Source: an optimization exercise on an open RTL-to-GDS flow (aim: small area, a short achievable clock period and few clock cycles per item). Production flows keep margins and buffers that such runs may drop.
Only simulation tests tie the RTL to the original design; equivalence was not proved.
Not every run is shown, and edits may drop behaviour that the tests do not exercise.

`design/flow/design.v`:
```
`timescale 1ns / 1ps
module multi_sum
#(
	parameter VALUE_WIDTH = 8,
	parameter VALUE_COUNT = 2,
	parameter SUM_WIDTH = 9
)
(
    input [VALUE_WIDTH * VALUE_COUNT - 1:0] values,
    output [SUM_WIDTH - 1:0] sum
);
   function integer log2;
      input integer number;
      begin
         log2=0;
         while(2**log2<number) begin
            log2=log2+1;
         end
      end
   endfunction
	function integer sum_count;
		input integer count;
		input integer level;
		begin
			if (count % (2 ** level) > 0) begin
				sum_count = count / (2 ** level) + 1;
			end else begin
				sum_count = count / (2 ** level);
			end
		end
	endfunction
	wire [SUM_WIDTH-1:0] sum_tmp [0:VALUE_COUNT-1][0:VALUE_COUNT-1];
	generate
		genvar j, k;
		for (j = 0; j <= log2(VALUE_COUNT); j = j + 1) begin : add_level
			for (k = 0; k < sum_count(VALUE_COUNT, j); k = k + 1) begin : add_item
				if (j == 0)
					assign sum_tmp[0][k] = values[k * VALUE_WIDTH + VALUE_WIDTH - 1: k * VALUE_WIDTH];
				else if (2 * k + 1 < sum_count(VALUE_COUNT, j-1))
					assign sum_tmp[j][k] = sum_tmp[j-1][2 * k] + sum_tmp[j-1][2 * k + 1];
				else
					assign sum_tmp[j][k] = sum_tmp[j-1][2 * k];
			end
		end
	endgenerate
	assign sum = sum_tmp[log2(VALUE_COUNT)][0];
endmodule
`timescale 1ns / 1ps
module small_fifo
#(
	parameter WIDTH = 72,
	parameter MAX_DEPTH_BITS = 3
)
(
	input [WIDTH-1:0] din,
	input wr_en,
	input rd_en,
	output reg [WIDTH-1:0] dout,
	input clk,
	input reset
);
	localparam MAX_DEPTH = 2 ** MAX_DEPTH_BITS;
	reg [WIDTH-1:0] queue [0:MAX_DEPTH-1];
	reg [MAX_DEPTH_BITS-1:0] rd_ptr;
	reg [MAX_DEPTH_BITS-1:0] wr_ptr;
	always @(posedge clk) begin
		if (wr_en)
			queue[wr_ptr] <= din;
		if (rd_en)
			dout <= queue[rd_ptr];
	end
	always @(posedge clk) begin
		if (reset) begin
			rd_ptr <= 0;
			wr_ptr <= 0;
		end else begin
			if (wr_en) wr_ptr <= wr_ptr + 1'b1;
			if (rd_en) rd_ptr <= rd_ptr + 1'b1;
		end
	end
endmodule
`timescale 1ns / 1ps
module cordic
(
	input [15 - 1:0] x,
	input [15 - 1:0] y,
	input enable,
	output [15 - 1:0] result,
	output data_valid_nxt,
	input clk,
	input reset
);
	reg [17-1:0] e_value [0:15];
	reg [17-1:0] b_value [0:15];
	reg step_en [0:15];
	always @(*) begin
		e_value[0] = {x, {(17 - 15){1'b0}}};
		b_value[0] = {y, {(17 - 15){1'b0}}};
		step_en[0] = reset ? 0 : enable;
	end
	generate
		genvar step_id;
		for (step_id = 0; step_id < 15; step_id = step_id + 1) begin: cordic_step
			always @(posedge clk) begin
				if (e_value[step_id] >= (step_id == 0 ? 17'hd47f : step_id == 1 ? 17'h62a2 : step_id == 2 ? 17'h62a2 : step_id == 3 ? 17'h2fac : step_id == 4 ? 17'h1773 : step_id == 5 ? 17'hba1 : step_id == 6 ? 17'h5cb : step_id == 7 ? 17'h2e4 : step_id == 8 ? 17'h171 : step_id == 9 ? 17'hb8 : step_id == 10 ? 17'h5c : step_id == 11 ? 17'h2e : step_id == 12 ? 17'h17 : step_id == 13 ? 17'hb : step_id == 14 ? 17'h5 : 0)) begin
					e_value[step_id+1] <= e_value[step_id] - (step_id == 0 ? 17'hd47f : step_id == 1 ? 17'h62a2 : step_id == 2 ? 17'h62a2 : step_id == 3 ? 17'h2fac : step_id == 4 ? 17'h1773 : step_id == 5 ? 17'hba1 : step_id == 6 ? 17'h5cb : step_id == 7 ? 17'h2e4 : step_id == 8 ? 17'h171 : step_id == 9 ? 17'hb8 : step_id == 10 ? 17'h5c : step_id == 11 ? 17'h2e : step_id == 12 ? 17'h17 : step_id == 13 ? 17'hb : step_id == 14 ? 17'h5 : 0);
					b_value[step_id+1] <= b_value[step_id] - (b_value[step_id] >> (step_id == 0 ? 4'h2 : step_id == 1 ? 4'h3 : step_id == 2 ? 4'h3 : step_id == 3 ? 4'h4 : step_id == 4 ? 4'h5 : step_id == 5 ? 4'h6 : step_id == 6 ? 4'h7 : step_id == 7 ? 4'h8 : step_id == 8 ? 4'h9 : step_id == 9 ? 4'ha : step_id == 10 ? 4'hb : step_id == 11 ? 4'hc : step_id == 12 ? 4'hd : step_id == 13 ? 4'he : step_id == 14 ? 4'hf : 0));
				end else begin
					e_value[step_id+1] <= e_value[step_id];
					b_value[step_id+1] <= b_value[step_id];
				end
				step_en[step_id+1] <= step_en[step_id];
			end
		end
	endgenerate
	assign result = b_value[15][17 - 1:17 - 15];
	assign data_valid_nxt = step_en[15-1];
endmodule
`timescale 1ns / 1ps
module svm_kernel_cordic
(
	input [11 * 3 - 1:0] x,
	input [11 * 3 - 1:0] sv,
	input [4 - 1:0] sv_class,
	input [(0 + 16) * (8 - 1) - 1:0] coef_scaled,
	input [8 - 2:0] coef_sign,
	input new_computation,
	input clk,
	input reset,
	input data_valid,
	output [(8 + 16) * 28 - 1:0] distance
);
	reg enable_diff;
	reg [11 * 3 - 1:0] x_reg_diff;
	reg [11 * 3 - 1:0] sv_reg_diff;
	reg [4 - 1:0] sv_class_reg_diff;
	reg [(0 + 16) * (8 - 1) - 1:0] coef_scaled_reg_diff;
	reg [(8 - 1) - 1:0] coef_sign_reg_diff;
	reg new_computation_reg_diff;
	reg enable_sum;
	reg [4 - 1:0] sv_class_reg_sum;
	reg [(0 + 16) * (8 - 1) - 1:0] coef_scaled_reg_sum;
	reg [(8 - 1) - 1:0] coef_sign_reg_sum;
	reg new_computation_reg_sum;
	reg enable_ceil;
	reg [4 - 1:0] sv_class_reg_ceil;
	reg [(0 + 16) * (8 - 1) - 1:0] coef_scaled_reg_ceil;
	reg [(8 - 1) - 1:0] coef_sign_reg_ceil;
	reg new_computation_reg_ceil;
	reg enable_cord;
	reg [4 - 1:0] sv_class_reg_cord;
	reg [(0 + 16) * (8 - 1) - 1:0] coef_scaled_reg_cord;
	reg [(8 - 1) - 1:0] coef_sign_reg_cord;
	reg new_computation_reg_cord;
	reg enable_shift;
	wire [4 - 1:0] sv_class_reg_shift;
	wire [(8 - 1) - 1:0] coef_sign_reg_shift;
	wire new_computation_reg_shift;
	wire [4 - 1:0] cordic_shift_reg_shift;
	reg enable_dist;
	reg [4 - 1:0] sv_class_reg_dist;
	reg [(8 - 1) - 1:0] coef_sign_reg_dist;
	reg new_computation_reg_dist;
	wire [11 - 1:0] x_vector [0:3 - 1];
	wire [11 - 1:0] sv_vector [0:3 - 1];
	wire signed [0 + 16 - 1:0] coefs_scaled [0:8 - 2];
	reg signed [8 + 16 - 1:0] distances [0:28 - 1];
	wire signed [11 + 1 - 1:0] diff_vector [0:3 - 1];
	reg [11 - 1:0] diff_vector_abs [0:3 - 1];
	wire [11 * 3 - 1:0] diff_vector_packed;
	wire [11 + 2 - 1:0] diff_sum_out;
	reg [11 + 2 - 1:0] diff_sum;
	wire [11 + 2 - 1:0] cordic_shift_tmp;
	reg [4 - 1:0] cordic_shift;
	reg [15 - 1:0] cordic_input;
	wire [15 - 1:0] cordic_output [0:8 - 2];
	wire cordic_output_rdy_nxt;
	reg [15 - 1:0] cordic_output_shifted [0:8 - 2];
	generate
		genvar pack_var;
		for (pack_var = 0; pack_var < ((3)>(28)?(3):(28)); pack_var = pack_var + 1) begin: pack_block
if (pack_var < (3))
	assign x_vector[pack_var] = x_reg_diff[(11)*pack_var+((11)-1):(11)*pack_var];
if (pack_var < (3))
	assign sv_vector[pack_var] = sv_reg_diff[(11)*pack_var+((11)-1):(11)*pack_var];
if (pack_var < (8 - 1))
	assign coefs_scaled[pack_var] = coef_scaled_reg_cord[(0 + 16)*pack_var+((0 + 16)-1):(0 + 16)*pack_var];
if (pack_var < (28))
	assign distance[(8 + 16)*pack_var+((8 + 16)-1):(8 + 16)*pack_var] = distances[pack_var];
if (pack_var < (3))
	assign diff_vector_packed[(11)*pack_var+((11)-1):(11)*pack_var] = diff_vector_abs[pack_var];
		end
	endgenerate
	always @(posedge clk) begin
		x_reg_diff <= x;
		sv_reg_diff <= sv;
		sv_class_reg_diff <= sv_class;
		coef_scaled_reg_diff <= coef_scaled;
		coef_sign_reg_diff <= coef_sign;
		new_computation_reg_diff <= new_computation;
		enable_diff <= reset ? 0 : data_valid;
		sv_class_reg_sum <= sv_class_reg_diff;
		coef_scaled_reg_sum <= coef_scaled_reg_diff;
		coef_sign_reg_sum <= coef_sign_reg_diff;
		new_computation_reg_sum <= new_computation_reg_diff;
		enable_sum <= enable_diff;
		sv_class_reg_ceil <= sv_class_reg_sum;
		coef_scaled_reg_ceil <= coef_scaled_reg_sum;
		coef_sign_reg_ceil <= coef_sign_reg_sum;
		new_computation_reg_ceil <= new_computation_reg_sum;
		enable_ceil <= enable_sum;
		sv_class_reg_cord <= sv_class_reg_ceil;
		coef_scaled_reg_cord <= coef_scaled_reg_ceil;
		coef_sign_reg_cord <= coef_sign_reg_ceil;
		new_computation_reg_cord <= new_computation_reg_ceil;
		enable_cord <= enable_ceil;
		enable_shift <= cordic_output_rdy_nxt;
		sv_class_reg_dist <= sv_class_reg_shift;
		coef_sign_reg_dist <= coef_sign_reg_shift;
		coef_sign_reg_dist <= coef_sign_reg_shift;
		new_computation_reg_dist <= new_computation_reg_shift;
		enable_dist <= reset ? 0 : enable_shift;
	end
	small_fifo #(
		.WIDTH(4 + (8-1) + 1 + 4),
		.MAX_DEPTH_BITS(4)
	) cord_fifo (
		.din({sv_class_reg_cord, coef_sign_reg_cord, new_computation_reg_cord, cordic_shift}),
		.dout({sv_class_reg_shift, coef_sign_reg_shift, new_computation_reg_shift, cordic_shift_reg_shift}),
		.wr_en(enable_cord),
		.rd_en(cordic_output_rdy_nxt),
        .clk(clk),
        .reset(reset)
	);
	generate
		genvar i;
		for (i = 0; i < 3; i = i + 1) begin: square_block
			assign diff_vector[i] = x_vector[i] - sv_vector[i];
			always @(posedge clk) begin
				diff_vector_abs[i] <= diff_vector[i] >= 0 ? diff_vector[i] : -diff_vector[i];
			end
		end
	endgenerate
	multi_sum #(
		.VALUE_WIDTH(11),
		.VALUE_COUNT(3),
		.SUM_WIDTH(11 + 2)
	) diff_adder (
		.values(diff_vector_packed),
		.sum(diff_sum_out)
	);
	always @(posedge clk) begin
		diff_sum <= diff_sum_out;
	end
    assign cordic_shift_tmp = diff_sum[11 + 2 - 1 : 7];
	always @(posedge clk) begin
		cordic_shift <= cordic_shift_tmp > 15 ? 15 : cordic_shift_tmp;
		cordic_input <= {diff_sum[7-1:0], {(15-7){1'b0}}};
	end
	generate
		genvar coef_index;
		for (coef_index = 0; coef_index < 8 - 1; coef_index = coef_index + 1) begin: cordic_block
			wire data_rdy_nxt;
			cordic cordic_computer (
                .enable(enable_cord),
				.x(cordic_input),
				.y(coefs_scaled[coef_index]),
				.result(cordic_output[coef_index]),
				.data_valid_nxt(data_rdy_nxt),
				.clk(clk),
				.reset(reset)
			);
			if (coef_index == 0)
				assign cordic_output_rdy_nxt = data_rdy_nxt;
		end
	endgenerate
	generate
		for (coef_index = 0; coef_index < 8 - 1; coef_index = coef_index + 1) begin: shift_block
			always @(posedge clk) begin
				cordic_output_shifted[coef_index] <= cordic_output[coef_index] >> cordic_shift_reg_shift;
			end
		end
	endgenerate
	generate
		genvar dec_id;
		for (dec_id = 0; dec_id < 28; dec_id = dec_id + 1) begin: reset_block
			always @(posedge clk) begin
				if (reset)
					distances[dec_id] <= 0;
				else if (enable_dist && sv_class_reg_dist == (dec_id == 0 ? 4'h0 : dec_id == 1 ? 4'h0 : dec_id == 2 ? 4'h0 : dec_id == 3 ? 4'h0 : dec_id == 4 ? 4'h0 : dec_id == 5 ? 4'h0 : dec_id == 6 ? 4'h0 : dec_id == 7 ? 4'h1 : dec_id == 8 ? 4'h1 : dec_id == 9 ? 4'h1 : dec_id == 10 ? 4'h1 : dec_id == 11 ? 4'h1 : dec_id == 12 ? 4'h1 : dec_id == 13 ? 4'h2 : dec_id == 14 ? 4'h2 : dec_id == 15 ? 4'h2 : dec_id == 16 ? 4'h2 : dec_id == 17 ? 4'h2 : dec_id == 18 ? 4'h3 : dec_id == 19 ? 4'h3 : dec_id == 20 ? 4'h3 : dec_id == 21 ? 4'h3 : dec_id == 22 ? 4'h4 : dec_id == 23 ? 4'h4 : dec_id == 24 ? 4'h4 : dec_id == 25 ? 4'h5 : dec_id == 26 ? 4'h5 : dec_id == 27 ? 4'h6 : 0))
					distances[dec_id] <= (new_computation_reg_dist ? 0 : distances[dec_id]) + (coef_sign_reg_dist[(dec_id == 0 ? 4'h0 : dec_id == 1 ? 4'h1 : dec_id == 2 ? 4'h2 : dec_id == 3 ? 4'h3 : dec_id == 4 ? 4'h4 : dec_id == 5 ? 4'h5 : dec_id == 6 ? 4'h6 : dec_id == 7 ? 4'h1 : dec_id == 8 ? 4'h2 : dec_id == 9 ? 4'h3 : dec_id == 10 ? 4'h4 : dec_id == 11 ? 4'h5 : dec_id == 12 ? 4'h6 : dec_id == 13 ? 4'h2 : dec_id == 14 ? 4'h3 : dec_id == 15 ? 4'h4 : dec_id == 16 ? 4'h5 : dec_id == 17 ? 4'h6 : dec_id == 18 ? 4'h3 : dec_id == 19 ? 4'h4 : dec_id == 20 ? 4'h5 : dec_id == 21 ? 4'h6 : dec_id == 22 ? 4'h4 : dec_id == 23 ? 4'h5 : dec_id == 24 ? 4'h6 : dec_id == 25 ? 4'h5 : dec_id == 26 ? 4'h6 : dec_id == 27 ? 4'h6 : 0)] ? -cordic_output_shifted[(dec_id == 0 ? 4'h0 : dec_id == 1 ? 4'h1 : dec_id == 2 ? 4'h2 : dec_id == 3 ? 4'h3 : dec_id == 4 ? 4'h4 : dec_id == 5 ? 4'h5 : dec_id == 6 ? 4'h6 : dec_id == 7 ? 4'h1 : dec_id == 8 ? 4'h2 : dec_id == 9 ? 4'h3 : dec_id == 10 ? 4'h4 : dec_id == 11 ? 4'h5 : dec_id == 12 ? 4'h6 : dec_id == 13 ? 4'h2 : dec_id == 14 ? 4'h3 : dec_id == 15 ? 4'h4 : dec_id == 16 ? 4'h5 : dec_id == 17 ? 4'h6 : dec_id == 18 ? 4'h3 : dec_id == 19 ? 4'h4 : dec_id == 20 ? 4'h5 : dec_id == 21 ? 4'h6 : dec_id == 22 ? 4'h4 : dec_id == 23 ? 4'h5 : dec_id == 24 ? 4'h6 : dec_id == 25 ? 4'h5 : dec_id == 26 ? 4'h6 : dec_id == 27 ? 4'h6 : 0)] : cordic_output_shifted[(dec_id == 0 ? 4'h0 : dec_id == 1 ? 4'h1 : dec_id == 2 ? 4'h2 : dec_id == 3 ? 4'h3 : dec_id == 4 ? 4'h4 : dec_id == 5 ? 4'h5 : dec_id == 6 ? 4'h6 : dec_id == 7 ? 4'h1 : dec_id == 8 ? 4'h2 : dec_id == 9 ? 4'h3 : dec_id == 10 ? 4'h4 : dec_id == 11 ? 4'h5 : dec_id == 12 ? 4'h6 : dec_id == 13 ? 4'h2 : dec_id == 14 ? 4'h3 : dec_id == 15 ? 4'h4 : dec_id == 16 ? 4'h5 : dec_id == 17 ? 4'h6 : dec_id == 18 ? 4'h3 : dec_id == 19 ? 4'h4 : dec_id == 20 ? 4'h5 : dec_id == 21 ? 4'h6 : dec_id == 22 ? 4'h4 : dec_id == 23 ? 4'h5 : dec_id == 24 ? 4'h6 : dec_id == 25 ? 4'h5 : dec_id == 26 ? 4'h6 : dec_id == 27 ? 4'h6 : 0)]);
				else if (enable_dist && sv_class_reg_dist == (dec_id == 0 ? 4'h1 : dec_id == 1 ? 4'h2 : dec_id == 2 ? 4'h3 : dec_id == 3 ? 4'h4 : dec_id == 4 ? 4'h5 : dec_id == 5 ? 4'h6 : dec_id == 6 ? 4'h7 : dec_id == 7 ? 4'h2 : dec_id == 8 ? 4'h3 : dec_id == 9 ? 4'h4 : dec_id == 10 ? 4'h5 : dec_id == 11 ? 4'h6 : dec_id == 12 ? 4'h7 : dec_id == 13 ? 4'h3 : dec_id == 14 ? 4'h4 : dec_id == 15 ? 4'h5 : dec_id == 16 ? 4'h6 : dec_id == 17 ? 4'h7 : dec_id == 18 ? 4'h4 : dec_id == 19 ? 4'h5 : dec_id == 20 ? 4'h6 : dec_id == 21 ? 4'h7 : dec_id == 22 ? 4'h5 : dec_id == 23 ? 4'h6 : dec_id == 24 ? 4'h7 : dec_id == 25 ? 4'h6 : dec_id == 26 ? 4'h7 : dec_id == 27 ? 4'h7 : 0))
					distances[dec_id] <= (new_computation_reg_dist ? 0 : distances[dec_id]) + (coef_sign_reg_dist[(dec_id == 0 ? 4'h0 : dec_id == 1 ? 4'h0 : dec_id == 2 ? 4'h0 : dec_id == 3 ? 4'h0 : dec_id == 4 ? 4'h0 : dec_id == 5 ? 4'h0 : dec_id == 6 ? 4'h0 : dec_id == 7 ? 4'h1 : dec_id == 8 ? 4'h1 : dec_id == 9 ? 4'h1 : dec_id == 10 ? 4'h1 : dec_id == 11 ? 4'h1 : dec_id == 12 ? 4'h1 : dec_id == 13 ? 4'h2 : dec_id == 14 ? 4'h2 : dec_id == 15 ? 4'h2 : dec_id == 16 ? 4'h2 : dec_id == 17 ? 4'h2 : dec_id == 18 ? 4'h3 : dec_id == 19 ? 4'h3 : dec_id == 20 ? 4'h3 : dec_id == 21 ? 4'h3 : dec_id == 22 ? 4'h4 : dec_id == 23 ? 4'h4 : dec_id == 24 ? 4'h4 : dec_id == 25 ? 4'h5 : dec_id == 26 ? 4'h5 : dec_id == 27 ? 4'h6 : 0)] ? -cordic_output_shifted[(dec_id == 0 ? 4'h0 : dec_id == 1 ? 4'h0 : dec_id == 2 ? 4'h0 : dec_id == 3 ? 4'h0 : dec_id == 4 ? 4'h0 : dec_id == 5 ? 4'h0 : dec_id == 6 ? 4'h0 : dec_id == 7 ? 4'h1 : dec_id == 8 ? 4'h1 : dec_id == 9 ? 4'h1 : dec_id == 10 ? 4'h1 : dec_id == 11 ? 4'h1 : dec_id == 12 ? 4'h1 : dec_id == 13 ? 4'h2 : dec_id == 14 ? 4'h2 : dec_id == 15 ? 4'h2 : dec_id == 16 ? 4'h2 : dec_id == 17 ? 4'h2 : dec_id == 18 ? 4'h3 : dec_id == 19 ? 4'h3 : dec_id == 20 ? 4'h3 : dec_id == 21 ? 4'h3 : dec_id == 22 ? 4'h4 : dec_id == 23 ? 4'h4 : dec_id == 24 ? 4'h4 : dec_id == 25 ? 4'h5 : dec_id == 26 ? 4'h5 : dec_id == 27 ? 4'h6 : 0)] : cordic_output_shifted[(dec_id == 0 ? 4'h0 : dec_id == 1 ? 4'h0 : dec_id == 2 ? 4'h0 : dec_id == 3 ? 4'h0 : dec_id == 4 ? 4'h0 : dec_id == 5 ? 4'h0 : dec_id == 6 ? 4'h0 : dec_id == 7 ? 4'h1 : dec_id == 8 ? 4'h1 : dec_id == 9 ? 4'h1 : dec_id == 10 ? 4'h1 : dec_id == 11 ? 4'h1 : dec_id == 12 ? 4'h1 : dec_id == 13 ? 4'h2 : dec_id == 14 ? 4'h2 : dec_id == 15 ? 4'h2 : dec_id == 16 ? 4'h2 : dec_id == 17 ? 4'h2 : dec_id == 18 ? 4'h3 : dec_id == 19 ? 4'h3 : dec_id == 20 ? 4'h3 : dec_id == 21 ? 4'h3 : dec_id == 22 ? 4'h4 : dec_id == 23 ? 4'h4 : dec_id == 24 ? 4'h4 : dec_id == 25 ? 4'h5 : dec_id == 26 ? 4'h5 : dec_id == 27 ? 4'h6 : 0)]);
				else if (enable_dist && new_computation_reg_dist)
					distances[dec_id] <= 0;
				else
					distances[dec_id] <= distances[dec_id];
			end
		end
	endgenerate
endmodule
`timescale 1ns / 1ps
module svm_detection
(
    input [11 * 3 - 1:0] x,
	 input data_valid,
    input clk,
    input reset,
    output [4 - 1:0] result_class,
	 output new_result,
    output ready
);
	reg distance_ready_keep;
	reg signed [8 + 16 - 1:0] distances_keep [0:1-1][0:28-1];
	generate
		genvar r, p, c, k, d;
		for (r = 0; r < 1; r = r + 1) begin: roll
			localparam ROM_WIDTH = 11 * 3 + 4 + (16 + 0 + 1) * (8 - 1);
			reg [ROM_WIDTH - 1 : 0] sv_rom [0 : ((r == (1 - 1)) ? 64 : 64) - 1];
			initial $readmemh("sv_rom.hex", sv_rom);
			reg [7 - 1:0] counter_read;
			reg enable_read;
			reg enable_compute;
			reg [11 * 3 - 1:0] x_read;
			always @(posedge clk) begin
				if (reset) begin
					counter_read <= 0;
					enable_read <= 0;
					enable_compute <= 0;
					x_read <= 0;
				end else	begin
					if (ready && data_valid) begin
						counter_read <= 1;  
						enable_read <= 1;  
						enable_compute <= 1;
						x_read <= x;
					end else begin
						enable_compute <= enable_read;
						if (enable_read) begin
							if ((counter_read + 1) < ((r == (1 - 1)) ? 64 : 64)) begin
								counter_read <= counter_read + 1;
								enable_read <= 1;
							end else begin
								counter_read <= 0;
								enable_read <= 0;
							end
						end else begin
							counter_read <= 0;
							enable_read <= 0;
						end
					end
				end
			end
			if (r == 0) begin
				assign ready = !enable_read;
			end
			reg [ROM_WIDTH - 1 : 0] rom_read;
			always @(posedge clk) begin
				rom_read <= reset ? 0 : sv_rom[counter_read];
			end
			wire [11 * 3 - 1:0] sv_read;
			wire [4 - 1:0] sv_class_read;
			wire [(0 + 16) * (8 - 1) - 1:0] coef_read;
			wire [1 * (8 - 1) - 1:0] coef_sign_read;
			assign {coef_sign_read, coef_read, sv_class_read, sv_read} = rom_read;
			wire [(8 + 16) * (28) - 1:0] distance_computed;
			wire last_compute;
			wire new_computation_read;
			assign last_compute = enable_compute && !enable_read;
			assign new_computation_read = enable_read && counter_read == 1;
                svm_kernel_cordic kernel_computation (
                    .x(x_read),
                    .sv(sv_read),
                    .sv_class(sv_class_read),
                    .coef_scaled(coef_read),
                    .coef_sign(coef_sign_read),
                    .new_computation(new_computation_read),
                    .data_valid(enable_compute),
                    .clk(clk),
                    .reset(reset),
                    .distance(distance_computed)
                );
			reg enable_reg_keep [0:20-1];
			always @(posedge clk) begin
				enable_reg_keep[0] <= reset ? 0 : last_compute;
			end
			for (k = 1; k < 20; k = k + 1) begin: wait_for_keep
				always @(posedge clk) begin
					enable_reg_keep[k] <= reset ? 0 : enable_reg_keep[k-1];
				end
			end
			reg enable_keep;
			always @(posedge clk) begin
				enable_keep <= reset ? 0 : enable_reg_keep[20-1];
				if (r == 0) begin
					distance_ready_keep <= enable_keep;
				end
			end
			for (d = 0; d < 28; d = d + 1) begin:unpack_distance
				always @(posedge clk) begin
					if (enable_keep)
						distances_keep[r][d] <= distance_computed[(d + 1) * (8 + 16) - 1 : d * (8 + 16)];
				end
			end
		end
	endgenerate
	localparam sum_first_count = 1 % 2 > 0 ? (1 / 2 + 1) : (1 / 2);
	reg enable_reg_compare [0:1-1];
	wire enable_compare;
	wire signed [8 + 16 - 1:0] distances_sum [0:28-1];
	generate
		genvar u, v;
		for (d = 0; d < 28; d = d + 1) begin: add_distance
			reg signed [8 + 16 - 1:0] distances_sum_tmp [0:1-1][0:sum_first_count-1];
			for (u = 0; u < 1; u = u + 1) begin : add_distances_level
				for (v = 0; v < (1 % (2 ** (u+1)) > 0 ? (1 / (2 ** (u+1)) + 1) : (1 / (2 ** (u+1)))); v = v + 1) begin : add_distances
					always @(posedge clk) begin
						if (u == 0 && (2 * v + 1) < 1)
							distances_sum_tmp[u][v] <= distances_keep[2 * v][d] + distances_keep[2 * v + 1][d];
						else if (u == 0)
							distances_sum_tmp[u][v] <= distances_keep[2 * v][d];
						else if (2 * v + 1 < (1 % (2 ** u) > 0 ? (1 / (2 ** u) + 1) : (1 / (2 ** u))))
							distances_sum_tmp[u][v] <= distances_sum_tmp[u-1][2 * v] + distances_sum_tmp[u-1][2 * v + 1];
						else
							distances_sum_tmp[u][v] <= distances_sum_tmp[u-1][2 * v];
					end
					always @(posedge clk) begin
						if (d == 0) begin
							if (u == 0)
								enable_reg_compare[0] <= distance_ready_keep;
							else
								enable_reg_compare[u] <= enable_reg_compare[u-1];
						end
					end
					if (u == (1 - 1) && v == 0)
						assign distances_sum[d] = distances_sum_tmp[u][v];
				end
			end
		end
	endgenerate
	assign enable_compare = enable_reg_compare[1-1];
	reg signed [0 + 17 - 1 : 0] rho [0 : 28 - 1];
	generate
		genvar dec_id;
		for (dec_id = 0; dec_id < 28; dec_id = dec_id + 1) begin:init_rho
			always @(posedge clk) begin
				if (reset)
					rho[dec_id] <= (dec_id == 0 ? 17'sh1fe70 : dec_id == 1 ? 17'sh1f943 : dec_id == 2 ? 17'sh1fab6 : dec_id == 3 ? 17'sh1f86c : dec_id == 4 ? 17'sh1f9ed : dec_id == 5 ? 17'sh1f812 : dec_id == 6 ? 17'sh1f789 : dec_id == 7 ? 17'sh1f982 : dec_id == 8 ? 17'sh1fab9 : dec_id == 9 ? 17'sh1f534 : dec_id == 10 ? 17'sh1fb2a : dec_id == 11 ? 17'sh1f6ec : dec_id == 12 ? 17'sh1f09e : dec_id == 13 ? 17'sh3b8 : dec_id == 14 ? 17'sh1fa0a : dec_id == 15 ? 17'sh1f1 : dec_id == 16 ? 17'sh1f8b0 : dec_id == 17 ? 17'sh1f85e : dec_id == 18 ? 17'sh1f827 : dec_id == 19 ? 17'sh1fe02 : dec_id == 20 ? 17'sh1f877 : dec_id == 21 ? 17'sh1f2ca : dec_id == 22 ? 17'sh6a8 : dec_id == 23 ? 17'sh1fc89 : dec_id == 24 ? 17'sh1f866 : dec_id == 25 ? 17'sh1f91e : dec_id == 26 ? 17'sh1f739 : dec_id == 27 ? 17'sh88 : 0);
				else
					rho[dec_id] <= rho[dec_id];
			end
		end
	endgenerate
	reg enable_vote;
	reg comparisons [0:28-1];
	generate
		for (d = 0; d < 28; d = d + 1) begin:unpack_distance
			always @(posedge clk) begin
				if (enable_compare)
					comparisons[d] <= distances_sum[d] > rho[d];
				if (d == 0)
					enable_vote <= reset ? 0 : enable_compare;
			end
		end
	endgenerate
	wire [8-2:0] votes_list [0:8-1];
	generate
		for (dec_id = 0; dec_id < 28; dec_id = dec_id + 1) begin:select_votes
			assign votes_list[(dec_id == 0 ? 4'h0 : dec_id == 1 ? 4'h0 : dec_id == 2 ? 4'h0 : dec_id == 3 ? 4'h0 : dec_id == 4 ? 4'h0 : dec_id == 5 ? 4'h0 : dec_id == 6 ? 4'h0 : dec_id == 7 ? 4'h1 : dec_id == 8 ? 4'h1 : dec_id == 9 ? 4'h1 : dec_id == 10 ? 4'h1 : dec_id == 11 ? 4'h1 : dec_id == 12 ? 4'h1 : dec_id == 13 ? 4'h2 : dec_id == 14 ? 4'h2 : dec_id == 15 ? 4'h2 : dec_id == 16 ? 4'h2 : dec_id == 17 ? 4'h2 : dec_id == 18 ? 4'h3 : dec_id == 19 ? 4'h3 : dec_id == 20 ? 4'h3 : dec_id == 21 ? 4'h3 : dec_id == 22 ? 4'h4 : dec_id == 23 ? 4'h4 : dec_id == 24 ? 4'h4 : dec_id == 25 ? 4'h5 : dec_id == 26 ? 4'h5 : dec_id == 27 ? 4'h6 : 0)][(dec_id == 0 ? 4'h0 : dec_id == 1 ? 4'h1 : dec_id == 2 ? 4'h2 : dec_id == 3 ? 4'h3 : dec_id == 4 ? 4'h4 : dec_id == 5 ? 4'h5 : dec_id == 6 ? 4'h6 : dec_id == 7 ? 4'h1 : dec_id == 8 ? 4'h2 : dec_id == 9 ? 4'h3 : dec_id == 10 ? 4'h4 : dec_id == 11 ? 4'h5 : dec_id == 12 ? 4'h6 : dec_id == 13 ? 4'h2 : dec_id == 14 ? 4'h3 : dec_id == 15 ? 4'h4 : dec_id == 16 ? 4'h5 : dec_id == 17 ? 4'h6 : dec_id == 18 ? 4'h3 : dec_id == 19 ? 4'h4 : dec_id == 20 ? 4'h5 : dec_id == 21 ? 4'h6 : dec_id == 22 ? 4'h4 : dec_id == 23 ? 4'h5 : dec_id == 24 ? 4'h6 : dec_id == 25 ? 4'h5 : dec_id == 26 ? 4'h6 : dec_id == 27 ? 4'h6 : 0)] = comparisons[dec_id];
			assign votes_list[(dec_id == 0 ? 4'h1 : dec_id == 1 ? 4'h2 : dec_id == 2 ? 4'h3 : dec_id == 3 ? 4'h4 : dec_id == 4 ? 4'h5 : dec_id == 5 ? 4'h6 : dec_id == 6 ? 4'h7 : dec_id == 7 ? 4'h2 : dec_id == 8 ? 4'h3 : dec_id == 9 ? 4'h4 : dec_id == 10 ? 4'h5 : dec_id == 11 ? 4'h6 : dec_id == 12 ? 4'h7 : dec_id == 13 ? 4'h3 : dec_id == 14 ? 4'h4 : dec_id == 15 ? 4'h5 : dec_id == 16 ? 4'h6 : dec_id == 17 ? 4'h7 : dec_id == 18 ? 4'h4 : dec_id == 19 ? 4'h5 : dec_id == 20 ? 4'h6 : dec_id == 21 ? 4'h7 : dec_id == 22 ? 4'h5 : dec_id == 23 ? 4'h6 : dec_id == 24 ? 4'h7 : dec_id == 25 ? 4'h6 : dec_id == 26 ? 4'h7 : dec_id == 27 ? 4'h7 : 0)][(dec_id == 0 ? 4'h0 : dec_id == 1 ? 4'h0 : dec_id == 2 ? 4'h0 : dec_id == 3 ? 4'h0 : dec_id == 4 ? 4'h0 : dec_id == 5 ? 4'h0 : dec_id == 6 ? 4'h0 : dec_id == 7 ? 4'h1 : dec_id == 8 ? 4'h1 : dec_id == 9 ? 4'h1 : dec_id == 10 ? 4'h1 : dec_id == 11 ? 4'h1 : dec_id == 12 ? 4'h1 : dec_id == 13 ? 4'h2 : dec_id == 14 ? 4'h2 : dec_id == 15 ? 4'h2 : dec_id == 16 ? 4'h2 : dec_id == 17 ? 4'h2 : dec_id == 18 ? 4'h3 : dec_id == 19 ? 4'h3 : dec_id == 20 ? 4'h3 : dec_id == 21 ? 4'h3 : dec_id == 22 ? 4'h4 : dec_id == 23 ? 4'h4 : dec_id == 24 ? 4'h4 : dec_id == 25 ? 4'h5 : dec_id == 26 ? 4'h5 : dec_id == 27 ? 4'h6 : 0)] = !comparisons[dec_id];
		end
	endgenerate
	wire [4-1:0] votes_sum [0:8-1];
	reg [4-1:0] votes [0:8-1];
	generate
		for (c = 0; c < 8; c = c + 1) begin:sum_votes
			multi_sum #(
				.VALUE_WIDTH(1),
				.VALUE_COUNT(8-1),
				.SUM_WIDTH(4)
			) square_adder (
				.values(votes_list[c]),
				.sum(votes_sum[c])
			);
			always @(posedge clk) begin
				if (enable_vote)
					votes[c] <= votes_sum[c];
			end
		end
	endgenerate
	reg enable_select;
	always @(posedge clk) begin
		enable_select <= reset ? 0 : enable_vote;
	end
	localparam select_first_count = 8 % 2 > 0 ? (8 / 2 + 1) : (8 / 2);
	reg [4-1:0] votes_tmp [0:3-1][0:select_first_count-1];
	reg [4-1:0] classes_tmp [0:3-1][0:select_first_count-1];
	reg enable_reg_out [0:3-1];
	generate
		for (u = 0; u < 3; u = u + 1) begin : max_level
			for (v = 0; v < (8 % (2 ** (u+1)) > 0 ? (8 / (2 ** (u+1)) + 1) : (8 / (2 ** (u+1)))); v = v + 1) begin : max_instance
				always @(posedge clk) begin
					if (u == 0) begin
						if ((2 * v + 1) < 8) begin
							votes_tmp[u][v] <= (votes[(2 * v + 1) < 8 ? (2 * v + 1) : 0] > votes[2 * v]) ? votes[(2 * v + 1) < 8 ? (2 * v + 1) : 0] : votes[2 * v];
							classes_tmp[u][v] <= (votes[(2 * v + 1) < 8 ? (2 * v + 1) : 0] > votes[2 * v]) ? (2 * v + 1) : (2 * v);
						end else begin
							votes_tmp[u][v] <= votes[2 * v];
							classes_tmp[u][v] <= (2 * v);
						end
					end else begin
						if ((2 * v + 1) < (8 % (2 ** u) > 0 ? (8 / (2 ** u) + 1) : (8 / (2 ** u)))) begin
							votes_tmp[u][v] <= (votes_tmp[u == 0 ? 0 : (u-1)][(2 * v + 1) < (8 % (2 ** u) > 0 ? (8 / (2 ** u) + 1) : (8 / (2 ** u))) ? (2 * v + 1) : 0] > votes_tmp[u == 0 ? 0 : (u-1)][2 * v]) ? votes_tmp[u == 0 ? 0 : (u-1)][(2 * v + 1) < (8 % (2 ** u) > 0 ? (8 / (2 ** u) + 1) : (8 / (2 ** u))) ? (2 * v + 1) : 0] : votes_tmp[u == 0 ? 0 : (u-1)][2 * v];
							classes_tmp[u][v] <= (votes_tmp[u == 0 ? 0 : (u-1)][(2 * v + 1) < (8 % (2 ** u) > 0 ? (8 / (2 ** u) + 1) : (8 / (2 ** u))) ? (2 * v + 1) : 0] > votes_tmp[u == 0 ? 0 : (u-1)][2 * v]) ? classes_tmp[u == 0 ? 0 : (u-1)][(2 * v + 1) < (8 % (2 ** u) > 0 ? (8 / (2 ** u) + 1) : (8 / (2 ** u))) ? (2 * v + 1) : 0] : classes_tmp[u == 0 ? 0 : (u-1)][2 * v];
						end else begin
							votes_tmp[u][v] <= votes_tmp[u-1][2 * v];
							classes_tmp[u][v] <= classes_tmp[u-1][2 * v];
						end
					end
				end
			end
			always @(posedge clk) begin
				if (u == 0)
					enable_reg_out[0] <= reset ? 0 : enable_select;
				else
					enable_reg_out[u] <= reset ? 0 : enable_reg_out[u-1];
			end
		end
	endgenerate
	assign new_result = enable_reg_out[3-1];
	assign result_class = classes_tmp[3-1][0];
endmodule
```
`design/flow/sv_rom.hex`:
```
0000000001efa0000000000000000000a014181
0000000000000000000000000121b800a01422a
00000000000000000000000000001a00a0f6028
00000000000000003800a000803cca0668cb196
000000000000000000000000006df200a0cd196
000000000000000000000000d0000000a0d69ad
00000000000000000000000001feda00a01419a
0000000001ea9c000000000000000000a014156
000000000000000000000000012d2400a01413c
000000000052bc000000000000000005381414d
00000000000000000054560000000000a18a028
00000000005a50000000000000000020a01a0af
00000000000000000000009b18000020a01a0b8
0200000000e09c708fffffffffecce20a0140c6
02000000011dea0001fffe7877fffe20a014165
000000000000000000234c0000000020b056092
020000000004040000161400aa886a260cc1983
020000000024ca00002b4c1e06017a20a076916
02000000000000000000000000247820b0ce10f
0000000001fffe000000000000000020a0140ae
020000000010e4000016000ba6068a22dc140d0
0400000001a61c0001fffe0290000040a07e028
06006c00cc0bdc027018f4155bfffe40a224828
060000001941540000578394d3fffe40a094828
060000001aa57200012badfffffffe40a0ba028
06000000900b7201226c5ffffffffe40a0d6828
06000000008d000001fffed37058a440a07e828
0400000001fffe000000002812000040a06e828
06006000c00b060232109a13581248510088828
060000000000000000000000de002260a03b028
040000000000004032000013de0000623824828
060000000057c800000001fffe024060a01408e
040000000000000000000032d2000060a047028
06d87000002c2600000001fffe2a72612414030
0c000000000990000001f08a44000060a05004a
0e000000a60bbc003614e02d11fffe60a1d9028
02000000000000000000000001ffe460d03b028
0200000000000000000000000128a260a03b028
02000000000000000000000001fffe60a03b028
1e077e019d8a51fffffffe7a6293e6809c138da
02000000000000000000000001b2be809c1390e
1e0074052fb5965f6e521d798be96a809c1390e
1e000006182d51fffe1f29fffe2bcc82604c098
160000000000014f780001fffeee0880a03d828
1e275002827c05ffe821fbfffffd1680a03d828
1e17fe053211331a020d45712635ea81d42c828
1ffffe017c4209fffe09d9fffe7fc080b81d028
02000000000000000000000000e82aa0a014112
0600000000000000000001fffffffea0a014143
080000000000000001fffe00000000a0a0140e6
10000000000001fffe000000000000a0a07a828
02000000000000000000000001fffea0a014112
080000000000000001fffe00000000a0a06f028
0800000000000000008e6e00000000a0a0710e2
080000000000000001fffe00000000a0a074028
7e126c1ee818542ae0660450964af8c80021828
46000020b6000000000001ffff808ee0a014030
fe01fddd302852bab40ab1ffff94f0e0a014030
26000000000c7c00000001fffffffee0a014028
1000000000000032f2000000000000e0a01e028
10000000000001fffe000000000000e0a01e028
10000000000001fffe000000000000e0a01e028
10000000000001fffe000000000000e0a01e028
10000000000001fffe000000000000e0a01e028
```
`design/flow/run.sh`:
```
#!/bin/bash
# synth_recipe.tcl (not shown) runs the flow's synth.tcl, then flattens the netlist and writes it again
# the make line also repeats each setting of config.mk as NAME=value (left out here)
make -C /OpenROAD-flow-scripts/flow DESIGN_CONFIG=/design/flow/config.mk WORK_HOME=/design/flow/orfs CLKGATE_MAP_FILE= SYNTH_SCRIPT=/design/flow/synth_recipe.tcl finish
```
`design/flow/config.mk`:
```
export PLATFORM = sky130hd
export DESIGN_NAME = svm_detection
export DESIGN_NICKNAME = svm_detection
export VERILOG_FILES = /design/flow/design.v
export SDC_FILE = /design/flow/constraint.sdc
export NUM_CORES = 4
export LEC_CHECK = 0
export CAP_MARGIN = 20
export CORE_MARGIN = 2
export CORE_UTILIZATION = 40
export SLEW_MARGIN = 20
export SYNTH_MEMORY_MAX_BITS = 16384
```
`design/flow/constraint.sdc`:
```
create_clock -name core_clock -period 8.0 [get_ports {clk}]
set_input_delay 1.6000 -clock core_clock [delete_from_list [all_inputs] [get_ports {clk}]]
set_output_delay 1.6000 -clock core_clock [all_outputs]
set_load 0.01 [all_outputs]
```
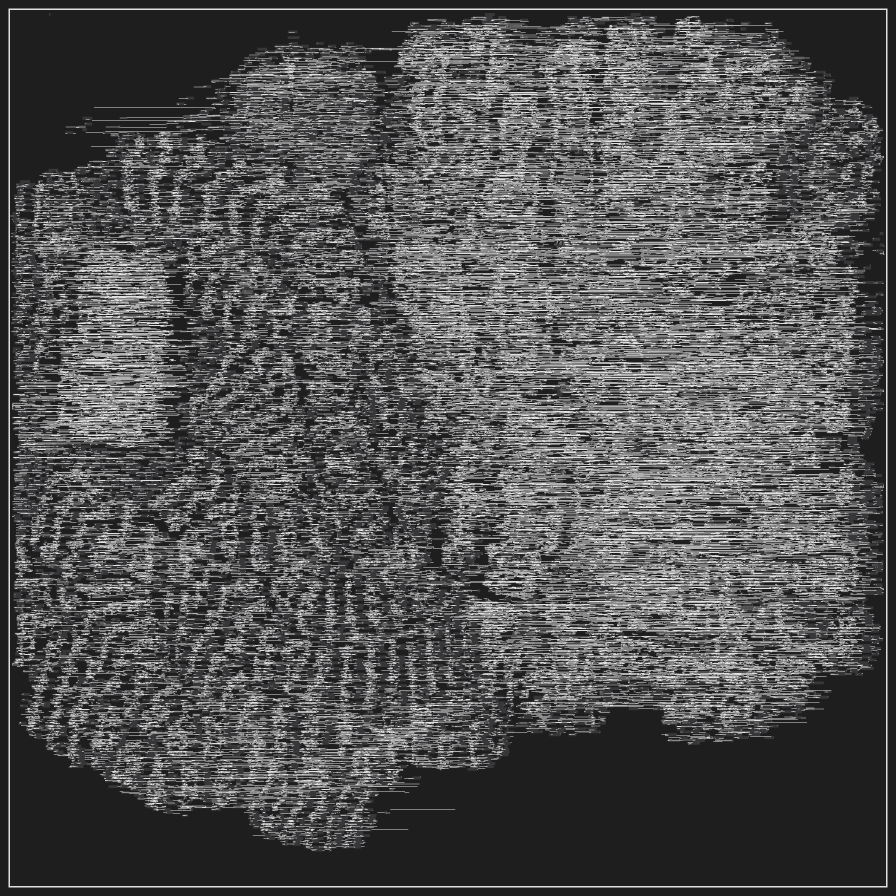
Fig. 1. Met1 routing (run 1).
longest straight run: 151 microns
wire length on this layer: 370 mm
main direction: horizontal
nets with wire on the layer: 30794
share of all routed wire: 40%
DRT Wirelength: 926.2 mm
met1 usage: 0.3171
routed via count: 218000

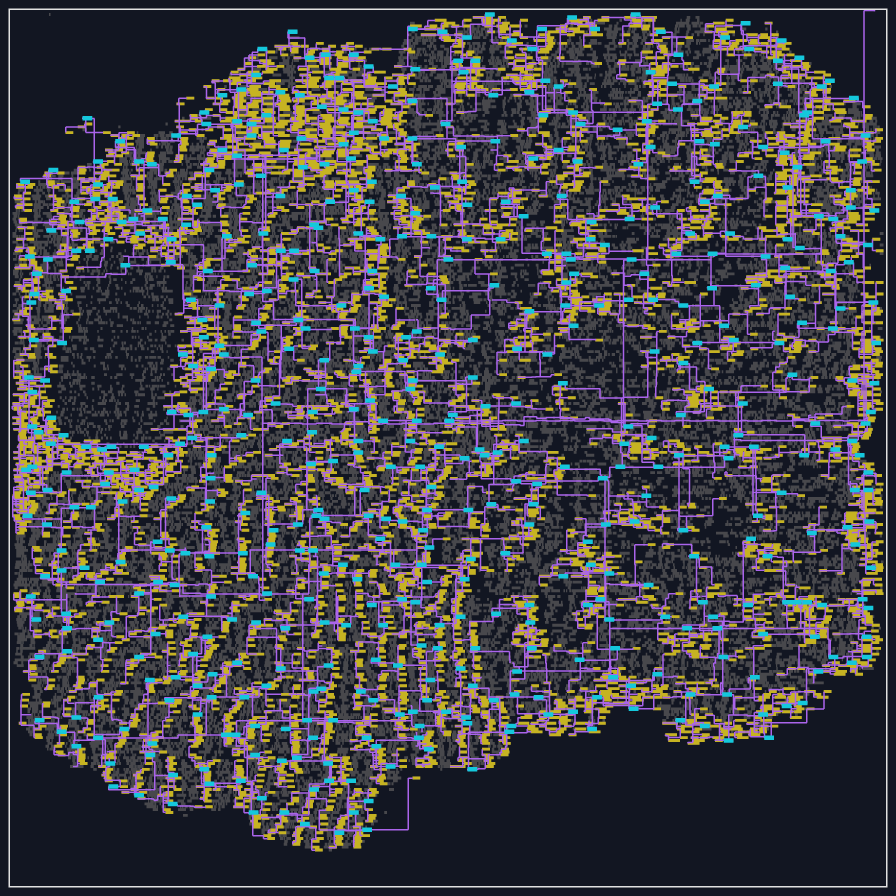
Fig. 2. Clock network drawn from the DEF (run 1).
legend:
  purple:
    item: clock wires
    length: 67.6 mm
  yellow:
    item: flip-flops
    count: 5252
  cyan:
    item: cells driving clock nets
    count: 582
routed clock nets: 583
flops lie: all over the die

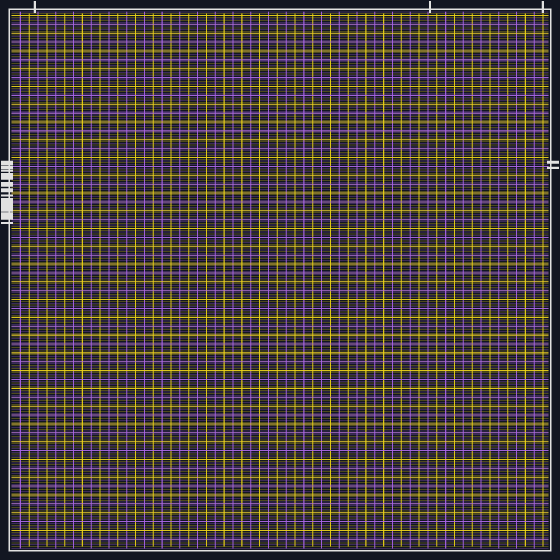
Fig. 3. Power grid (run 1).
Pins as bars on the die edge.
legend:
  purple:
    net: VSS
  yellow:
    net: VDD
signal pins: 42
met4 straps: 60
rows: 302
met5 straps: 60
met1 rails: 303
Die Width: 827.1 microns
Die Ht: 827.1 microns
Core Box Area: 675600 sq um

==> impl_metrics.ini, run 1 <==
[outcome]
outcome = timing/DRC/antenna clean

[critical_path]
worstSetupPathDepth = 20
startpoint = roll[0].kernel_computation.new_computation_reg_dist$_DFF_P_
ff2ff_setup_slack_ps = 1420
crit_path_end = roll[0].kernel_computation.distances[1][22]$_SDFFE_PP0P_
r2r_end = roll[0].kernel_computation.distances[1][22]$_SDFFE_PP0P_
critPathKind = reg -> reg
crit_path_end_kind = flop

[final_layout]
num-nonclk-inverters = 2241
top_register = roll.kernel_computation.cordic_block.cordic_computer.b_value
non_clock_buffer_area_share = 0.01420
seq_cells = 5252
finalNonFillerCells = 39200
mostFrequentLayoutCell = dfxtp_1
fin_util = 0.4500
nets = 31760
stdcell_area_sq_um = 304000

[placement]
dpl_cell_area_sq_um = 283400
dp.cells = 38010
place.gp.congestion = 1.002

[detailed_routing]
drcViolationCount = 0
drtPass1Iterations = 9
wl_met1_mm = 370.1

[yosys]
yosys.area.top_type_share = 0.3159
postSynthAreaPerCell_sq_um = 9.175
synth-edff-count = 976
yosysSeqAreaShare = 0.4240
synthAdderAreaFrac = 0.1062
ys_types = 128
ys_top_cells_by_count = dfxtp_1 (4276), nor2_1 (2668), nand2_1 (2569)
synth_simple_gate_area_frac = 0.1563

[clock_network]
cts.clk_slew.worst_paths_ps = 70
htreeDepth = 6
numCtsBuffers = 582

[grt]
grtUsageMet3 = 0.04435
grt-busiest-layer = met2
grt.overflow.total = 0
antenna_found_initial = 81
first_global_vias = 208300

[timing]
clock.fmax_ghz = 0.1521
fin_skew_ps = 75.53
fin_crit_ps = 6577

[floorplan]
ios = 42
start_util = 0.4011
floorplan.die_area_sq_um = 684100
Fig. 4: run 1, routing view
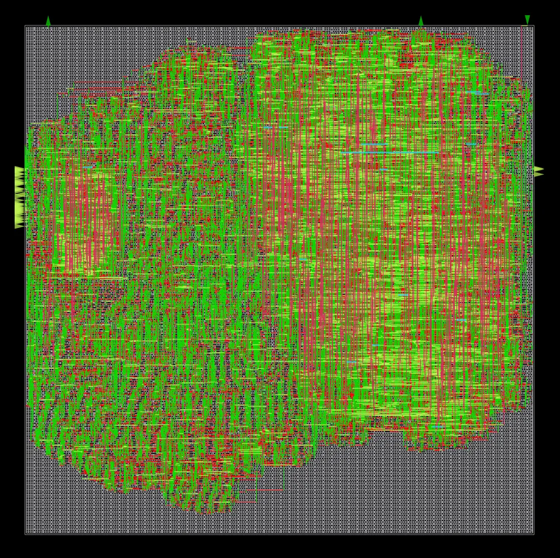

--- run 2: outline of the changes from run 1 ---
design/flow/design.v: 532 -> 8501 lines; modules unchanged: 0
  svm_absd: new, 164 lines
  svm_dsum: new, 2652 lines
  svm_kern: new, 507 lines
  svm_dec: new, 4724 lines
  svm_fin: new, 61 lines
  svm_cnt: new, 13 lines
  svm_sel: new, 22 lines
  svm_detection: edited, 230 -> 357 lines
  removed: multi_sum, small_fifo, cordic, svm_kernel_cordic
==> module svm_absd as of run 2 <==
module svm_absd (
    input [32:0] x,
    output [935:0] ad
);
    wire [10:0] f0 = x[10:0];
    wire [10:0] f1 = x[21:11];
    wire [10:0] f2 = x[32:22];
    wire [11:0] d0 = {1'b0, f0} - 12'd385;
    assign ad[11:0] = {d0[11], d0[10:0] ^ {11{d0[11]}}};
    wire [11:0] d1 = {1'b0, f1} - 12'd40;
    assign ad[23:12] = {d1[11], d1[10:0] ^ {11{d1[11]}}};
    wire [11:0] d2 = {1'b0, f2} - 12'd40;
    assign ad[35:24] = {d2[11], d2[10:0] ^ {11{d2[11]}}};
    wire [11:0] d3 = {1'b0, f0} - 12'd554;
    assign ad[47:36] = {d3[11], d3[10:0] ^ {11{d3[11]}}};
    wire [11:0] d4 = {1'b0, f0} - 12'd40;
    assign ad[59:48] = {d4[11], d4[10:0] ^ {11{d4[11]}}};
    wire [11:0] d5 = {1'b0, f1} - 12'd492;
    assign ad[71:60] = {d5[11], d5[10:0] ^ {11{d5[11]}}};
    wire [11:0] d6 = {1'b0, f0} - 12'd406;
    assign ad[83:72] = {d6[11], d6[10:0] ^ {11{d6[11]}}};
    wire [11:0] d7 = {1'b0, f1} - 12'd406;
    assign ad[95:84] = {d7[11], d7[10:0] ^ {11{d7[11]}}};
    wire [11:0] d8 = {1'b0, f2} - 12'd410;
    assign ad[107:96] = {d8[11], d8[10:0] ^ {11{d8[11]}}};
    wire [11:0] d9 = {1'b0, f1} - 12'd410;
    assign ad[119:108] = {d9[11], d9[10:0] ^ {11{d9[11]}}};
    wire [11:0] d10 = {1'b0, f0} - 12'd429;
    assign ad[131:120] = {d10[11], d10[10:0] ^ {11{d10[11]}}};
    wire [11:0] d11 = {1'b0, f1} - 12'd429;
    assign ad[143:132] = {d11[11], d11[10:0] ^ {11{d11[11]}}};
    wire [11:0] d12 = {1'b0, f0} - 12'd410;
    assign ad[155:144] = {d12[11], d12[10:0] ^ {11{d12[11]}}};
    wire [11:0] d13 = {1'b0, f0} - 12'd342;
    assign ad[167:156] = {d13[11], d13[10:0] ^ {11{d13[11]}}};
    wire [11:0] d14 = {1'b0, f0} - 12'd316;
    assign ad[179:168] = {d14[11], d14[10:0] ^ {11{d14[11]}}};
    wire [11:0] d15 = {1'b0, f0} - 12'd333;
    assign ad[191:180] = {d15[11], d15[10:0] ^ {11{d15[11]}}};
    wire [11:0] d16 = {1'b0, f2} - 12'd334;
    assign ad[203:192] = {d16[11], d16[10:0] ^ {11{d16[11]}}};
    wire [11:0] d17 = {1'b0, f1} - 12'd788;
    assign ad[215:204] = {d17[11], d17[10:0] ^ {11{d17[11]}}};
    wire [11:0] d18 = {1'b0, f0} - 12'd175;
    assign ad[227:216] = {d18[11], d18[10:0] ^ {11{d18[11]}}};
    wire [11:0] d19 = {1'b0, f1} - 12'd52;
    assign ad[239:228] = {d19[11], d19[10:0] ^ {11{d19[11]}}};
    wire [11:0] d20 = {1'b0, f0} - 12'd184;
    assign ad[251:240] = {d20[11], d20[10:0] ^ {11{d20[11]}}};
    wire [11:0] d21 = {1'b0, f0} - 12'd198;
    assign ad[263:252] = {d21[11], d21[10:0] ^ {11{d21[11]}}};
    wire [11:0] d22 = {1'b0, f0} - 12'd357;
    assign ad[275:264] = {d22[11], d22[10:0] ^ {11{d22[11]}}};
    wire [11:0] d23 = {1'b0, f0} - 12'd146;
    assign ad[287:276] = {d23[11], d23[10:0] ^ {11{d23[11]}}};
    wire [11:0] d24 = {1'b0, f1} - 12'd172;
    assign ad[299:288] = {d24[11], d24[10:0] ^ {11{d24[11]}}};
    wire [11:0] d25 = {1'b0, f2} - 12'd44;
    assign ad[311:300] = {d25[11], d25[10:0] ^ {11{d25[11]}}};
    wire [11:0] d26 = {1'b0, f0} - 12'd387;
    assign ad[323:312] = {d26[11], d26[10:0] ^ {11{d26[11]}}};
    wire [11:0] d27 = {1'b0, f1} - 12'd387;
    assign ad[335:324] = {d27[11], d27[10:0] ^ {11{d27[11]}}};
    wire [11:0] d28 = {1'b0, f2} - 12'd387;
    assign ad[347:336] = {d28[11], d28[10:0] ^ {11{d28[11]}}};
    wire [11:0] d29 = {1'b0, f0} - 12'd278;
    assign ad[359:348] = {d29[11], d29[10:0] ^ {11{d29[11]}}};
    wire [11:0] d30 = {1'b0, f1} - 12'd237;
    assign ad[371:360] = {d30[11], d30[10:0] ^ {11{d30[11]}}};
    wire [11:0] d31 = {1'b0, f0} - 12'd271;
    assign ad[383:372] = {d31[11], d31[10:0] ^ {11{d31[11]}}};
    wire [11:0] d32 = {1'b0, f1} - 12'd412;
    assign ad[395:384] = {d32[11], d32[10:0] ^ {11{d32[11]}}};
    wire [11:0] d33 = {1'b0, f0} - 12'd174;
    assign ad[407:396] = {d33[11], d33[10:0] ^ {11{d33[11]}}};
    wire [11:0] d34 = {1'b0, f0} - 12'd208;
    assign ad[419:408] = {d34[11], d34[10:0] ^ {11{d34[11]}}};
    wire [11:0] d35 = {1'b0, f2} - 12'd183;
    assign ad[431:420] = {d35[11], d35[10:0] ^ {11{d35[11]}}};
    wire [11:0] d36 = {1'b0, f1} - 12'd252;
    assign ad[443:432] = {d36[11], d36[10:0] ^ {11{d36[11]}}};
    wire [11:0] d37 = {1'b0, f1} - 12'd1097;
    assign ad[455:444] = {d37[11], d37[10:0] ^ {11{d37[11]}}};
    wire [11:0] d38 = {1'b0, f1} - 12'd297;
    assign ad[467:456] = {d38[11], d38[10:0] ^ {11{d38[11]}}};
    wire [11:0] d39 = {1'b0, f1} - 12'd372;
    assign ad[479:468] = {d39[11], d39[10:0] ^ {11{d39[11]}}};
    wire [11:0] d40 = {1'b0, f1} - 12'd253;
    assign ad[491:480] = {d40[11], d40[10:0] ^ {11{d40[11]}}};
    wire [11:0] d41 = {1'b0, f1} - 12'd221;
    assign ad[503:492] = {d41[11], d41[10:0] ^ {11{d41[11]}}};
    wire [11:0] d42 = {1'b0, f1} - 12'd273;
    assign ad[515:504] = {d42[11], d42[10:0] ^ {11{d42[11]}}};
    wire [11:0] d43 = {1'b0, f2} - 12'd1088;
    assign ad[527:516] = {d43[11], d43[10:0] ^ {11{d43[11]}}};
    wire [11:0] d44 = {1'b0, f1} - 12'd118;
    assign ad[539:528] = {d44[11], d44[10:0] ^ {11{d44[11]}}};
    wire [11:0] d45 = {1'b0, f1} - 12'd73;
    assign ad[551:540] = {d45[11], d45[10:0] ^ {11{d45[11]}}};
    wire [11:0] d46 = {1'b0, f2} - 12'd142;
    assign ad[563:552] = {d46[11], d46[10:0] ^ {11{d46[11]}}};
    wire [11:0] d47 = {1'b0, f0} - 12'd142;
    assign ad[575:564] = {d47[11], d47[10:0] ^ {11{d47[11]}}};
    wire [11:0] d48 = {1'b0, f1} - 12'd142;
    assign ad[587:576] = {d48[11], d48[10:0] ^ {11{d48[11]}}};
    wire [11:0] d49 = {1'b0, f0} - 12'd48;
    assign ad[599:588] = {d49[11], d49[10:0] ^ {11{d49[11]}}};
    wire [11:0] d50 = {1'b0, f2} - 12'd73;
    assign ad[611:600] = {d50[11], d50[10:0] ^ {11{d50[11]}}};
    wire [11:0] d51 = {1'b0, f0} - 12'd74;
    assign ad[623:612] = {d51[11], d51[10:0] ^ {11{d51[11]}}};
    wire [11:0] d52 = {1'b0, f1} - 12'd160;
    assign ad[635:624] = {d52[11], d52[10:0] ^ {11{d52[11]}}};
    wire [11:0] d53 = {1'b0, f1} - 12'd946;
    assign ad[647:636] = {d53[11], d53[10:0] ^ {11{d53[11]}}};
    wire [11:0] d54 = {1'b0, f2} - 12'd52;
    assign ad[659:648] = {d54[11], d54[10:0] ^ {11{d54[11]}}};
    wire [11:0] d55 = {1'b0, f0} - 12'd218;
    assign ad[671:660] = {d55[11], d55[10:0] ^ {11{d55[11]}}};
    wire [11:0] d56 = {1'b0, f1} - 12'd39;
    assign ad[683:672] = {d56[11], d56[10:0] ^ {11{d56[11]}}};
    wire [11:0] d57 = {1'b0, f2} - 12'd39;
    assign ad[695:684] = {d57[11], d57[10:0] ^ {11{d57[11]}}};
    wire [11:0] d58 = {1'b0, f0} - 12'd270;
    assign ad[707:696] = {d58[11], d58[10:0] ^ {11{d58[11]}}};
    wire [11:0] d59 = {1'b0, f0} - 12'd152;
    assign ad[719:708] = {d59[11], d59[10:0] ^ {11{d59[11]}}};
    wire [11:0] d60 = {1'b0, f1} - 12'd152;
    assign ad[731:720] = {d60[11], d60[10:0] ^ {11{d60[11]}}};
    wire [11:0] d61 = {1'b0, f2} - 12'd152;
    assign ad[743:732] = {d61[11], d61[10:0] ^ {11{d61[11]}}};
    wire [11:0] d62 = {1'b0, f1} - 12'd123;
    assign ad[755:744] = {d62[11], d62[10:0] ^ {11{d62[11]}}};
    wire [11:0] d63 = {1'b0, f1} - 12'd89;
    assign ad[767:756] = {d63[11], d63[10:0] ^ {11{d63[11]}}};
    wire [11:0] d64 = {1'b0, f2} - 12'd117;
    assign ad[779:768] = {d64[11], d64[10:0] ^ {11{d64[11]}}};
    wire [11:0] d65 = {1'b0, f1} - 12'd58;
    assign ad[791:780] = {d65[11], d65[10:0] ^ {11{d65[11]}}};
    wire [11:0] d66 = {1'b0, f2} - 12'd46;
    assign ad[803:792] = {d66[11], d66[10:0] ^ {11{d66[11]}}};
    wire [11:0] d67 = {1'b0, f0} - 12'd274;
    assign ad[815:804] = {d67[11], d67[10:0] ^ {11{d67[11]}}};
    wire [11:0] d68 = {1'b0, f0} - 12'd323;
    assign ad[827:816] = {d68[11], d68[10:0] ^ {11{d68[11]}}};
    wire [11:0] d69 = {1'b0, f0} - 12'd230;
    assign ad[839:828] = {d69[11], d69[10:0] ^ {11{d69[11]}}};
    wire [11:0] d70 = {1'b0, f1} - 12'd245;
    assign ad[851:840] = {d70[11], d70[10:0] ^ {11{d70[11]}}};
    wire [11:0] d71 = {1'b0, f1} - 12'd222;
    assign ad[863:852] = {d71[11], d71[10:0] ^ {11{d71[11]}}};
    wire [11:0] d72 = {1'b0, f0} - 12'd226;
    assign ad[875:864] = {d72[11], d72[10:0] ^ {11{d72[11]}}};
    wire [11:0] d73 = {1'b0, f1} - 12'd226;
    assign ad[887:876] = {d73[11], d73[10:0] ^ {11{d73[11]}}};
    wire [11:0] d74 = {1'b0, f1} - 12'd232;
    assign ad[899:888] = {d74[11], d74[10:0] ^ {11{d74[11]}}};
    wire [11:0] d75 = {1'b0, f1} - 12'd67;
    assign ad[911:900] = {d75[11], d75[10:0] ^ {11{d75[11]}}};
    wire [11:0] d76 = {1'b0, f2} - 12'd512;
    assign ad[923:912] = {d76[11], d76[10:0] ^ {11{d76[11]}}};
    wire [11:0] d77 = {1'b0, f1} - 12'd60;
    assign ad[935:924] = {d77[11], d77[10:0] ^ {11{d77[11]}}};
endmodule
==> module svm_cnt as of run 2 <==
module svm_cnt (
    input [27:0] win,
    output [23:0] vt
);
    assign vt[2:0] = {2'd0, win[0]} + {2'd0, win[1]} + {2'd0, win[2]} + {2'd0, win[3]} + {2'd0, win[4]} + {2'd0, win[5]} + {2'd0, win[6]};
    assign vt[5:3] = {2'd0, ~win[0]} + {2'd0, win[7]} + {2'd0, win[8]} + {2'd0, win[9]} + {2'd0, win[10]} + {2'd0, win[11]} + {2'd0, win[12]};
    assign vt[8:6] = {2'd0, ~win[1]} + {2'd0, ~win[7]} + {2'd0, win[13]} + {2'd0, win[14]} + {2'd0, win[15]} + {2'd0, win[16]} + {2'd0, win[17]};
    assign vt[11:9] = {2'd0, ~win[2]} + {2'd0, ~win[8]} + {2'd0, ~win[13]} + {2'd0, win[18]} + {2'd0, win[19]} + {2'd0, win[20]} + {2'd0, win[21]};
    assign vt[14:12] = {2'd0, ~win[3]} + {2'd0, ~win[9]} + {2'd0, ~win[14]} + {2'd0, ~win[18]} + {2'd0, win[22]} + {2'd0, win[23]} + {2'd0, win[24]};
    assign vt[17:15] = {2'd0, ~win[4]} + {2'd0, ~win[10]} + {2'd0, ~win[15]} + {2'd0, ~win[19]} + {2'd0, ~win[22]} + {2'd0, win[25]} + {2'd0, win[26]};
    assign vt[20:18] = {2'd0, ~win[5]} + {2'd0, ~win[11]} + {2'd0, ~win[16]} + {2'd0, ~win[20]} + {2'd0, ~win[23]} + {2'd0, ~win[25]} + {2'd0, win[27]};
    assign vt[23:21] = {2'd0, ~win[6]} + {2'd0, ~win[12]} + {2'd0, ~win[17]} + {2'd0, ~win[21]} + {2'd0, ~win[24]} + {2'd0, ~win[26]} + {2'd0, ~win[27]};
endmodule
==> module svm_sel as of run 2 <==
module svm_sel (
    input [23:0] vt,
    output [2:0] cls
);
    wire [2:0] vt0 = vt[2:0];
    wire [2:0] vt1 = vt[5:3];
    wire [2:0] vt2 = vt[8:6];
    wire [2:0] vt3 = vt[11:9];
    wire [2:0] vt4 = vt[14:12];
    wire [2:0] vt5 = vt[17:15];
    wire [2:0] vt6 = vt[20:18];
    wire [2:0] vt7 = vt[23:21];
    wire best0 = (vt0 >= vt1) & (vt0 >= vt2) & (vt0 >= vt3) & (vt0 >= vt4) & (vt0 >= vt5) & (vt0 >= vt6) & (vt0 >= vt7);
    wire best1 = (vt1 > vt0) & (vt1 >= vt2) & (vt1 >= vt3) & (vt1 >= vt4) & (vt1 >= vt5) & (vt1 >= vt6) & (vt1 >= vt7);
    wire best2 = (vt2 > vt0) & (vt2 > vt1) & (vt2 >= vt3) & (vt2 >= vt4) & (vt2 >= vt5) & (vt2 >= vt6) & (vt2 >= vt7);
    wire best3 = (vt3 > vt0) & (vt3 > vt1) & (vt3 > vt2) & (vt3 >= vt4) & (vt3 >= vt5) & (vt3 >= vt6) & (vt3 >= vt7);
    wire best4 = (vt4 > vt0) & (vt4 > vt1) & (vt4 > vt2) & (vt4 > vt3) & (vt4 >= vt5) & (vt4 >= vt6) & (vt4 >= vt7);
    wire best5 = (vt5 > vt0) & (vt5 > vt1) & (vt5 > vt2) & (vt5 > vt3) & (vt5 > vt4) & (vt5 >= vt6) & (vt5 >= vt7);
    wire best6 = (vt6 > vt0) & (vt6 > vt1) & (vt6 > vt2) & (vt6 > vt3) & (vt6 > vt4) & (vt6 > vt5) & (vt6 >= vt7);
    wire best7 = (vt7 > vt0) & (vt7 > vt1) & (vt7 > vt2) & (vt7 > vt3) & (vt7 > vt4) & (vt7 > vt5) & (vt7 > vt6);
    assign cls = {best4 | best5 | best6 | best7, best2 | best3 | best6 | best7, best1 | best3 | best5 | best7};
endmodule
==> design/flow/flow/run.sh (new file) <==
#!/bin/bash
# The standard layout (standard.sh: ORFS synthesis to final layout, same
# settings), with only the global router's layer capacities changed by
# flow/fastroute.tcl. make's output goes to standard_flow.log; ORFS keeps
# each step's log under orfs/logs.
set -euo pipefail
bash standard.sh FASTROUTE_TCL="$PWD/flow/fastroute.tcl" finish > standard_flow.log 2>&1
==> design/flow/flow/fastroute.tcl (new file) <==
# Global routing as the platform's fastroute.tcl, but with less of met1 and met2
# offered to the global router: the many small cells' pins leave the detailed
# router little room on those layers, and the upper layers stay mostly empty.
set_global_routing_layer_adjustment met1 0.55
set_global_routing_layer_adjustment met2 0.35
set_global_routing_layer_adjustment met3 0.2
set_global_routing_layer_adjustment met4 0.2
set_global_routing_layer_adjustment met5 0.2

set_routing_layers -clock $::env(MIN_CLK_ROUTING_LAYER)-$::env(MAX_ROUTING_LAYER)
set_routing_layers -signal $::env(MIN_ROUTING_LAYER)-$::env(MAX_ROUTING_LAYER)
==> design/flow/standard.sh (new file) <==
#!/bin/bash
# synth_recipe.tcl (not shown) runs the flow's synth.tcl, then flattens the netlist and writes it again
# the make line also repeats each setting of config.mk as NAME=value (left out here)
make -C /OpenROAD-flow-scripts/flow DESIGN_CONFIG=/design/flow/config.mk WORK_HOME=/design/flow/orfs CLKGATE_MAP_FILE= SYNTH_SCRIPT=/design/flow/synth_recipe.tcl "${@:-finish}"
--- a/design/flow/config.mk
+++ b/design/flow/config.mk
@@ -6,7 +6,9 @@
 export NUM_CORES = 4
 export LEC_CHECK = 0
+export ABC_AREA = 1
 export CAP_MARGIN = 20
 export CORE_MARGIN = 2
-export CORE_UTILIZATION = 40
+export CORE_UTILIZATION = 30
+export PLACE_DENSITY = 0.34
+export SETUP_SLACK_MARGIN = 4
 export SLEW_MARGIN = 20
-export SYNTH_MEMORY_MAX_BITS = 16384
removed: design/flow/sv_rom.hex
removed: design/flow/run.sh
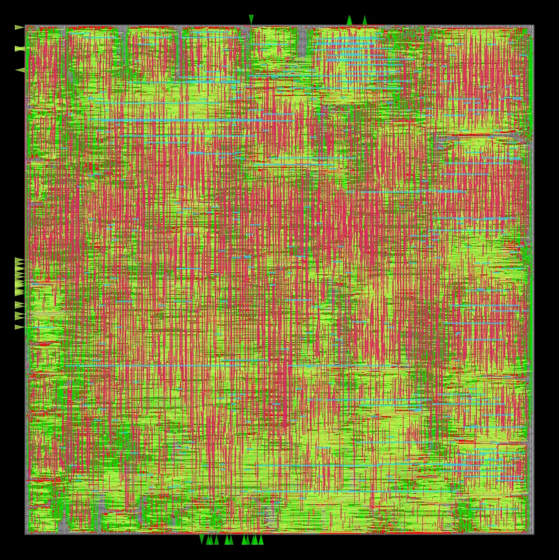
Fig. 5. Routing view (run 2).
DRT Wirelength: 3537 mm
routed length on met1: 1164 mm
WL per Instance: 35.08 microns
highest routed metal layer: met5
met2 WL: 1301 mm

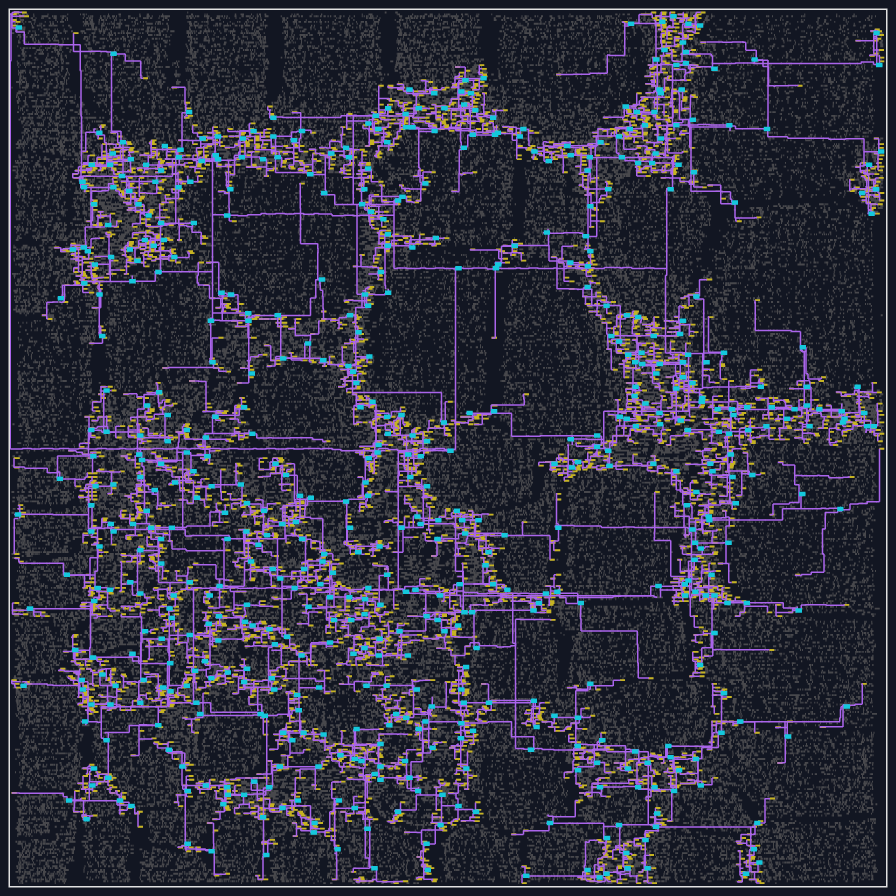
Fig. 6. Clock network drawn from the DEF (run 2).
legend:
  yellow:
    item: flip-flops
    count: 4512
  cyan:
    item: cells driving clock nets
    count: 598
  purple:
    item: clock wires
    length: 80.7 mm
flops lie: all over the die
post-route clock skew: 140.8 ps

==> run 2 against run 1 <==
Net effect:
- still clean on timing, DRC and antenna
- clock skew grew 65 ps
- die area grew 130%
- critical path depth shrank 7
- via count grew to 2.6 times the previous value
- sequential cell count shrank 740
- hold slack lost 18 ps
- cell count grew to 2.6 times the previous value
- sequential share of layout area shrank 21 points
- design area grew 76%
==> impl_metrics.ini, run 2 <==
[yosys]
synth_compound_area_frac = 0.1340
syn_inst = 78970
postSynthAreaPerCell_sq_um = 6.059
yosys.area.top_type_share = 0.1905
ys_types = 67
ys_top_cells_by_count = nand2_1 (24280), nand3_1 (11200), inv_1 (8715)
async_flop_share = 0
synth_simple_gate_area_frac = 0.3800
synthAdderAreaFrac = 0.1662
synth-edff-count = 0
yosysSeqAreaShare = 0.1888

[timing]
fin_crit_ps = 4241
clock.fmax_ghz = 0.2358
finalHoldWorstSlack_ps = 285.2

[floorplan]
core_sq_um = 1593000
die_x_mm = 1.267
start_util = 0.3004
ios = 42
die_y_mm = 1.267

[final_layout]
nets = 82680
mostFrequentLayoutCell = nand2_1
stdcell_area_sq_um = 534600
fillCellCount = 181100
seq_cells = 4512
non_clock_buffer_area_share = 0.02921
seq_share = 0.1698
drive_gt1_frac = 0.06092
fin_util = 0.3356
num-nonclk-inverters = 9029
nNonClkBuffers = 1914
finalNonFillerCells = 100800

[critical_path]
start_kind = flop
r2r_end = es[376]$_DFF_P_
startpoint = ad_r[35]$_DFF_P_
crit_path_end = es[376]$_DFF_P_
ff2ff_setup_slack_ps = 3760
crit_path_end_kind = flop
crit_required_ps = 8960
worstSetupPathDepth = 13
critPathKind = reg -> reg

[clock_network]
numCtsBuffers = 598
cts.clk_slew.worst_paths_ps = 60
htreeDepth = 6

[placement]
numPortBuffers = 39
dp.cells = 97970
dpl_cell_area_sq_um = 503600
place.gp.congestion = 1.119

[grt]
grt-busiest-layer = met1
antenna_found_initial = 635
first_global_vias = 590600
grtUsageMet3 = 0.3959
grt.overflow.total = 0
use_met1 = 0.6946

[detailed_routing]
drtPass1Iterations = 7
drcViolationCount = 0
via_count = 570500

[outcome]
outcome = timing/DRC/antenna clean

[hold_path]
worstHoldPathCells = 0
Testbench counts for the RTL of run 2, summed over its fixed seeds: cycles 1,024, items 960.
Fig. 7: run 2, power grid
Pins as bars on the die edge.
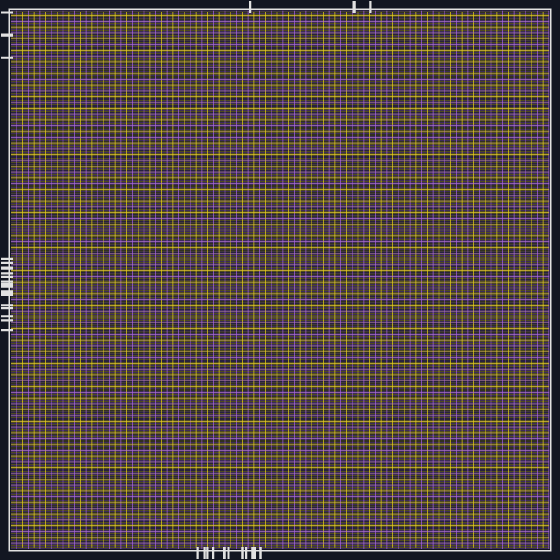

==> run 2 -> run 3 <==
==> design/flow/flow/fastroute.tcl (replaced) <==
# Global routing as the platform's fastroute.tcl, but with less of met1 and met2
# offered to the global router: the many small cells' pins leave the detailed
# router little room on those layers, and the upper layers stay mostly empty.
set_global_routing_layer_adjustment met1 0.7
set_global_routing_layer_adjustment met2 0.45
set_global_routing_layer_adjustment met3 0.2
set_global_routing_layer_adjustment met4 0.2
set_global_routing_layer_adjustment met5 0.2

set_routing_layers -clock $::env(MIN_CLK_ROUTING_LAYER)-$::env(MAX_ROUTING_LAYER)
set_routing_layers -signal $::env(MIN_ROUTING_LAYER)-$::env(MAX_ROUTING_LAYER)
--- a/design/flow/config.mk
+++ b/design/flow/config.mk
@@ -7,8 +7,10 @@
 export LEC_CHECK = 0
 export ABC_AREA = 1
 export CAP_MARGIN = 20
+export CELL_PAD_IN_SITES_DETAIL_PLACEMENT = 1
+export CELL_PAD_IN_SITES_GLOBAL_PLACEMENT = 1
 export CORE_MARGIN = 2
 export CORE_UTILIZATION = 30
-export PLACE_DENSITY = 0.34
+export PLACE_DENSITY = 0.5
 export SETUP_SLACK_MARGIN = 4
 export SLEW_MARGIN = 20
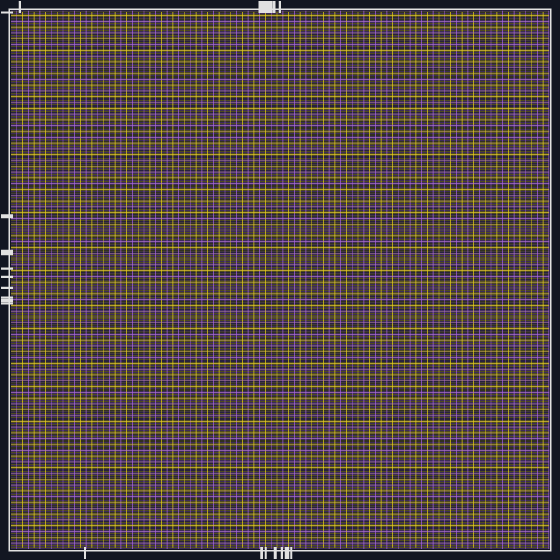
Fig. 8. Power grid (run 3).
Pins as bars on the die edge.
legend:
  yellow:
    net: VDD
  purple:
    net: VSS
signal pins: 42
met1 rails: 465
met5 straps: 92
Die Width: 1.267 mm
Die Ht: 1.267 mm

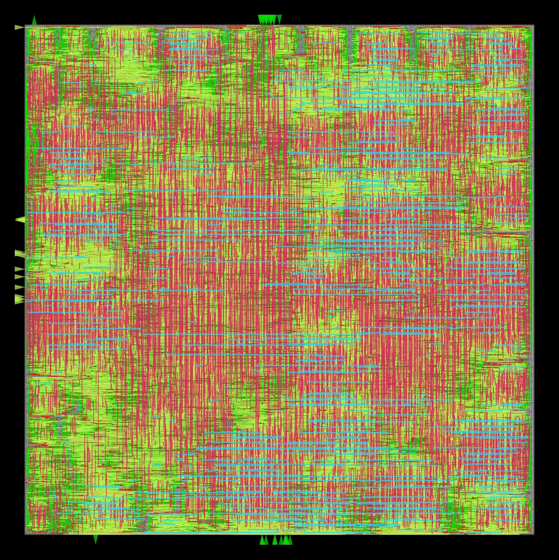
Fig. 9. Routing view (run 3).
met2 WL: 1282 mm
DRT Wirelength: 3690 mm
WL per Instance: 36.38 microns
routed via count: 594700

==> run 3 against run 2 <==
Net effect:
- clock skew decreased by 26 ps
- the layout now fails its checks (capacitance limit, slew limit)
- critical path type unchanged
- via count grew 4.2%
- synthesized cell count unchanged
- maximum frequency fell by 0.51%
- critical endpoint is now ad_r[234]$_DFF_P_
- critical path depth fell by 3
==> impl_metrics.ini, run 3 <==
[grt]
grt_usage = 0.6434
grt-busiest-layer = met1
first_global_vias = 677100
grt.overflow.total = 0
grtUsageMet3 = 0.5674
use_met1 = 0.7847
antenna_found_initial = 799
grt_max_degree = 100

[timing]
slew_viol_final = 8
finalHoldWorstSlack_ps = 320.9
rsz0062_at_grt = yes
clock.fmax_ghz = 0.2346
fin_crit_ps = 4263
tns_ps = 0
fin_skew_ps = 114.8

[outcome]
failed_checks = capacitance limit, slew limit
outcome = finished with violations

[job]
cap_violations = 3

[critical_path]
crit_buf_inv = 5
r2r_end = ad_r[234]$_DFF_P_
crit_required_ps = 9120
startpoint = xr[14]$_DFF_P_
crit_path_end_kind = flop
cpMostUsedCell = inv_1
worstSetupPathDepth = 10
worstPathArrival_ps = 5390
ff2ff_setup_slack_ps = 3740
start_kind = flop
critPathKind = reg -> reg
cp_cell_sequence = clkinv_2 > ha_1 > a21oi_1 > buf_4 > inv_1 > a21oi_1 > inv_1 > nor2_4 > inv_1 > o21ai_0
crit_path_end = ad_r[234]$_DFF_P_

[yosys]
synth_simple_gate_area_frac = 0.3800
async_flop_share = 0
ys_ff_latch = 4512
postSynthAreaPerCell_sq_um = 6.059
synth-edff-count = 0
synth_top_family_by_area = simple AND/OR/NAND/NOR gates
ys_types = 67
synth_compound_area_frac = 0.1340
synthMuxAreaShare = 0.0004602
synthAdderAreaFrac = 0.1662
yosys.area.top_type_share = 0.1905
yosysSeqAreaShare = 0.1888
ys_top_cells_by_count = nand2_1 (24280), nand3_1 (11200), inv_1 (8715)
syn_inst = 78970

[final_layout]
finalNonFillerCells = 101400
final_cell_mix = nand2_1 (23980), nand3_1 (11170), inv_1 (8565)
non_clock_buffer_area_share = 0.02986
seq_cells = 4512
nNonClkBuffers = 1949
mostFrequentLayoutCell = nand2_1
fillCellCount = 207800
drive_gt1_frac = 0.06326
fin_util = 0.3369
seq_share = 0.1693
nets = 82720
stdcell_area_sq_um = 536700
num-nonclk-inverters = 9029

[detailed_routing]
drcViolationCount = 0
drtPass1Iterations = 9
top_layer = met5
wl_met1_mm = 966.8
drt_iter0_drc = 26900

[floorplan]
num_rows = 464
start_util = 0.3004
core_sq_um = 1593000
ios = 42

[hold_path]
worstHoldEndpoint = rows_r[816]$_DFF_P_
worstHoldPathCells = 0

[placement]
dp.cells = 97970
place.gp.congestion = 1.159
numPortBuffers = 39
dpl_cell_area_sq_um = 503600

[clock_network]
htreeDepth = 6
numCtsBuffers = 591
cts_resized = 405
cts.clk_slew.worst_paths_ps = 60

-- re-timing with driven ports --
Ports are ideal in the flow. The routed layouts listed here were re-timed in OpenROAD. Step 1, drivers: a clkbuf_16 drives clk and a buf_2 each remaining input, both assumed. Step 2 also shifts input and output timing later by t, the mid clock arrival at the registers, as if the neighbouring blocks saw the same clock. Slacks: ideal ports / drivers / drivers and shift; pairs: ideal ports / drivers.
| run | t (ns) | setup WS [ns] | clock arrival spread, ns |
|---|---|---|---|
| run 1 | 1.263 | 1.423 / 1.423 / 1.423 | 0.083 / 0.083 |
| run 2 | 1.406 | 3.759 / 3.759 / 3.759 | 0.158 / 0.158 |
| run 3 | 1.468 | 3.737 / 3.737 / 3.737 | 0.124 / 0.124 |
